This design comes from an exercise in tuning for small area on the open sky130 flow, not from production work.
In this exercise RTL edits were held to simulation tests only and were not proved equivalent to the original.
Some runs may be left out. An edit can pass the tests and still lose a function that they never use.

Fig. 1: run 1, the worst timing path
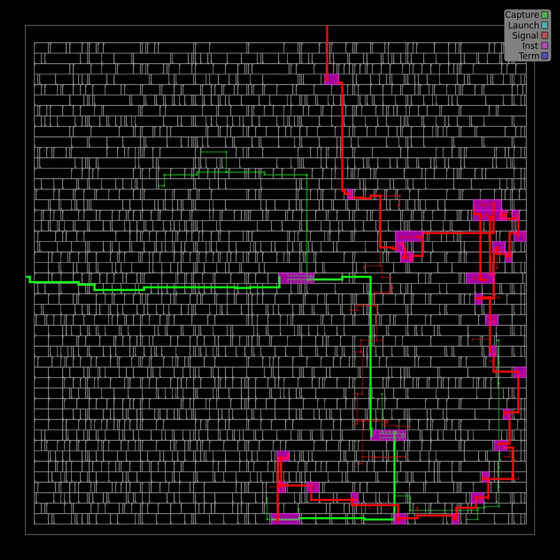
Fig. 2: run 1, selected gate families
Drawn at 3 px/um.
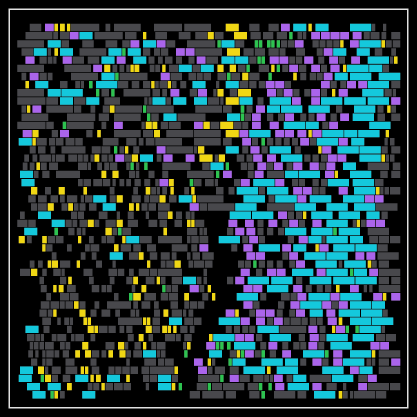
Fig. 3: run 1, register map, names as in the netlist
Drawn at 4 px/um. Other sequential cells in the stronger grey, the rest of the logic in the fainter grey.
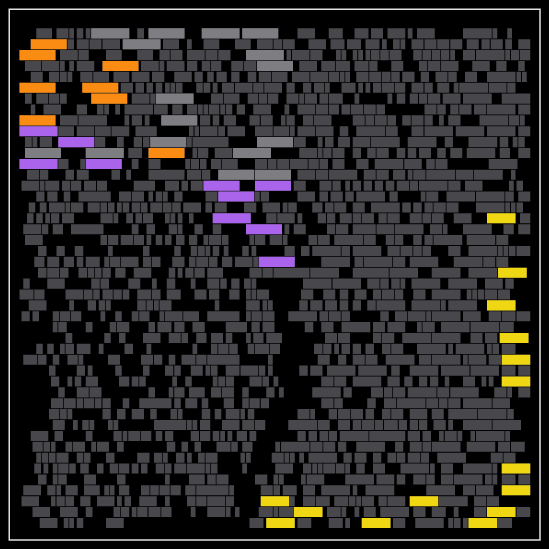
Fig. 4: run 1, cell density map
Drawn at 3 px/um. The die is cut into 13 by 13 equal tiles; black is low, pale yellow is high, 0 to 100% covered.
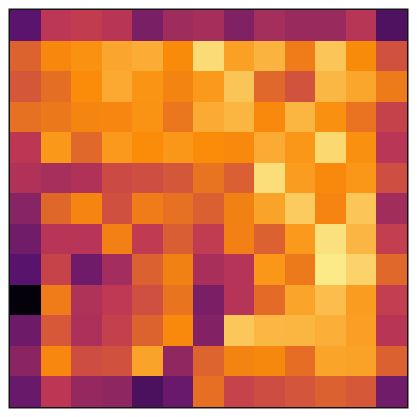
## flow/design.v in outline (module list and top-level ports)
// module hamming_window: 1575 lines
// module booth_enc: 7 lines
// module oai22m: 3 lines
// module nor2m: 3 lines
// module nand2m: 3 lines
// module aoi22m: 3 lines
// module booth_sel: 4 lines
// module booth_sel_pos: 3 lines
// module mul_fa: 4 lines
// module add_1: 4 lines
// module ha_m: 4 lines
// module carry2: 3 lines
// module carry3: 3 lines
// module gp_m: 4 lines
// module chain_m: 3 lines
// module gp_t: 4 lines
// module gp_n: 4 lines
// module chain_aoi: 3 lines
// module chain_oai: 3 lines
// module xnor2m: 3 lines
// module and2m: 3 lines
// module nor2bm: 3 lines
// module inv_m: 3 lines
// module xor2m: 3 lines
// module xor3m: 3 lines
module hamming_window #(
    parameter DATA_WIDTH = 16,
    parameter WINDOW_SIZE = 1024
)(
    input wire clk,
    input wire rst_n,
    input wire [DATA_WIDTH-1:0] data_in,
    input wire data_valid,
    output wire [DATA_WIDTH-1:0] data_out,
    output wire data_out_valid
);
  // ...
==> flow/run.sh <==
#!/bin/bash
# synth_recipe.tcl (not shown) runs the flow's synth.tcl, then flattens the netlist and writes it again
# the make line also repeats each setting of config.mk as NAME=value (left out here)
make -C /OpenROAD-flow-scripts/flow DESIGN_CONFIG=/design/flow/config.mk WORK_HOME=/design/flow/orfs CLKGATE_MAP_FILE= SYNTH_SCRIPT=/design/flow/synth_recipe.tcl finish
==> flow/config.mk <==
export PLATFORM = sky130hd
export DESIGN_NAME = hamming_window
export DESIGN_NICKNAME = hamming_window
export VERILOG_FILES = /design/flow/design.v
export SDC_FILE = /design/flow/constraint.sdc
export NUM_CORES = 4
export LEC_CHECK = 0
export CAP_MARGIN = 20
export CORE_MARGIN = 2
export CORE_UTILIZATION = 65
export PLACE_DENSITY = 0.75
export SLEW_MARGIN = 20
export SYNTH_HIERARCHICAL = 1
export SYNTH_MEMORY_MAX_BITS = 32768
export SYNTH_MINIMUM_KEEP_SIZE = 0
==> flow/constraint.sdc <==
create_clock -name core_clock -period 10.0 [get_ports {clk}]
set_input_delay 2.0000 -clock core_clock [delete_from_list [all_inputs] [get_ports {clk}]]
set_output_delay 2.0000 -clock core_clock [all_outputs]
set_load 0.01 [all_outputs]
==> flow_summary_export.csv, run 1 <==
group,metric,value,unit
run_status,outcome,"no timing/DRC/antenna violations",
setup_path,path_common_cell,"o21ai_1",
global_route,grt_pass1_vias,9767,
synth,synth.avg_cell_area,8.71,um^2
detailed_routing,vias,10137,
cts,cts_setup_buffers,0,
cts,cts_buffers,5,
sta,worst_slew_pin_slew,1.16,ns
placement,place_area,11100,um^2
cells_and_area,multi_input_area,9080,um^2
setup_path,start_kind,"primary input",
floorplanning,num_rows,46,
sta,fin_crit,8.08,ns
sta,slew_headroom,22.7,%
setup_path,worstPathArrival,8.32,ns
global_route,grt_antenna_before_repair,0,
setup_path,cp_data_required_time,10.23,ns
synth,yosys_warnings,7,
floorplanning,die_h,132,um
setup_path,max_stage_delay,0.54,ns
detailed_routing,route.detailed.drc,0,
global_route,grt_busiest_layer,"met2",
global_route,grt_util_met2,58.2,%
detailed_routing,routedWlPerCell,22.4,um
placement,port_buffers,34,
worst_hold_path,hold_depth,1,
cells_and_area,area_delta_synth_final,5.44,%
setup_path,cp_max_fo,16,
floorplanning,fp.dieW,132,um
setup_path,crit_cells,27,
detailed_routing,drt_wl_total,32500,um
sta,max_freq,0.124,GHz
cts,clock_sinks,49,
cells_and_area,diodes,0,
global_route,grtUsageTotal,36.9,%
sta,clock-skew-final,0.00444,ns
detailed_routing,drtPass1Iterations,8,
setup_path,endpoint_kind,"flop",
About Fig. 1:
Final WS setup: 1.92 ns
post-layout util: 70.5%
sum of negative setup slack: 0 ns

About Fig. 2:
legend:
  inv cells:
    colour: green
    cells: 55
    most_used: inv_1
  xor and xnor cells:
    colour: purple
    cells: 169
    most_used: xor2_1
  nor cells:
    colour: yellow
    cells: 151
    most_used: nor2_1
    where: all over the die
  fa/ha/maj cells:
    colour: cyan
    cells: 177
    most_used: fa_1
    where: all over the die
most common cell after layout, fill and taps aside: xor2_1
multi-input combinational area share: 80.5%

About Fig. 3:
legend:
  window_index:
    colour: purple
    sequential_cells: 10
  slope:
    colour: orange
    sequential_cells: 8
    where: upper left
  result_hi:
    colour: yellow
    sequential_cells: 15
not coloured: 16
register area: 1160 um^2
fraction of area in registers: 10.3%

About Fig. 4:
densest ninth of the die: middle right
nearly empty tiles: 0.60%
emptiest ninth of the die: lower left
mean over tiles: 63%
Initial Util: 66.9%
Core ar.: 16,000 um^2

## run 1: layout by cell type (no fill, tap or decap), types with 23 or more instances in the layout
cell / n
a21oi_1: 48
fa_1: 98
o21ai_0: 43
dfrtp_1: 24
xnor2_1: 29
clkdlybuf4s50_1: 33
inv_1: 52
ha_1: 79
o22ai_1: 124
xor2_1: 140
nand2_1: 62
a211oi_1: 23
nor2_1: 81
nor2b_1: 28
nor3_1: 26
## run 1: final cells by class
class,instances,area share (%)
flip-flops and latches,49,10.3
repair buffers,43,3.57
clock inverters,3,0.299
multi-input cells,1076,80.5
inverters,55,1.83
well taps,216,2.39
clock buffers,5,1.11
## run 1: through the flow
stage,cells,worst slack [ns]
finish,1447,1.92
global placement,1439,1.83
global route,1447,1.55
floorplan,1237,2.86
CTS,1447,1.96
detailed placement,1439,1.64
## run 1: routing by layer
layer | share of wire (%) | wire length [um]
met4 | 5.1 | 1650
met5 | 0 | 0
met2 | 45 | 14700
met3 | 11 | 3600
met1 | 39 | 12500
==> run 2: too many edits to list; what changed since run 1 <==
flow/design.v: 1658 -> 1801 lines; modules unchanged: 24
  hamming_window: edited, 1575 -> 1125 lines
  rom_dd: new, 399 lines
  rom_fix: new, 131 lines
  k_a221o: new, 3 lines
  k_a22o: new, 3 lines
  k_a311oi: new, 3 lines
  k_a31oi: new, 3 lines
  k_a32o: new, 3 lines
  k_a32oi: new, 3 lines
  k_and2: new, 3 lines
  k_and3: new, 3 lines
  k_inv: new, 3 lines
  k_nand2: new, 3 lines
  k_nand3: new, 3 lines
  k_nand4: new, 3 lines
  k_nor2: new, 3 lines
  k_o21a: new, 3 lines
  k_o21ai: new, 3 lines
  k_o221a: new, 3 lines
  k_o22ai: new, 3 lines
  k_o311a: new, 3 lines
  k_o311ai: new, 3 lines
  k_o31a: new, 3 lines
  k_or3: new, 3 lines
==> module k_a32o as of run 2 <==
module k_a32o(input wire A1, input wire A2, input wire A3, input wire B1, input wire B2, output wire X);
assign X = (A1&A2&A3) | (B1&B2);
endmodule
==> module k_and2 as of run 2 <==
module k_and2(input wire A, input wire B, output wire X);
assign X = (A&B);
endmodule
==> module k_or3 as of run 2 <==
module k_or3(input wire A, input wire B, input wire C, output wire X);
assign X = (A) | (B) | (C);
endmodule
==> module k_o221a as of run 2 <==
module k_o221a(input wire A1, input wire A2, input wire B1, input wire B2, input wire C1, output wire X);
assign X = (A1&B1&C1) | (A2&B1&C1) | (A1&B2&C1) | (A2&B2&C1);
endmodule
==> module k_nor2 as of run 2 <==
module k_nor2(input wire A, input wire B, output wire Y);
assign Y = (~A&~B);
endmodule
==> module k_nand4 as of run 2 <==
module k_nand4(input wire A, input wire B, input wire C, input wire D, output wire Y);
assign Y = (~A) | (~B) | (~C) | (~D);
endmodule
==> module k_nand2 as of run 2 <==
module k_nand2(input wire A, input wire B, output wire Y);
assign Y = (~A) | (~B);
endmodule
==> module k_nand3 as of run 2 <==
module k_nand3(input wire A, input wire B, input wire C, output wire Y);
assign Y = (~A) | (~B) | (~C);
endmodule
==> module k_inv as of run 2 <==
module k_inv(input wire A, output wire Y);
assign Y = (~A);
endmodule
==> module k_a22o as of run 2 <==
module k_a22o(input wire A1, input wire A2, input wire B1, input wire B2, output wire X);
assign X = (B1&B2) | (A1&A2);
endmodule
==> module k_a221o as of run 2 <==
module k_a221o(input wire A1, input wire A2, input wire B1, input wire B2, input wire C1, output wire X);
assign X = (B1&B2) | (A1&A2) | (C1);
endmodule
==> module rom_fix as of run 2 <==
module rom_fix(j, c);
  input [9:0] j;
  wire [9:0] j;
  output [2:0] c;
  wire [2:0] c;
  wire _000_;
  wire _001_;
  wire _002_;
  wire _003_;
  wire _004_;
  wire _005_;
  wire _006_;
  wire _007_;
  wire _008_;
  wire _009_;
  wire _010_;
  wire _011_;
  wire _012_;
  wire _013_;
  wire _014_;
  wire _015_;
  wire _016_;
  wire _017_;
  wire _018_;
  wire _019_;
  wire _020_;
  wire _021_;
  wire _022_;
  wire _023_;
  wire _024_;
  wire _025_;
  wire _026_;
  wire _027_;
  wire _028_;
  wire _029_;
  wire _030_;
  wire _031_;
  wire _032_;
  wire _033_;
  wire _034_;
  wire _035_;
  wire _036_;
  wire _037_;
  wire _038_;
  wire _039_;
  wire _040_;
  wire _041_;
  wire _042_;
  wire _043_;
  wire _044_;
  wire _045_;
  wire _046_;
  wire _047_;
  wire _048_;
  wire _049_;
  wire _050_;
  wire _051_;
  wire _052_;
  wire _053_;
  wire _054_;
  wire _055_;
  wire _056_;
  wire _057_;
  wire _058_;
  wire _059_;
  wire [9:0] n_0 ;
  k_inv _060_ (.A(j[5]), .Y(_000_));
  k_inv _061_ (.A(j[8]), .Y(_001_));
  k_nor2 _062_ (.A(j[7]), .B(_001_), .Y(_002_));
  k_nand2 _063_ (.A(_001_), .B(j[7]), .Y(_003_));
  k_nand2 _064_ (.A(_003_), .B(_000_), .Y(_004_));
  k_o21ai _065_ (.A1(_000_), .A2(_002_), .B1(_004_), .Y(_005_));
  k_inv _066_ (.A(j[1]), .Y(_006_));
  k_inv _067_ (.A(j[2]), .Y(_007_));
  k_nor2 _068_ (.A(_006_), .B(_007_), .Y(_008_));
  k_inv _069_ (.A(_008_), .Y(_009_));
  k_a31oi _070_ (.A1(_005_), .A2(_006_), .A3(j[2]), .B1(j[3]), .Y(_010_));
  k_o21ai _071_ (.A1(_005_), .A2(_009_), .B1(_010_), .Y(_011_));
  k_o21ai _072_ (.A1(j[1]), .A2(j[2]), .B1(j[3]), .Y(_012_));
  k_nand2 _073_ (.A(_011_), .B(_012_), .Y(_013_));
  k_nor2 _074_ (.A(_005_), .B(_013_), .Y(_014_));
  k_inv _075_ (.A(j[4]), .Y(_015_));
  k_inv _076_ (.A(j[6]), .Y(_016_));
  k_nor2 _077_ (.A(j[6]), .B(_008_), .Y(_017_));
  k_and3 _078_ (.A(_017_), .B(j[7]), .C(j[8]), .X(_018_));
  k_inv _079_ (.A(j[3]), .Y(_019_));
  k_o21ai _080_ (.A1(j[1]), .A2(j[2]), .B1(_000_), .Y(_020_));
  k_nand2 _081_ (.A(_020_), .B(_015_), .Y(_021_));
  k_o21ai _082_ (.A1(_019_), .A2(_015_), .B1(_021_), .Y(_022_));
  k_nand2 _083_ (.A(_020_), .B(j[3]), .Y(_023_));
  k_nand3 _084_ (.A(_018_), .B(_022_), .C(_023_), .Y(_024_));
  k_a31oi _085_ (.A1(_006_), .A2(_007_), .A3(j[5]), .B1(_024_), .Y(_025_));
  k_a31oi _086_ (.A1(_014_), .A2(_015_), .A3(_016_), .B1(_025_), .Y(_026_));
  k_nand2 _087_ (.A(_026_), .B(_006_), .Y(_027_));
  k_inv _088_ (.A(j[9]), .Y(_028_));
  k_nor2 _089_ (.A(j[0]), .B(_028_), .Y(_029_));
  k_nor2 _090_ (.A(_015_), .B(_016_), .Y(_030_));
  k_inv _091_ (.A(_030_), .Y(_031_));
  k_o21ai _092_ (.A1(_031_), .A2(_005_), .B1(j[3]), .Y(_032_));
  k_o21ai _093_ (.A1(j[4]), .A2(j[6]), .B1(j[7]), .Y(_033_));
  k_nand3 _094_ (.A(_033_), .B(j[5]), .C(_001_), .Y(_034_));
  k_nor2 _095_ (.A(j[7]), .B(_030_), .Y(_035_));
  k_o21ai _096_ (.A1(_034_), .A2(_035_), .B1(_019_), .Y(_036_));
  k_nand3 _097_ (.A(_032_), .B(j[2]), .C(_036_), .Y(_037_));
  k_nand2 _098_ (.A(_037_), .B(j[1]), .Y(_038_));
  k_nand3 _099_ (.A(_027_), .B(_029_), .C(_038_), .Y(_039_));
  k_nand2 _100_ (.A(_031_), .B(j[5]), .Y(_040_));
  k_o21ai _101_ (.A1(j[4]), .A2(j[6]), .B1(_000_), .Y(_041_));
  k_nand3 _102_ (.A(_040_), .B(_002_), .C(_041_), .Y(_042_));
  k_nor2 _103_ (.A(j[3]), .B(_006_), .Y(_043_));
  k_o21ai _104_ (.A1(_019_), .A2(_015_), .B1(_016_), .Y(_044_));
  k_nand2 _105_ (.A(_044_), .B(_000_), .Y(_045_));
  k_o21ai _106_ (.A1(_006_), .A2(_021_), .B1(_045_), .Y(_046_));
  k_nand2 _107_ (.A(_046_), .B(j[2]), .Y(_047_));
  k_o21ai _108_ (.A1(_012_), .A2(_017_), .B1(_041_), .Y(_048_));
  k_a311oi _109_ (.A1(j[1]), .A2(_019_), .A3(_007_), .B1(_003_), .C1(_030_), .Y(_049_));
  k_nand3 _110_ (.A(_047_), .B(_048_), .C(_049_), .Y(_050_));
  k_o22ai _111_ (.A1(j[3]), .A2(_042_), .B1(_043_), .B2(_050_), .Y(_051_));
  k_nand2 _112_ (.A(_023_), .B(_007_), .Y(_052_));
  k_nand2 _113_ (.A(_006_), .B(j[5]), .Y(_053_));
  k_and2 _114_ (.A(j[0]), .B(j[9]), .X(_054_));
  k_nand4 _115_ (.A(_051_), .B(_052_), .C(_053_), .D(_054_), .Y(_055_));
  k_nand2 _116_ (.A(_039_), .B(_055_), .Y(c[2]));
  k_o21ai _117_ (.A1(_042_), .A2(_013_), .B1(_050_), .Y(_056_));
  k_nor2 _118_ (.A(_009_), .B(_042_), .Y(_057_));
  k_o21ai _119_ (.A1(_037_), .A2(_057_), .B1(_026_), .Y(_058_));
  k_a22o _120_ (.A1(_029_), .A2(_056_), .B1(_058_), .B2(_054_), .X(c[0]));
  k_nand2 _121_ (.A(_057_), .B(_032_), .Y(_059_));
  k_o311ai _122_ (.A1(_028_), .A2(_014_), .A3(_059_), .B1(_055_), .C1(_039_), .Y(c[1]));
  assign n_0  = 10'hxxx;
endmodule
==> module k_o31a as of run 2 <==
module k_o31a(input wire A1, input wire A2, input wire A3, input wire B1, output wire X);
assign X = (A1&B1) | (A2&B1) | (A3&B1);
endmodule
==> module k_o311ai as of run 2 <==
module k_o311ai(input wire A1, input wire A2, input wire A3, input wire B1, input wire C1, output wire Y);
assign Y = (~A1&~A2&~A3) | (~B1) | (~C1);
endmodule
==> module k_o21a as of run 2 <==
module k_o21a(input wire A1, input wire A2, input wire B1, output wire X);
assign X = (A1&B1) | (A2&B1);
endmodule
==> module k_a32oi as of run 2 <==
module k_a32oi(input wire A1, input wire A2, input wire A3, input wire B1, input wire B2, output wire Y);
assign Y = (~A1&~B1) | (~A1&~B2) | (~A2&~B1) | (~A3&~B1) | (~A2&~B2) | (~A3&~B2);
endmodule
==> module k_o21ai as of run 2 <==
module k_o21ai(input wire A1, input wire A2, input wire B1, output wire Y);
assign Y = (~A1&~A2) | (~B1);
endmodule
==> module k_o311a as of run 2 <==
module k_o311a(input wire A1, input wire A2, input wire A3, input wire B1, input wire C1, output wire X);
assign X = (A1&B1&C1) | (A2&B1&C1) | (A3&B1&C1);
endmodule
==> module k_o22ai as of run 2 <==
module k_o22ai(input wire A1, input wire A2, input wire B1, input wire B2, output wire Y);
assign Y = (~B1&~B2) | (~A1&~A2);
endmodule
==> module k_a31oi as of run 2 <==
module k_a31oi(input wire A1, input wire A2, input wire A3, input wire B1, output wire Y);
assign Y = (~A1&~B1) | (~A2&~B1) | (~A3&~B1);
endmodule
==> module k_and3 as of run 2 <==
module k_and3(input wire A, input wire B, input wire C, output wire X);
assign X = (A&B&C);
endmodule
==> module k_a311oi as of run 2 <==
module k_a311oi(input wire A1, input wire A2, input wire A3, input wire B1, input wire C1, output wire Y);
assign Y = (~A1&~B1&~C1) | (~A2&~B1&~C1) | (~A3&~B1&~C1);
endmodule
==> run 2 against run 1 <==
Compared with the run above:
- critical endpoint unchanged
- die area down 21%
- hold slack got worse by 0.035 ns
==> flow_summary_export.csv, run 2 <==
group,metric,value,unit
run_status,outcome,"no timing/DRC/antenna violations",
sta,max_freq,0.120,GHz
synth,yosys_warnings,7,
placement,port_buffers,34,
setup_path,endpoint_kind,"flop",
floorplanning,start_util,66.5,%
cells_and_area,area_delta_synth_final,9.80,%
worst_hold_path,hold_depth,1,
setup_path,cp_max_fo,16,
setup_path,max_stage_delay,0.50,ns
setup_path,worstPathArrival,8.56,ns
floorplanning,fp.dieW,118,um
detailed_routing,wl_met2,11600,um
sta,setup_tns,0,ns
global_route,grt_antenna_before_repair,0,
synth,synth.avg_cell_area,9.22,um^2
detailed_routing,drtPass1Iterations,9,
global_route,grt_pass1_vias,8156,
floorplanning,die_h,118,um
sta,worst_slew_pin_slew,1.13,ns
cells_and_area,final_cell_mix,"xor2_1, o22ai_1, fa_1, nor2_1, inv_1",
setup_path,start_kind,"primary input",
cts,cts_buffers,5,
cts,cts_setup_buffers,0,
floorplanning,num_rows,41,
cells_and_area,diodes,0,
detailed_routing,route.detailed.drc,0,
detailed_routing,m1WireLength,8940,um
floorplanning,core,12600,um^2
-- run 2: critical path, delay by kind of cell --
kind | cells | cell delay [ns]
compound gates | 23 | 3.79
xor+xnor | 2 | 0.34
fa+ha+maj | 3 | 1.31
buf+inv | 2 | 0.94
simple gates | 1 | 0.15
-- run 2: stage by stage --
step | instances | setup WS (ns) | cell area [um^2]
after global placement | 1135 | 1.76 | 9060
after CTS | 1143 | 1.67 | 9220
after detailed placement | 1135 | 1.39 | 9060
final | 1143 | 1.67 | 9220
after floorplan | 919 | 2.48 | 8430
after global routing | 1143 | 1.20 | 9220
-- run 2: layout make-up --
type	count	area, um^2
Multi-Input combinational cell	794	6990
Fill cell	892	3400
Sequential cell	49	1160
Timing Repair Buffer	45	423
Inverter	75	282
Tap cell	172	215
Clock buffer	5	125
Clock inverter	3	28.8
-- run 2: layer usage --
layer / track usage, % / up-vias
li1: - / 3304
met1: 48.4 / 3685
met2: 58.7 / 639
met3: 5.18 / 160
met4: 16.5 / 0
met5: 0 / -
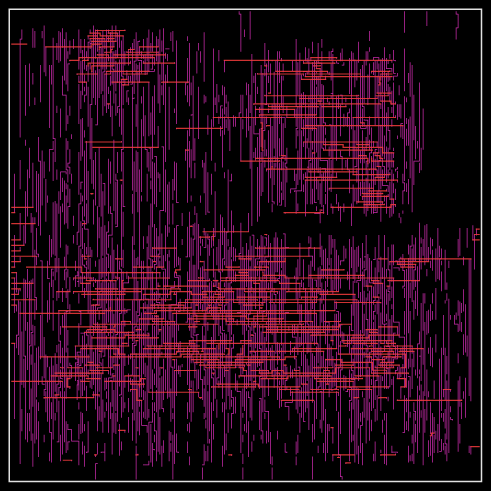
Fig. 5. Wiring by layer (run 2).
Drawn at 4 px/um. Two of the layers only.
legend:
  M3:
    colour: red
    wire_length: 2,650 um
  M2:
    colour: magenta
    wire_length: 11,600 um
routed wire length: 24,400 um
routed via count: 7,788
All-Layer GR Usage: 36.2%
post-DR wirelength/cell: 21.4 um

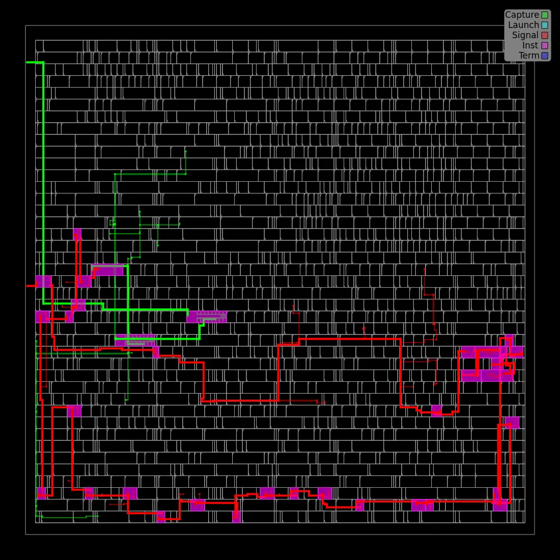
Fig. 6. The worst timing path (run 2).
Final WS setup: 1.67 ns
Final Non-Filler Cells: 1,143
post-route minimum period: 8.33 ns
post-layout util: 73.1%

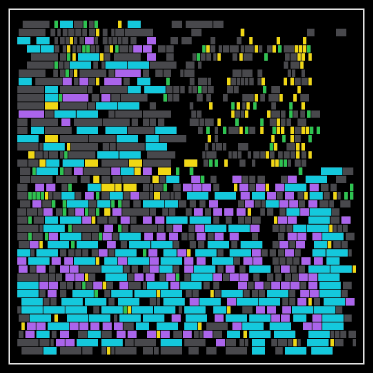
Fig. 7. Selected gate families (run 2).
Drawn at 3 px/um.
legend:
  fa/ha/maj cells:
    colour: cyan
    cells: 160
    most_used: fa_1
    where: all over the die
  inv cells:
    colour: green
    cells: 75
    most_used: inv_1
  nor cells:
    colour: yellow
    cells: 108
    most_used: nor2_1
    where: all over the die
  xor and xnor cells:
    colour: purple
    cells: 154
    most_used: xor2_1
multi-input combinational area share: 75.8%

==> run 3: too many edits to list; what changed since run 2 <==
flow/design.v: 1801 -> 1696 lines; modules unchanged: 33
  hamming_window: edited, 1125 -> 1009 lines
  aoi222m: new, 4 lines
  oa22m: new, 3 lines
  oa21m: new, 3 lines
  aoi221m: new, 3 lines
  aoi21m: new, 3 lines
  mux2im: new, 3 lines
  or2m: new, 3 lines
  rom_dd: edited, 399 -> 401 lines
  rom_fix: edited, 131 -> 137 lines
  k_a2111o: new, 3 lines
  k_a211o: new, 3 lines
  k_a21o: new, 3 lines
  k_nand2b: new, 3 lines
  k_o2111a: new, 3 lines
  k_o211a: new, 3 lines
  k_o41a: new, 3 lines
  k_xnor2: new, 3 lines
  removed: booth_enc, aoi22m, booth_sel, booth_sel_pos, add_1, carry3, gp_m, chain_m, nor2bm, k_a22o, k_o21a, k_o221a
==> module k_a211o as of run 3 <==
module k_a211o(input wire A1, input wire A2, input wire B1, input wire C1, output wire X);
assign X = (A1&A2) | (B1) | (C1);
endmodule
==> module oa21m as of run 3 <==
module oa21m(input wire a, input wire b, input wire c, output wire y);
assign y = (a | b) & c;
endmodule
==> module oa22m as of run 3 <==
module oa22m(input wire a, input wire b, input wire c, input wire d, output wire y);
assign y = (a | b) & (c | d);
endmodule
==> module k_o41a as of run 3 <==
module k_o41a(input wire A1, input wire A2, input wire A3, input wire A4, input wire B1, output wire X);
assign X = (A1&B1) | (A2&B1) | (A3&B1) | (A4&B1);
endmodule
==> module or2m as of run 3 <==
module or2m(input wire a, input wire b, output wire y);
assign y = a | b;
endmodule
==> module k_xnor2 as of run 3 <==
module k_xnor2(input wire A, input wire B, output wire Y);
assign Y = (~A&~B) | (A&B);
endmodule
==> module k_a21o as of run 3 <==
module k_a21o(input wire A1, input wire A2, input wire B1, output wire X);
assign X = (A1&A2) | (B1);
endmodule
==> module mux2im as of run 3 <==
module mux2im(input wire s, input wire a0, input wire a1, output wire y);
assign y = ~(s ? a1 : a0);
endmodule
==> module k_o211a as of run 3 <==
module k_o211a(input wire A1, input wire A2, input wire B1, input wire C1, output wire X);
assign X = (A1&B1&C1) | (A2&B1&C1);
endmodule
==> module aoi21m as of run 3 <==
module aoi21m(input wire a1, input wire a2, input wire b, output wire y);
assign y = ~((a1 & a2) | b);
endmodule
==> module aoi222m as of run 3 <==
module aoi222m(input wire a1, input wire a2, input wire b1, input wire b2, input wire c1, input wire c2,
               output wire y);
assign y = ~((a1 & a2) | (b1 & b2) | (c1 & c2));
endmodule
==> module aoi221m as of run 3 <==
module aoi221m(input wire a1, input wire a2, input wire b1, input wire b2, input wire c, output wire y);
assign y = ~((a1 & a2) | (b1 & b2) | c);
endmodule
==> module k_nand2b as of run 3 <==
module k_nand2b(input wire A_N, input wire B, output wire Y);
assign Y = (A_N) | (~B);
endmodule
==> module k_o2111a as of run 3 <==
module k_o2111a(input wire A1, input wire A2, input wire B1, input wire C1, input wire D1, output wire X);
assign X = (A1&B1&C1&D1) | (A2&B1&C1&D1);
endmodule
==> module rom_fix as of run 3 <==
module rom_fix(j, c);
  input [9:0] j;
  wire [9:0] j;
  output [2:0] c;
  wire [2:0] c;
  wire _000_;
  wire _001_;
  wire _002_;
  wire _003_;
  wire _004_;
  wire _005_;
  wire _006_;
  wire _007_;
  wire _008_;
  wire _009_;
  wire _010_;
  wire _011_;
  wire _012_;
  wire _013_;
  wire _014_;
  wire _015_;
  wire _016_;
  wire _017_;
  wire _018_;
  wire _019_;
  wire _020_;
  wire _021_;
  wire _022_;
  wire _023_;
  wire _024_;
  wire _025_;
  wire _026_;
  wire _027_;
  wire _028_;
  wire _029_;
  wire _030_;
  wire _031_;
  wire _032_;
  wire _033_;
  wire _034_;
  wire _035_;
  wire _036_;
  wire _037_;
  wire _038_;
  wire _039_;
  wire _040_;
  wire _041_;
  wire _042_;
  wire _043_;
  wire _044_;
  wire _045_;
  wire _046_;
  wire _047_;
  wire _048_;
  wire _049_;
  wire _050_;
  wire _051_;
  wire _052_;
  wire _053_;
  wire _054_;
  wire _055_;
  wire _056_;
  wire _057_;
  wire _058_;
  wire _059_;
  wire _060_;
  wire _061_;
  wire _062_;
  wire [9:0] n_0 ;
  k_nor2 _063_ (.A(j[4]), .B(j[6]), .Y(_000_));
  k_inv _064_ (.A(j[7]), .Y(_001_));
  k_nor2 _065_ (.A(j[3]), .B(_001_), .Y(_002_));
  k_nor2 _066_ (.A(j[1]), .B(j[2]), .Y(_003_));
  k_inv _067_ (.A(j[5]), .Y(_004_));
  k_nand2 _068_ (.A(_002_), .B(_000_), .Y(_005_));
  k_nor2 _069_ (.A(j[5]), .B(_000_), .Y(_006_));
  k_nor2 _070_ (.A(j[6]), .B(_001_), .Y(_007_));
  k_nand3 _071_ (.A(_006_), .B(j[3]), .C(_007_), .Y(_008_));
  k_o21ai _072_ (.A1(_004_), .A2(_005_), .B1(_008_), .Y(_009_));
  k_a31oi _073_ (.A1(_000_), .A2(_002_), .A3(_003_), .B1(_009_), .Y(_010_));
  k_inv _074_ (.A(j[1]), .Y(_011_));
  k_inv _075_ (.A(j[2]), .Y(_012_));
  k_nor2 _076_ (.A(_011_), .B(_012_), .Y(_013_));
  k_o21ai _077_ (.A1(_003_), .A2(_013_), .B1(_009_), .Y(_014_));
  k_nand3 _078_ (.A(_014_), .B(j[9]), .C(j[8]), .Y(_015_));
  k_nand3 _079_ (.A(_001_), .B(j[9]), .C(j[8]), .Y(_016_));
  k_inv _080_ (.A(j[8]), .Y(_017_));
  k_nand3 _081_ (.A(_017_), .B(j[7]), .C(j[9]), .Y(_018_));
  k_inv _082_ (.A(_018_), .Y(_019_));
  k_nand2 _083_ (.A(_019_), .B(_004_), .Y(_020_));
  k_o21ai _084_ (.A1(_004_), .A2(_016_), .B1(_020_), .Y(_021_));
  k_xnor2 _085_ (.A(j[3]), .B(j[2]), .Y(_022_));
  k_nor2 _086_ (.A(_003_), .B(_013_), .Y(_023_));
  k_nor2 _087_ (.A(_022_), .B(_023_), .Y(_024_));
  k_nand3 _088_ (.A(_021_), .B(_024_), .C(_000_), .Y(_025_));
  k_o21ai _089_ (.A1(_010_), .A2(_015_), .B1(_025_), .Y(_026_));
  k_nand3 _090_ (.A(_017_), .B(j[5]), .C(j[9]), .Y(_027_));
  k_nand2b _091_ (.A_N(j[3]), .B(j[2]), .Y(_028_));
  k_nand3 _092_ (.A(_021_), .B(j[3]), .C(j[2]), .Y(_029_));
  k_o21ai _093_ (.A1(_027_), .A2(_028_), .B1(_029_), .Y(_030_));
  k_nand2 _094_ (.A(j[4]), .B(j[6]), .Y(_031_));
  k_o21ai _095_ (.A1(_031_), .A2(_002_), .B1(_005_), .Y(_032_));
  k_nand2 _096_ (.A(_030_), .B(_032_), .Y(_033_));
  k_nand2 _097_ (.A(_033_), .B(j[1]), .Y(_034_));
  k_o21ai _098_ (.A1(j[1]), .A2(_026_), .B1(_034_), .Y(_035_));
  k_inv _099_ (.A(j[0]), .Y(_036_));
  k_and2 _100_ (.A(_035_), .B(_036_), .X(_037_));
  k_nand3 _101_ (.A(_013_), .B(j[4]), .C(j[6]), .Y(_038_));
  k_o21ai _102_ (.A1(j[5]), .A2(_028_), .B1(_038_), .Y(_039_));
  k_nor2 _103_ (.A(_016_), .B(_006_), .Y(_040_));
  k_o21ai _104_ (.A1(j[5]), .A2(_022_), .B1(j[1]), .Y(_041_));
  k_nor2 _105_ (.A(j[5]), .B(_022_), .Y(_042_));
  k_nand2 _106_ (.A(_042_), .B(_011_), .Y(_043_));
  k_o21ai _107_ (.A1(j[4]), .A2(_004_), .B1(_013_), .Y(_044_));
  k_nand2 _108_ (.A(_011_), .B(_004_), .Y(_045_));
  k_nand3 _109_ (.A(_023_), .B(j[6]), .C(_045_), .Y(_046_));
  k_o21ai _110_ (.A1(_006_), .A2(_044_), .B1(_046_), .Y(_047_));
  k_nand2 _111_ (.A(_047_), .B(j[3]), .Y(_048_));
  k_nand2 _112_ (.A(_042_), .B(j[4]), .Y(_049_));
  k_nand2 _113_ (.A(_006_), .B(_003_), .Y(_050_));
  k_nand3 _114_ (.A(_048_), .B(_049_), .C(_050_), .Y(_051_));
  k_nand3 _115_ (.A(_051_), .B(_019_), .C(_031_), .Y(_052_));
  k_a21o _116_ (.A1(_041_), .A2(_043_), .B1(_052_), .X(_053_));
  k_nand2 _117_ (.A(_053_), .B(j[0]), .Y(_054_));
  k_a31oi _118_ (.A1(_035_), .A2(_039_), .A3(_040_), .B1(_054_), .Y(_055_));
  k_nor2 _119_ (.A(_037_), .B(_055_), .Y(c[2]));
  k_nand2 _120_ (.A(_039_), .B(_040_), .Y(_056_));
  k_a31oi _121_ (.A1(_032_), .A2(_030_), .A3(_056_), .B1(_026_), .Y(_057_));
  k_nand3 _122_ (.A(_024_), .B(j[4]), .C(j[6]), .Y(_058_));
  k_nand2 _123_ (.A(_058_), .B(_043_), .Y(_059_));
  k_nand2 _124_ (.A(_059_), .B(_040_), .Y(_060_));
  k_nand2 _125_ (.A(_052_), .B(_060_), .Y(_061_));
  k_nand2 _126_ (.A(_061_), .B(_036_), .Y(_062_));
  k_o21ai _127_ (.A1(_036_), .A2(_057_), .B1(_062_), .Y(c[0]));
  k_o22ai _128_ (.A1(_056_), .A2(_059_), .B1(_037_), .B2(_055_), .Y(c[1]));
  assign n_0  = 10'hxxx;
endmodule
==> module k_a2111o as of run 3 <==
module k_a2111o(input wire A1, input wire A2, input wire B1, input wire C1, input wire D1, output wire X);
assign X = (A1&A2) | (B1) | (C1) | (D1);
endmodule
--- a/flow/config.mk
+++ b/flow/config.mk
@@ -8,6 +8,6 @@
 export CAP_MARGIN = 20
 export CORE_MARGIN = 2
-export CORE_UTILIZATION = 65
-export PLACE_DENSITY = 0.75
+export CORE_UTILIZATION = 60
+export PLACE_DENSITY = 0.7
 export SLEW_MARGIN = 20
 export SYNTH_HIERARCHICAL = 1
==> run 3 against run 2 <==
Compared with the run above:
- global-route usage grew 0.087 points
- clock skew grew 0.0040 ns
- maximum frequency fell by 4.1%
==> flow_summary_export.csv, run 3 <==
group,metric,value,unit
setup_path,cp_max_fo,16,
floorplanning,num_rows,41,
cells_and_area,layout_commonest_cell,"fa_1",
setup_path,endpoint_kind,"flop",
sta,setup_tns,0,ns
cts,cts_buffers,5,
setup_path,cp_data_required_time,10.22,ns
worst_hold_path,hold_depth,1,
floorplanning,die_h,118,um
global_route,grt_overflow,0,
sta,fin_crit_sh,86.8,%
global_route,grt_antenna_before_repair,0,
cts,cts_setup_buffers,0,
sta,slew_headroom,51.0,%
cts,tritoncts,"built",
setup_path,max_stage_delay,0.72,ns
sta,worst_slew_pin_slew,0.733,ns
setup_path,worstPathArrival,8.90,ns
sta,max_freq,0.115,GHz
placement,port_buffers,34,
run_status,outcome,"no timing/DRC/antenna violations",
setup_path,start_kind,"primary input",
synth,synth.avg_cell_area,9.64,um^2
detailed_routing,route.detailed.drc,0,
synth,synth_top_cells_by_area,"fa_1, a222oi_1, dfrtp_1",
synth,ys_seq_area_share,14.9,%
cells_and_area,final_cell_mix,"fa_1, a222oi_1, nor2_1, inv_1, nand2_1",
## run 3: kinds of logic (layout without fill, tap and decap cells)
family          Yosys count  after routing  synth area share (%)
mux                       7              7                 0.898
simple gates            227            227                  12.6
compound gates          250            250                  26.7
xor+xnor                 50             50                  6.19
fa+ha+maj               148            148                  34.9
other cells               1              1                0.0480
flops                    49             49                  14.9
buf+inv                  78            149                  3.80
## run 3: final cells by class
type	instances	area, um^2
multi-input combinational	683	6350
fill	970	3930
sequential	49	1160
timing repair buffer	64	566
inverter	77	289
tap	172	215
clock buffer	5	125
clock inverter	3	33.8
## run 3: worst max-delay path: cells and delay by family
family	cells	cell delay (ns)
fa+ha+maj	4	1.93
simple gates	1	0.15
compound gates	17	3.56
buf+inv	2	1.10
xor+xnor	1	0.16
## run 3: stage by stage
stage	cell area (um^2)	utilization (%)	cells	setup WS [ns]
5_1_grt	8740	69.0	1053	0.990
3_5_place_dp	8580	67.7	1045	1.23
2_1_floorplan	7800	-	810	2.48
4_1_cts	8740	69.0	1053	1.51
3_3_place_gp	8580	67.7	1045	1.55
6_report	8740	69.0	1053	1.32
## run 3: routing by layer
| layer | global-route usage (%) | part of all wire, % |
|---|---|---|
| met5 | 1.84 | 0 |
| met4 | 14.2 | 5.7 |
| met2 | 54.0 | 44 |
| met1 | 50.5 | 36 |
| met3 | 9.79 | 14 |
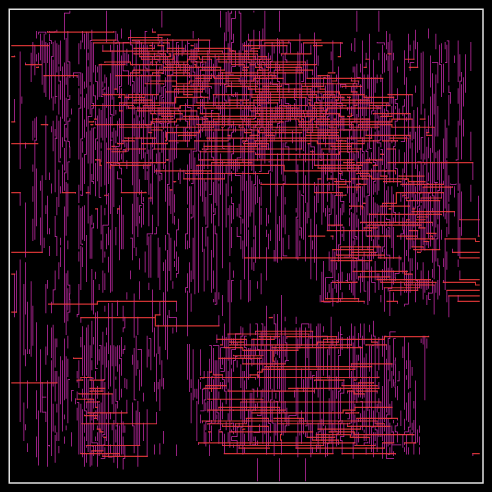
Fig. 8. Wiring by layer (run 3).
Drawn at 4 px/um. Two of the layers only.
All-Layer GR Usage: 36.3%
routed via count: 7,798
post-DR wirelength/cell: 23.9 um

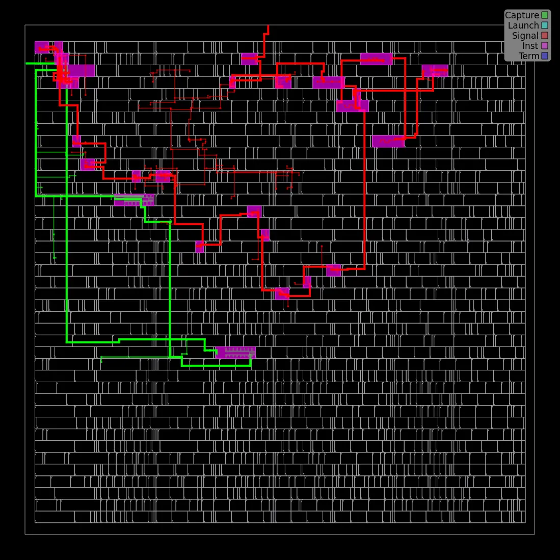
Fig. 9. The worst timing path (run 3).
Final WS setup: 1.32 ns
post-route minimum period: 8.68 ns
post-layout util: 69.0%
Final Non-Filler Cells: 1,053

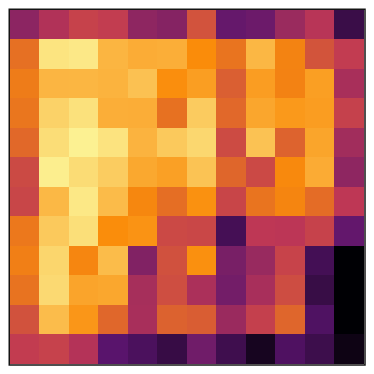
Fig. 10. Cell density map (run 3).
Drawn at 3 px/um. The die is cut into 12 by 12 equal tiles; black is low, pale yellow is high, 0 to 100% covered.
mean over tiles: 61%
fullest tile: 97%
tiles over 75% full: 37%
Initial Util: 61.6%
Core ar.: 12,700 um^2

==> run 4, diff against run 3 <==
==> flow/flow/run.sh (new file) <==
#!/bin/bash
# Layout flow: the standard layout (standard.sh: standard synthesis, floorplan,
# placement, CTS, routing, finish) with one change: the buffers that ORFS puts on
# every input and output port are the smallest buffer, sky130_fd_sc_hd__buf_1,
# instead of ORFS's default choice.  Each tool's full output stays in the ORFS
# log folder (orfs/logs/...); make's own output goes to flow_make.log.
set -euo pipefail
export BUFFER_PORTS_ARGS="-buffer_cell sky130_fd_sc_hd__buf_1"
bash standard.sh finish > flow_make.log 2>&1
==> flow/standard.sh (new file) <==
#!/bin/bash
# synth_recipe.tcl (not shown) runs the flow's synth.tcl, then flattens the netlist and writes it again
# the make line also repeats each setting of config.mk as NAME=value (left out here)
make -C /OpenROAD-flow-scripts/flow DESIGN_CONFIG=/design/flow/config.mk WORK_HOME=/design/flow/orfs CLKGATE_MAP_FILE= SYNTH_SCRIPT=/design/flow/synth_recipe.tcl "${@:-finish}"
--- a/flow/config.mk
+++ b/flow/config.mk
@@ -8,6 +8,7 @@
 export CAP_MARGIN = 20
 export CORE_MARGIN = 2
 export CORE_UTILIZATION = 60
+export CTS_BUF_LIST = sky130_fd_sc_hd__clkbuf_8
 export PLACE_DENSITY = 0.7
 export SLEW_MARGIN = 20
 export SYNTH_HIERARCHICAL = 1
removed: flow/run.sh
==> run 4 against run 3 <==
Compared with the run above:
- non-clock buffer count shrank 1
- synthesized area is the same
- hold slack gained 0.0037 ns
- global-route usage shrank 1.1 points
- final cell count is essentially flat
- highest routed layer unchanged
==> flow_summary_export.csv, run 4 <==
group,metric,value,unit
setup_path,cp_data_required_time,10.25,ns
cells_and_area,fillers,1021,
worst_hold_path,hold_path.class,"flop to flop",
detailed_routing,drtPass1Iterations,20,
cts,tritoncts,"built",
synth,yosys_warnings,7,
sta,max_freq,0.121,GHz
setup_path,cp_max_fo,16,
global_route,grt_pass1_vias,7628,
sta,fin_crit_sh,82.6,%
setup_path,worstPathArrival,8.51,ns
setup_path,path_common_cell,"o21ai_1",
sta,fin_crit,8.26,ns
cells_and_area,final_cells,1052,
synth,synth.avg_cell_area,9.64,um^2
sta,fin_ws,1.74,ns
placement,port_buffers,34,
setup_path,max_stage_delay,0.52,ns
detailed_routing,route.detailed.drc,0,
cells_and_area,final_cell_mix,"fa_1, a222oi_1, nor2_1, inv_1, nand2_1",
cells_and_area,area_delta_synth_final,8.35,%
global_route,grt_antenna_before_repair,0,
cells_and_area,layout_commonest_cell,"fa_1",
sta,worst_slew_pin_slew,0.782,ns
cts,cts_buffers,5,
worst_hold_path,hold_depth,1,
placement,place_area,8360,um^2
synth,ys_seq_area_share,14.9,%
cells_and_area,regArea,1160,um^2
setup_path,endpoint_kind,"flop",
placement,dp_slack,1.57,ns
floorplanning,fp.dieW,118,um
sta,slew_headroom,47.8,%
cells_and_area,diodes,0,
cells_and_area,multi_input_area,6350,um^2
floorplanning,core,12700,um^2
floorplanning,die_h,118,um
setup_path,crit_cells,28,
sta,clock-skew-final,0.00675,ns
synth,synth_top_cells_by_area,"fa_1, a222oi_1, dfrtp_1",
cts,clock_sinks,49,
detailed_routing,ant_nets,0,
synth,ys_top_cells_by_count,"fa_1, a222oi_1, nor2_1",
run_status,outcome,"no timing/DRC/antenna violations",
cts,cts_setup_buffers,0,
floorplanning,num_rows,41,
setup_path,critPathTopFamily,"compound AO/OA/AOI/OAI gates",
placement,place_inst,1044,
detailed_routing,drt-vias-per-instance,7.40,
synth,ys_types,42,
-- run 4: cell counts after synthesis --
Identical to the previous run, type by type.
-- run 4: routing by layer --
| layer | global-route usage [%] | vias to the layer above | wire [um] |
|---|---|---|---|
| li1 | - | 3229 | - |
| met1 | 49.3 | 3700 | 9000 |
| met2 | 53.0 | 713 | 10600 |
| met3 | 9.06 | 140 | 3360 |
| met4 | 12.8 | 0 | 1140 |
| met5 | 0.368 | - | 0 |
-- run 4: worst reg2reg max path, delay by kind of cell (launching register included) --
kind            cells  cell delay (ns)
flops               1             0.47
compound gates     22             4.18
mux                 1             0.32
xor+xnor            2             0.46
simple gates        2             0.27
buf+inv             2             0.27
fa+ha+maj           4             1.94
-- run 4: layout make-up --
type	count	area share (%)
clock inverter	3	0.340
multi-input combinational	683	75.1
clock buffer	5	0.814
sequential	49	13.7
inverter	77	3.42
tap	172	2.54
timing repair buffer	63	4.10
-- run 4: logic make-up (layout without fill, tap and decap cells) --
family / Yosys count / in the layout / share of synthesized area, %
AO/OA/AOI/OAI: 250 / 250 / 26.7
AND/OR/NAND/NOR: 227 / 227 / 12.6
adder cells (fa/ha/maj): 148 / 148 / 34.9
buffers and inverters: 78 / 148 / 3.80
XOR/XNOR: 50 / 50 / 6.19
flip-flops: 49 / 49 / 14.9
multiplexers: 7 / 7 / 0.898
other: 1 / 1 / 0.0480
-- run 4: through the flow --
stage	util, %
floorplan	-
global placement	66.0
detailed placement	66.0
CTS	66.7
global route	66.7
finish	66.7
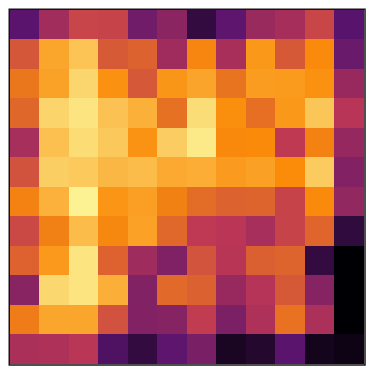
Fig. 11. Cell density map (run 4).
Drawn at 3 px/um. The die is cut into 12 by 12 equal tiles; black is low, pale yellow is high, 0 to 100% covered.
tiles over 75% full: 33%
fullest tile: 97%
emptiest ninth of the die: lower right
mean over tiles: 59%
nearly empty tiles: 2.1%
post-layout util: 66.7%

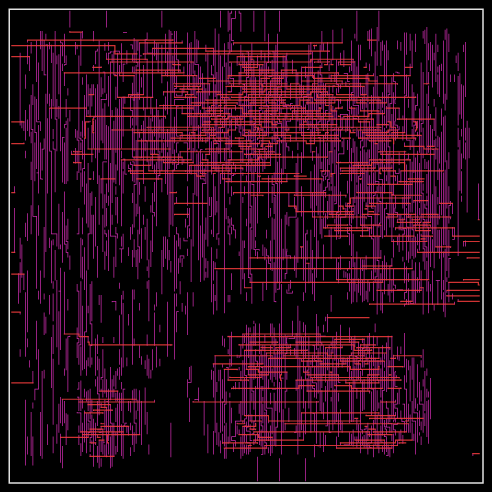
Fig. 12. Wiring by layer (run 4).
Drawn at 4 px/um. Two of the layers only.
legend:
  M3:
    colour: red
    wire_length: 3,360 um
  M2:
    colour: magenta
    wire_length: 10,600 um
post-DR wirelength/cell: 22.9 um
routed via count: 7,782
All-Layer GR Usage: 35.2%
routed wire length: 24,100 um

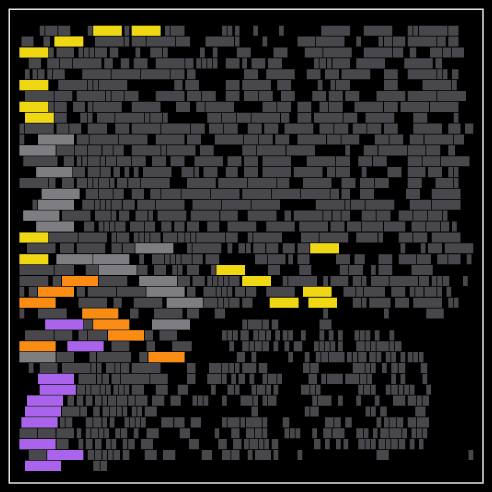
Fig. 13. Register map, names as in the netlist (run 4).
Drawn at 4 px/um. Other sequential cells in the stronger grey, the rest of the logic in the fainter grey.
legend:
  slope:
    colour: orange
    sequential_cells: 8
  window_index:
    colour: purple
    sequential_cells: 10
    where: lower left
  result_hi:
    colour: yellow
    sequential_cells: 15
fraction of area in registers: 13.7%

==> run 5, diff against run 4 <==
--- a/flow/config.mk
+++ b/flow/config.mk
@@ -7,9 +7,9 @@
 export LEC_CHECK = 0
 export CAP_MARGIN = 20
 export CORE_MARGIN = 2
-export CORE_UTILIZATION = 60
+export CORE_UTILIZATION = 50
 export CTS_BUF_LIST = sky130_fd_sc_hd__clkbuf_8
-export PLACE_DENSITY = 0.7
+export PLACE_DENSITY = 0.55
 export SLEW_MARGIN = 20
 export SYNTH_HIERARCHICAL = 1
 export SYNTH_MEMORY_MAX_BITS = 32768
==> run 5 against run 4 <==
Compared with the run above:
- maximum frequency barely moved
- core utilization fell by 11 points
- critical path depth rose by 3
- global-route usage fell by 5.2 points
- hold slack improved by 0.027 ns
- setup slack got worse by 0.00057 ns
- synthesized area did not move
- sequential cell count did not move
- critical path type unchanged
- critical endpoint unchanged
==> flow_summary_export.csv, run 5 <==
group,metric,value,unit
run_status,outcome,"no timing/DRC/antenna violations",
sta,hold_viol,0,
global_route,grtUsageTotal,30.0,%
worst_hold_path,hold_depth,1,
placement,port_buffers,34,
synth,synth_top_cells_by_area,"fa_1, a222oi_1, dfrtp_1",
cells_and_area,drive_above_1_share,9.10,%
cells_and_area,diodes,0,
detailed_routing,ant_nets,0,
global_route,grt_antenna_before_repair,0,
cells_and_area,layout_commonest_cell,"fa_1",
detailed_routing,vias,7492,
setup_path,worstPathArrival,8.51,ns
detailed_routing,drt_wl_total,24000,um
cells_and_area,area_delta_synth_final,8.51,%
cts,clk_latency,0.31,ns
placement,gp_congestion,0.960,
floorplanning,core,15200,um^2
detailed_routing,drt-vias-per-instance,7.02,
sta,max_freq,0.121,GHz
detailed_routing,routedWlPerCell,22.5,um
setup_path,worst-path-buf-inv,2,
global_route,grt_pass1_vias,7394,
setup_path,cp_data_required_time,10.25,ns
cts,cts_setup_buffers,0,
setup_path,max_stage_delay,0.51,ns
cts,clock_sinks,49,
floorplanning,die_h,129,um
synth,synth_most_common_cell,"fa_1",
sta,clock-skew-final,0.0185,ns
cts,cts_buffers,5,
cts,tritoncts,"built",
synth,ys_types,42,
setup_path,start_kind,"primary input",
synth,yosysTopAreaCell,"fa_1",
global_route,grt_max_degree,35,
setup_path,crit_cells,31,
sta,fin_crit_sh,82.6,%
placement,dp_slack,1.46,ns
synth,yosys_warnings,7,
setup_path,cp_max_fo,16,
sta,worst_slew_pin_slew,0.793,ns
cts,cts-root-buf,"clkbuf_8",
worst_hold_path,hold_path.class,"flop to flop",
cts,holdBufCountCts,0,
global_route,grt_overflow,0,
setup_path,critPathTopFamily,"compound AO/OA/AOI/OAI gates",
sta,slew_headroom,47.2,%
cts,cts-htree-levels,2,
synth,ys_top_cells_by_count,"fa_1, a222oi_1, nor2_1",
setup_path,endpoint_kind,"flop",
detailed_routing,route.detailed.drc,0,
cells_and_area,final_cell_mix,"fa_1, a222oi_1, nor2_1, inv_1, nand2_1",
setup_path,crit_type,"primary input to flop",
detailed_routing,drtPass1Iterations,19,
floorplanning,fp.dieW,129,um
==> run 5: cells by family after synthesis <==
family	Yosys count	share of synthesized area [%]
and+or+nand+nor	227	12.6
buffers and inverters	78	3.80
muxes	7	0.898
xor gates and xnor gates	50	6.19
AOI/OAI and AO/OA	250	26.7
other	1	0.0480
adders and majority gates	148	34.9
DFF	49	14.9
==> run 5: area by class of cell <==
type | instances | area, um^2
clock buffer | 5 | 68.8
tap | 188 | 235
multi-input combinational | 683 | 6350
timing repair buffer | 62 | 339
fill | 1363 | 6730
inverter | 77 | 289
clock inverter | 3 | 28.8
sequential | 49 | 1160
==> run 5: stage by stage <==
| step | util, % | instances | hold WS (ns) | area (um^2) |
|---|---|---|---|---|
| floorplan | - | 810 | 0.471 | 7800 |
| global placement | 55.1 | 1059 | 0.486 | 8370 |
| detailed placement | 55.1 | 1059 | 0.509 | 8370 |
| CTS | 55.7 | 1067 | 0.533 | 8470 |
| global route | 55.7 | 1067 | 0.569 | 8470 |
| finish | 55.7 | 1067 | 0.536 | 8470 |
==> run 5: worst register-to-register path: cells and delay by family (launching register included) <==
| kind | cells | cell delay, ns |
|---|---|---|
| AOI/OAI and AO/OA | 22 | 4.11 |
| xor gates and xnor gates | 2 | 0.41 |
| adders and majority gates | 4 | 1.92 |
| buffers and inverters | 2 | 0.23 |
| DFF | 1 | 0.47 |
| muxes | 1 | 0.43 |
| and+or+nand+nor | 2 | 0.26 |
==> run 5: per-layer routing <==
metal	track usage (%)	wire length, um	part of all wire, %
met1	43.8	9870	41
met2	45.2	10700	45
met3	6.15	2750	11
met4	9.08	716	3.0
met5	0	0	0
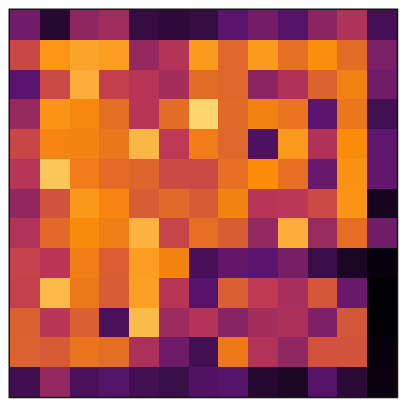
Fig. 14. Cell density map (run 5).
Drawn at 3 px/um. The die is cut into 13 by 13 equal tiles; black is low, pale yellow is high, 0 to 100% covered.
tiles over 75% full: 13%
nearly empty tiles: 2.4%
densest ninth of the die: middle left
emptiest ninth of the die: lower right
mean over tiles: 50%
fullest tile: 91%
post-layout util: 55.7%
Initial Util: 51.3%

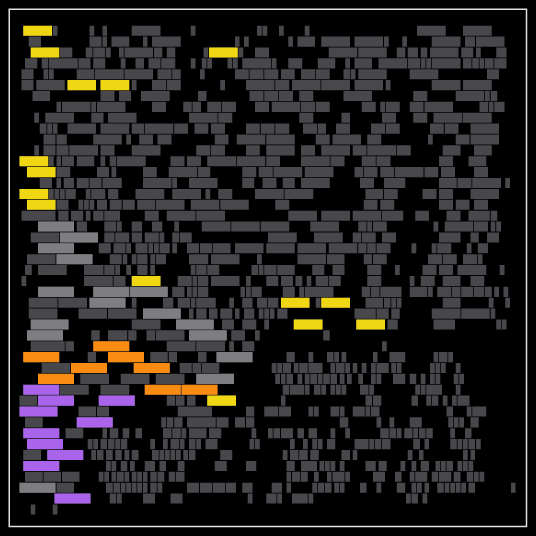
Fig. 15. Register map, names as in the netlist (run 5).
Drawn at 4 px/um. Other sequential cells in the stronger grey, the rest of the logic in the fainter grey.
legend:
  result_hi:
    colour: yellow
    sequential_cells: 15
  window_index:
    colour: purple
    sequential_cells: 10
    where: lower left
  slope:
    colour: orange
    sequential_cells: 8
not coloured: 16
fraction of area in registers: 13.7%

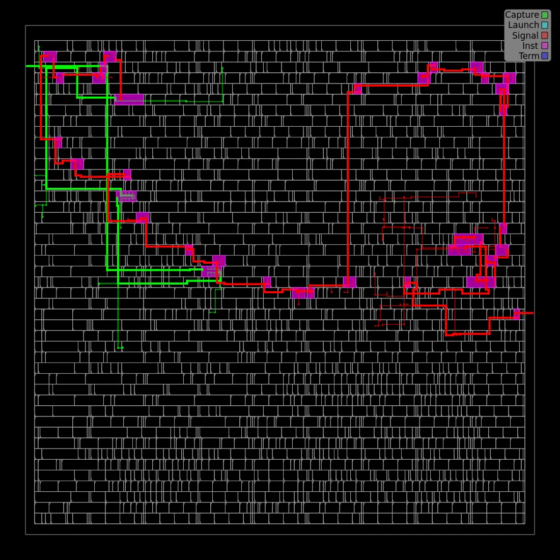
Fig. 16. The worst timing path (run 5).
post-route minimum period: 8.26 ns
Final Non-Filler Cells: 1,067
Final WS setup: 1.74 ns

--- run 6: outline of the changes from run 5 ---
flow/design.v: 1696 -> 1900 lines; modules unchanged: 44
  hamming_window: edited, 1009 -> 1205 lines
  rom_dd: edited, 401 -> 415 lines
  k_a31o: new, 3 lines
  k_o21a: new, 3 lines
  k_o221a: new, 3 lines
  removed: k_a2111o, k_a311oi, k_o211a, k_o41a, k_or3
==> module k_a31o as of run 6 <==
module k_a31o(input wire A1, input wire A2, input wire A3, input wire B1, output wire X);
assign X = (A1&A2&A3) | (B1);
endmodule
==> module k_o221a as of run 6 <==
module k_o221a(input wire A1, input wire A2, input wire B1, input wire B2, input wire C1, output wire X);
assign X = (A1&B1&C1) | (A2&B1&C1) | (A1&B2&C1) | (A2&B2&C1);
endmodule
==> module k_o21a as of run 6 <==
module k_o21a(input wire A1, input wire A2, input wire B1, output wire X);
assign X = (A1&B1) | (A2&B1);
endmodule
==> flow/run.sh (new file) <==
#!/bin/bash
# synth_recipe.tcl (not shown) runs the flow's synth.tcl, then flattens the netlist and writes it again
# the make line also repeats each setting of config.mk as NAME=value (left out here)
make -C /OpenROAD-flow-scripts/flow DESIGN_CONFIG=/design/flow/config.mk WORK_HOME=/design/flow/orfs CLKGATE_MAP_FILE= SYNTH_SCRIPT=/design/flow/synth_recipe.tcl finish
--- a/flow/config.mk
+++ b/flow/config.mk
@@ -8,7 +8,6 @@
 export CAP_MARGIN = 20
 export CORE_MARGIN = 2
-export CORE_UTILIZATION = 50
-export CTS_BUF_LIST = sky130_fd_sc_hd__clkbuf_8
-export PLACE_DENSITY = 0.55
+export CORE_UTILIZATION = 65
+export PLACE_DENSITY = 0.75
 export SLEW_MARGIN = 20
 export SYNTH_HIERARCHICAL = 1
removed: flow/flow/run.sh
removed: flow/standard.sh
==> run 6 against run 5 <==
Compared with the run above:
- still clean
- sequential share of layout area fell by 0.88 points
- final cell count rose by 7.4%
- hold slack got worse by 0.028 ns
- first-iteration DRC count fell by 40%
- maximum frequency fell by 1.6%
==> flow_summary_export.csv, run 6 <==
group,metric,value,unit
cts,cts-root-buf,"clkbuf_16",
setup_path,crit_type,"primary input to flop",
setup_path,worst-path-buf-inv,2,
cells_and_area,drive_above_1_share,5.75,%
run_status,outcome,"no timing/DRC/antenna violations",
synth,ys_seq_area_share,14.2,%
synth,synth.avg_cell_area,8.99,um^2
cts,holdBufCountCts,0,
cts,tritoncts,"built",
worst_hold_path,hold_path.class,"flop to flop",
detailed_routing,m1WireLength,8950,um
global_route,grt_pass1_vias,7804,
placement,gp_congestion,0.953,
cells_and_area,area_delta_synth_final,10.4,%
synth,synth_top_cells_by_area,"fa_1, xor2_1, o22ai_1",
cts,cts_setup_buffers,0,
synth,ys_types,36,
placement,place_inst,1138,
synth,yosys_warnings,7,
sta,worst_slew_pin_slew,1.05,ns
cts,cts-htree-levels,2,
cts,clk_latency,0.30,ns
global_route,grt_max_degree,35,
sta,setup_tns,0,ns
-- run 6: per-layer routing --
| metal | up-vias | global-route usage (%) |
|---|---|---|
| met3 | 125 | 5.24 |
| met4 | 0 | 15.6 |
| li1 | 3276 | - |
| met1 | 3688 | 51.3 |
| met2 | 623 | 60.3 |
| met5 | - | 0 |
-- run 6: logic make-up (layout without fill, tap and decap cells) --
logic type	count (synthesis)	count (layout)	synth area share, %
fa+ha+maj	148	148	33.2
compound gates	218	218	17.0
xor+xnor	171	171	18.8
flops	49	49	14.2
simple gates	256	256	13.5
buf+inv	69	128	3.21
other cells	1	4	0.0458
-- run 6: stage by stage --
| stage | area, um^2 | hold slack [ns] | worst slack, ns | utilization [%] |
|---|---|---|---|---|
| floorplan | 8210 | 0.471 | 2.48 | - |
| global placement | 8900 | 0.486 | 1.72 | 71.4 |
| detailed placement | 8900 | 0.497 | 1.43 | 71.4 |
| CTS | 9050 | 0.514 | 1.71 | 72.6 |
| global route | 9050 | 0.523 | 1.29 | 72.6 |
| finish | 9050 | 0.509 | 1.61 | 72.6 |
-- run 6: area by class of cell --
type | count | area, um^2
well taps | 172 | 215
multi-input cells | 797 | 6790
clock buffers | 5 | 125
fillers | 898 | 3410
inverters | 68 | 255
flip-flops and latches | 49 | 1160
clock inverters | 3 | 28.8
repair buffers | 52 | 475
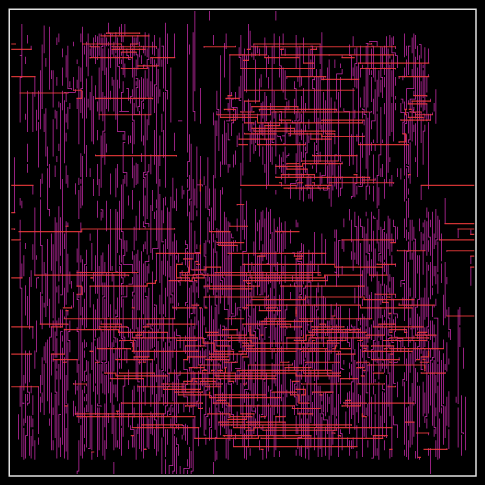
Fig. 17. Wiring by layer (run 6).
Drawn at 4 px/um. Two of the layers only.
legend:
  M2:
    colour: magenta
    wire_length: 11,300 um
  M3:
    colour: red
    wire_length: 2,760 um
All-Layer GR Usage: 37.4%
post-DR wirelength/cell: 21.0 um
routed wire length: 24,100 um

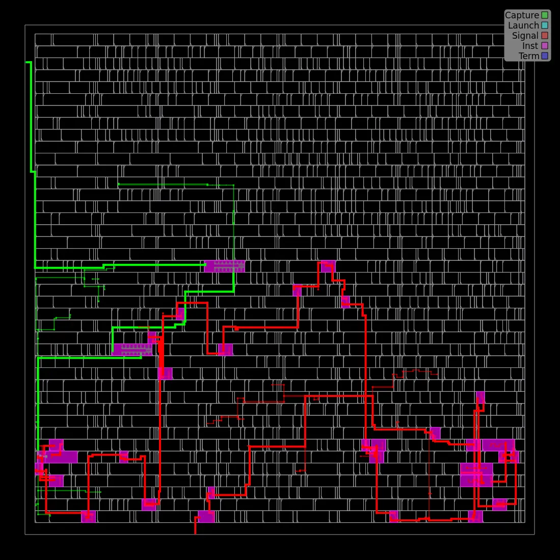
Fig. 18. The worst timing path (run 6).
Final Non-Filler Cells: 1,146
post-route minimum period: 8.39 ns
post-layout util: 72.6%
Final WS setup: 1.61 ns

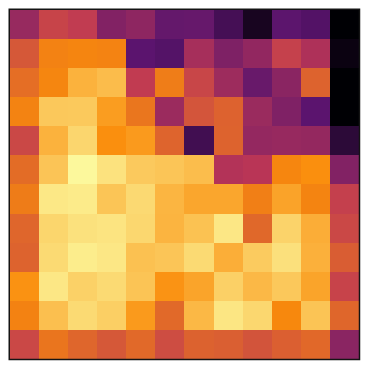
Fig. 19. Cell density map (run 6).
Drawn at 3 px/um. The die is cut into 12 by 12 equal tiles; black is low, pale yellow is high, 0 to 100% covered.
mean over tiles: 65%
emptiest ninth of the die: upper right
fullest tile: 99%
tiles over 75% full: 43%
nearly empty tiles: 2.1%
Core ar.: 12,500 um^2
Initial Util: 65.7%

==> run 7, diff against run 6 <==
==> flow/flow/run.sh (new file) <==
#!/bin/bash
# Layout flow: the standard layout (standard.sh: standard synthesis, floorplan,
# placement, CTS, routing, finish) with one change: the buffers that ORFS puts on
# every input and output port are the smallest buffer, sky130_fd_sc_hd__buf_1,
# instead of ORFS's default choice.  Each tool's full output stays in the ORFS
# log folder (orfs/logs/...); make's own output goes to flow_make.log.
set -euo pipefail
export BUFFER_PORTS_ARGS="-buffer_cell sky130_fd_sc_hd__buf_1"
bash standard.sh finish > flow_make.log 2>&1
==> flow/standard.sh (new file) <==
#!/bin/bash
# synth_recipe.tcl (not shown) runs the flow's synth.tcl, then flattens the netlist and writes it again
# the make line also repeats each setting of config.mk as NAME=value (left out here)
make -C /OpenROAD-flow-scripts/flow DESIGN_CONFIG=/design/flow/config.mk WORK_HOME=/design/flow/orfs CLKGATE_MAP_FILE= SYNTH_SCRIPT=/design/flow/synth_recipe.tcl "${@:-finish}"
removed: flow/run.sh
==> run 7 against run 6 <==
Compared with the run above:
- final cell count is essentially flat
- register-to-register slack gained 0.24 ns
- still clean on timing, DRC and antenna
- core utilization shrank 1.6 points
- design area shrank 2.3%
- highest routed layer unchanged
- largest cell class unchanged
==> flow_summary_export.csv, run 7 <==
group,metric,value,unit
sta,max_freq,0.126,GHz
placement,gp_congestion,0.999,
setup_path,worstPathArrival,8.18,ns
cts,cts-root-buf,"clkbuf_16",
detailed_routing,drt-vias-per-instance,6.56,
cells_and_area,final_cell_mix,"xor2_1, o22ai_1, fa_1, nand2_1, nor2_1",
sta,hold_viol,0,
synth,ys_seq_area_share,14.2,%
cts,holdBufCountCts,0,
cells_and_area,final_cell_area,8850,um^2
setup_path,cp_data_required_time,10.23,ns
placement,dp_slack,1.84,ns
global_route,grt_antenna_before_repair,0,
setup_path,endpoint_kind,"flop",
synth,yosysTopAreaCell,"fa_1",
detailed_routing,vias,7530,
floorplanning,core,12500,um^2
cells_and_area,diodes,0,
detailed_routing,drtPass1Iterations,6,
worst_hold_path,hold_path.class,"flop to flop",
synth,ys_types,36,
sta,slew_headroom,31.0,%
sta,setup_tns,0,ns
synth,synth_top_cells_by_area,"fa_1, xor2_1, o22ai_1",
floorplanning,start_util,65.7,%
placement,port_buffers,34,
floorplanning,fp.dieW,116,um
cts,cts-htree-levels,2,
synth,synth_most_common_cell,"xor2_1",
setup_path,start_kind,"primary input",
synth,yosys_warnings,7,
global_route,grt_max_degree,35,
global_route,grt_overflow,0,
cts,clk_latency,0.30,ns
run_status,outcome,"no timing/DRC/antenna violations",
global_route,grt_pass1_vias,7996,
sta,clock-skew-final,0.00775,ns
cts,cts_buffers,5,
sta,fin_crit_sh,79.5,%
detailed_routing,route.detailed.drc,0,
floorplanning,num_rows,41,
placement,place_area,8690,um^2
worst_hold_path,hold_depth,1,
-- run 7: kinds of logic after synthesis --
group                    synth area share (%)
other                                  0.0458
AND/OR/NAND/NOR                          13.5
buffers and inverters                    3.21
flip-flops                               14.2
AO/OA/AOI/OAI                            17.0
adder cells (fa/ha/maj)                  33.2
XOR/XNOR                                 18.8
-- run 7: cell type report --
cell class | count | area (um^2) | share of cell area [%]
well taps | 172 | 215 | 2.43
inverters | 68 | 255 | 2.89
flip-flops and latches | 49 | 1160 | 13.1
clock inverters | 3 | 28.8 | 0.325
clock buffers | 5 | 125 | 1.41
repair buffers | 53 | 272 | 3.07
multi-input cells | 797 | 6790 | 76.8
-- run 7: critical path, delay by kind of cell --
kind | cells | cell delay [ns]
AO/OA/AOI/OAI | 20 | 3.50
XOR/XNOR | 2 | 0.36
adder cells (fa/ha/maj) | 4 | 1.77
buffers and inverters | 2 | 0.50
AND/OR/NAND/NOR | 1 | 0.06
-- run 7: routing by layer --
metal,vias to the layer above,GRT usage [%],part of all wire (%)
met5,-,0,0
met4,0,14.8,3.3
met3,110,5.45,9.6
met2,511,60.6,48
met1,3635,50.3,39
li1,3274,-,-
-- run 7: per-stage QoR --
step           hold WS, ns  std cells
2_1_floorplan        0.471        915
3_3_place_gp         0.483       1139
3_5_place_dp         0.496       1139
4_1_cts              0.512       1147
5_1_grt              0.544       1147
6_report             0.511       1147
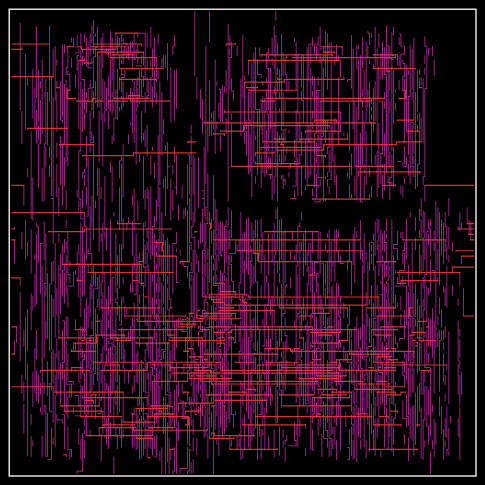
Fig. 20. Wiring by layer (run 7).
Drawn at 4 px/um. Two of the layers only.
legend:
  M3:
    colour: red
    wire_length: 2,310 um
  M2:
    colour: magenta
    wire_length: 11,500 um
post-DR wirelength/cell: 20.9 um
routed wire length: 24,000 um
All-Layer GR Usage: 37.1%

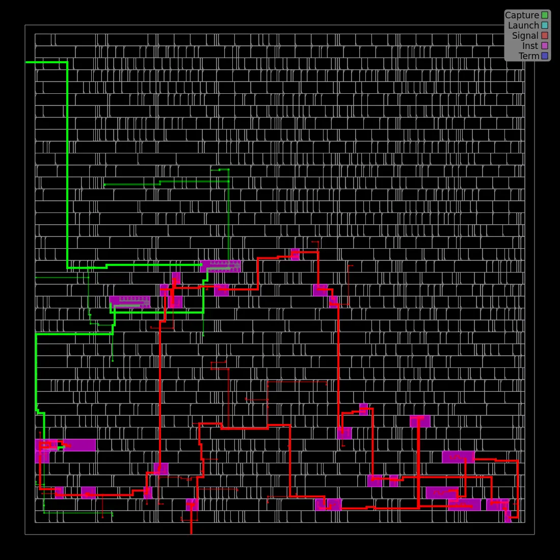
Fig. 21. The worst timing path (run 7).
post-route minimum period: 7.95 ns
Final WS setup: 2.05 ns
post-layout util: 71.0%

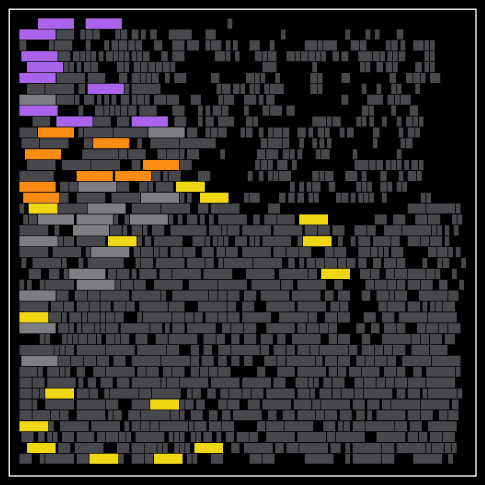
Fig. 22. Register map, names as in the netlist (run 7).
Drawn at 4 px/um. Other sequential cells in the stronger grey, the rest of the logic in the fainter grey.
legend:
  window_index:
    colour: purple
    sequential_cells: 10
    where: upper left
  slope:
    colour: orange
    sequential_cells: 8
  result_hi:
    colour: yellow
    sequential_cells: 15
register area: 1160 um^2
fraction of area in registers: 13.1%

## Run 8: large edit since run 7, in outline
flow/design.v: 1900 -> 1886 lines; modules unchanged: 48
  hamming_window: edited, 1205 -> 1191 lines
==> run 8 against run 7 <==
Compared with the run above:
- still clean
- critical path depth increased by 1
- final cell count decreased by 1.3%
- clock skew increased by 0.0064 ns
- design area decreased by 0.61%
- core utilization increased by 1.3 points
- setup slack got worse by 0.47 ns
- count of clock-buffer cells in the layout unchanged
- maximum frequency decreased by 5.5%
- register-to-register slack got worse by 0.08 ns
==> flow_summary_export.csv, run 8 <==
group,metric,value,unit
sta,setup_tns,0,ns
sta,fin_crit,8.41,ns
detailed_routing,ant_nets,0,
global_route,grt_pass1_vias,8065,
setup_path,cp_data_required_time,10.20,ns
synth,yosysTopAreaCell,"fa_1",
setup_path,worstPathArrival,8.62,ns
cells_and_area,drive_above_1_share,5.60,%
cts,tritoncts,"built",
detailed_routing,route.detailed.drc,0,
detailed_routing,drt-vias-per-instance,6.78,
synth,synth_top_family_by_area,"adder cells",
cells_and_area,fillers,884,
setup_path,crit_type,"primary input to flop",
setup_path,worst-path-buf-inv,3,
cells_and_area,multi_input_area,6750,um^2
cells_and_area,layout_commonest_cell,"xor2_1",
sta,hold_viol,0,
setup_path,crit_cells,30,
setup_path,endpoint_kind,"flop",
synth,muxShareOfSynthArea,0,%
synth,synth.avg_cell_area,9.05,um^2
synth,ys_seq_area_share,14.2,%
synth,synth_compound_gate_area_share,16.8,%
synth,yosys.area_share.simple,13.4,%
synth,synth_top_cells_by_area,"fa_1, xor2_1, o22ai_1",
placement,dp_slack,1.33,ns
cts,cts_setup_buffers,0,
floorplanning,num_rows,40,
placement,gp_congestion,1.03,
placement,port_buffers,34,
cts,cts-root-buf,"clkbuf_16",
global_route,grt_antenna_before_repair,0,
run_status,outcome,"no timing/DRC/antenna violations",
sta,max_freq,0.119,GHz
worst_hold_path,hold_depth,1,
[run 8: layout make-up]
| type | count | share of cell area [%] |
|---|---|---|
| multi-input cells | 787 | 76.8 |
| flip-flops and latches | 49 | 13.2 |
| inverters | 69 | 2.95 |
| repair buffers | 51 | 2.92 |
| well taps | 168 | 2.39 |
| clock buffers | 5 | 1.42 |
| clock inverters | 3 | 0.327 |
[run 8: cell families (layout without fill, tap and decap cells)]
group | count (synthesis) | count (layout)
adders and majority gates | 150 | 150
and+or+nand+nor | 252 | 252
other | 1 | 4
xor gates and xnor gates | 166 | 166
AOI/OAI and AO/OA | 215 | 215
buffers and inverters | 70 | 128
DFF | 49 | 49
[run 8: per-stage QoR]
| stage | hold WS, ns | util, % |
|---|---|---|
| after floorplan | 0.471 | - |
| after global placement | 0.484 | 71.0 |
| after detailed placement | 0.488 | 71.0 |
| after CTS | 0.504 | 72.3 |
| after global routing | 0.559 | 72.3 |
| final | 0.501 | 72.3 |
[run 8: routing by layer]
metal	up-vias	part of all wire, %	track usage, %
met4	0	5.5	20.2
met5	-	0	0
met2	642	46	57.9
met3	161	12	7.42
met1	3634	37	50.1
li1	3239	-	-
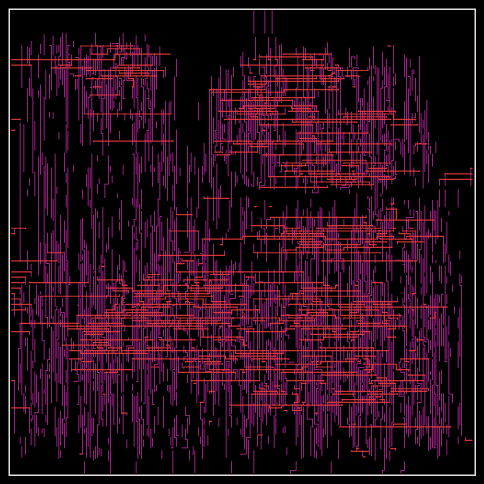
Fig. 23. Wiring by layer (run 8).
Drawn at 4 px/um. Two of the layers only.
All-Layer GR Usage: 37.3%
post-DR wirelength/cell: 20.9 um
routed wire length: 23,700 um
routed via count: 7,676

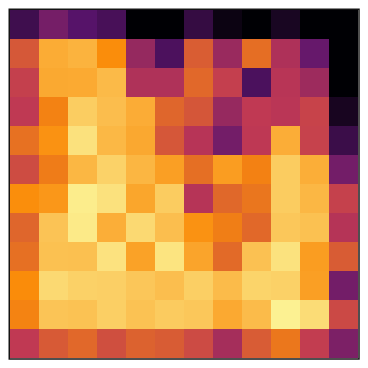
Fig. 24. Cell density map (run 8).
Drawn at 3 px/um. The die is cut into 12 by 12 equal tiles; black is low, pale yellow is high, 0 to 100% covered.
fullest tile: 97%
tiles over 75% full: 46%
nearly empty tiles: 4.9%
emptiest ninth of the die: upper right
Initial Util: 67.2%
Core ar.: 12,200 um^2
post-layout util: 72.3%

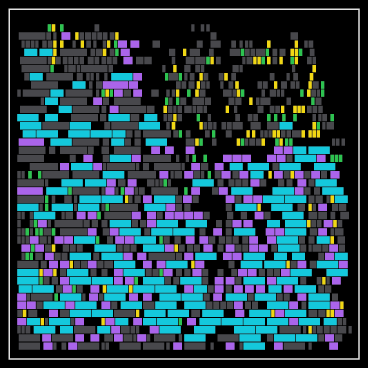
Fig. 25. Selected gate families (run 8).
Drawn at 3 px/um.
multi-input combinational area share: 76.8%
Final Non-Filler Cells: 1,132

==> run 9, diff against run 8 <==
--- a/flow/config.mk
+++ b/flow/config.mk
@@ -8,6 +8,7 @@
 export CAP_MARGIN = 20
 export CORE_MARGIN = 2
 export CORE_UTILIZATION = 65
+export CTS_BUF_LIST = sky130_fd_sc_hd__clkbuf_8
 export PLACE_DENSITY = 0.75
 export SLEW_MARGIN = 20
 export SYNTH_HIERARCHICAL = 1
==> run 9 against run 8 <==
Compared with the run above:
- still clean on timing, DRC and antenna
- critical path type unchanged
- via count is essentially flat
- clock skew grew 0.0040 ns
- sequential cell count stayed put
- largest cell class unchanged
- final cell count is the same
==> flow_summary_export.csv, run 9 <==
group,metric,value,unit
detailed_routing,drt-vias-per-instance,6.79,
cells_and_area,drive_above_1_share,5.60,%
floorplanning,core,12200,um^2
detailed_routing,drtPass1Iterations,7,
run_status,outcome,"no timing/DRC/antenna violations",
placement,dp_slack,1.33,ns
sta,clock-skew-final,0.0181,ns
floorplanning,num_rows,40,
cts,cts-root-buf,"clkbuf_8",
setup_path,max_stage_delay,0.53,ns
cts,cts-htree-levels,2,
worst_hold_path,hold_depth,1,
synth,yosysTopAreaCell,"fa_1",
synth,ys_top_cells_by_count,"xor2_1, o22ai_1, fa_1",
global_route,global_route.usage.met3,7.37,%
sta,setup_tns,0,ns
synth,synth.avg_cell_area,9.05,um^2
cells_and_area,final_cell_mix,"xor2_1, o22ai_1, fa_1, nand2_1, nor2_1",
setup_path,cp_data_required_time,10.23,ns
cts,holdBufCountCts,0,
global_route,use_met1,48.8,%
sta,slew_headroom,28.4,%
detailed_routing,route.detailed.drc,0,
floorplanning,fp.dieW,116,um
cells_and_area,diodes,0,
synth,ys_types,36,
placement,gp_congestion,1.03,
-- run 9: cell counts after synthesis --
No cell type changed its count.
-- run 9: area by class of cell --
type                    count  area [um^2]
flip-flops and latches     49         1160
well taps                 168          210
repair buffers             51          256
clock inverters             3         28.8
inverters                  69          259
fillers                   889         3420
clock buffers               5         68.8
multi-input cells         787         6750
-- run 9: metal layers --
| layer | vias to the layer above | part of all wire [%] |
|---|---|---|
| met5 | - | 0 |
| met4 | 0 | 5.0 |
| met3 | 139 | 13 |
| met2 | 649 | 46 |
| met1 | 3648 | 36 |
| li1 | 3245 | - |
-- run 9: cell families after synthesis --
kind of cell               after synthesis  synth area share, %
AOI/OAI and AO/OA                      215                 16.8
other                                    1               0.0459
adders and majority gates              150                 33.9
and+or+nand+nor                        252                 13.4
DFF                                     49                 14.2
xor gates and xnor gates               166                 18.3
buffers and inverters                   70                 3.26
-- run 9: worst max-delay path: cells and delay by family --
family,cells,cell delay (ns)
AO/OA/AOI/OAI,18,2.62
adder cells (fa/ha/maj),6,2.74
buffers and inverters,3,0.62
AND/OR/NAND/NOR,1,0.25
XOR/XNOR,2,0.37
-- run 9: stage by stage --
| stage | instances | utilization, % | cell area [um^2] | hold WS, ns |
|---|---|---|---|---|
| floorplan | 906 | - | 8180 | 0.471 |
| global placement | 1124 | 71.0 | 8640 | 0.484 |
| detailed placement | 1124 | 71.0 | 8640 | 0.488 |
| CTS | 1132 | 71.8 | 8740 | 0.549 |
| global route | 1132 | 71.8 | 8740 | 0.597 |
| finish | 1132 | 71.8 | 8740 | 0.563 |
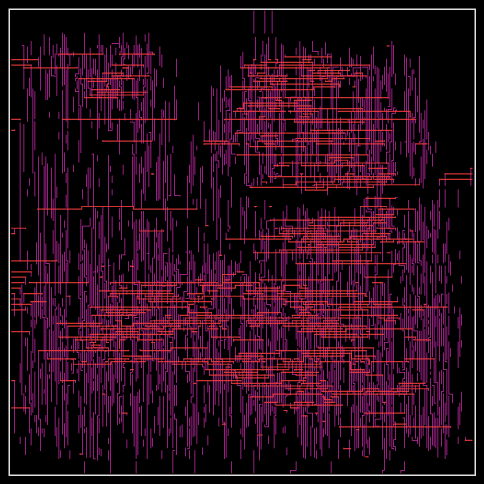
Fig. 26. Wiring by layer (run 9).
Drawn at 4 px/um. Two of the layers only.
legend:
  M2:
    colour: magenta
    wire_length: 10,900 um
  M3:
    colour: red
    wire_length: 2,980 um
routed via count: 7,681
routed wire length: 23,400 um
post-DR wirelength/cell: 20.7 um

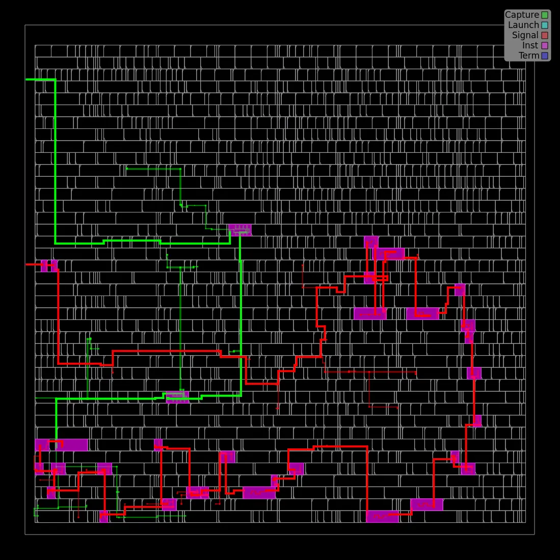
Fig. 27. The worst timing path (run 9).
Final WS setup: 1.61 ns
post-route minimum period: 8.39 ns
post-layout util: 71.8%

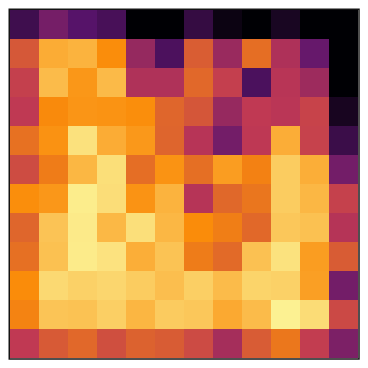
Fig. 28. Cell density map (run 9).
Drawn at 3 px/um. The die is cut into 12 by 12 equal tiles; black is low, pale yellow is high, 0 to 100% covered.

==> static timing again, ports no longer ideal <==
The results above use ideal ports. As a check the final layouts listed here were re-extracted and re-timed, cells and wires unchanged.
Step 1 assumes that a clkbuf_16 drives the clock port and a buf_2 every other input.
Step 2 adds t to the input delays and takes it off the output delays; t is the mean of the earliest and latest rising clock arrival at the registers after step 1. Input paths then give back, and output paths get back, about the clock's delay inside the block.
Slacks: no drivers / after step 1 / after step 2; pairs: no drivers / after step 1.
run | shift t [ns] | slack for setup (ns) | worst hold slack (ns) | worst setup path at the end
run 1 | 0.342 | 1.916 / 1.925 / 1.584 | 0.577 / 0.577 / 0.577 | input to register
run 2 | 0.335 | 1.671 / 1.690 / 1.355 | 0.542 / 0.542 / 0.542 | input to register
run 3 | 0.335 | 1.316 / 1.327 / 0.992 | 0.506 / 0.506 / 0.506 | input to register
run 4 | 0.352 | 1.740 / 1.746 / 1.393 | 0.509 / 0.509 / 0.509 | input to register
run 5 | 0.339 | 1.740 / 1.748 / 1.409 | 0.536 / 0.536 / 0.536 | input to register
run 6 | 0.332 | 1.605 / 1.619 / 1.287 | 0.509 / 0.509 / 0.509 | input to register
run 7 | 0.333 | 2.053 / 2.069 / 1.736 | 0.511 / 0.511 / 0.511 | input to register
run 8 | 0.339 | 1.586 / 1.605 / 1.266 | 0.501 / 0.501 / 0.501 | input to register
run 9 | 0.351 | 1.614 / 1.626 / 1.276 | 0.563 / 0.563 / 0.563 | input to register
After both steps setup and hold are still met in every run listed. For run 4, which loses most, drivers alone change the setup slack by +0.006 ns; drivers and shift together by -0.347 ns.
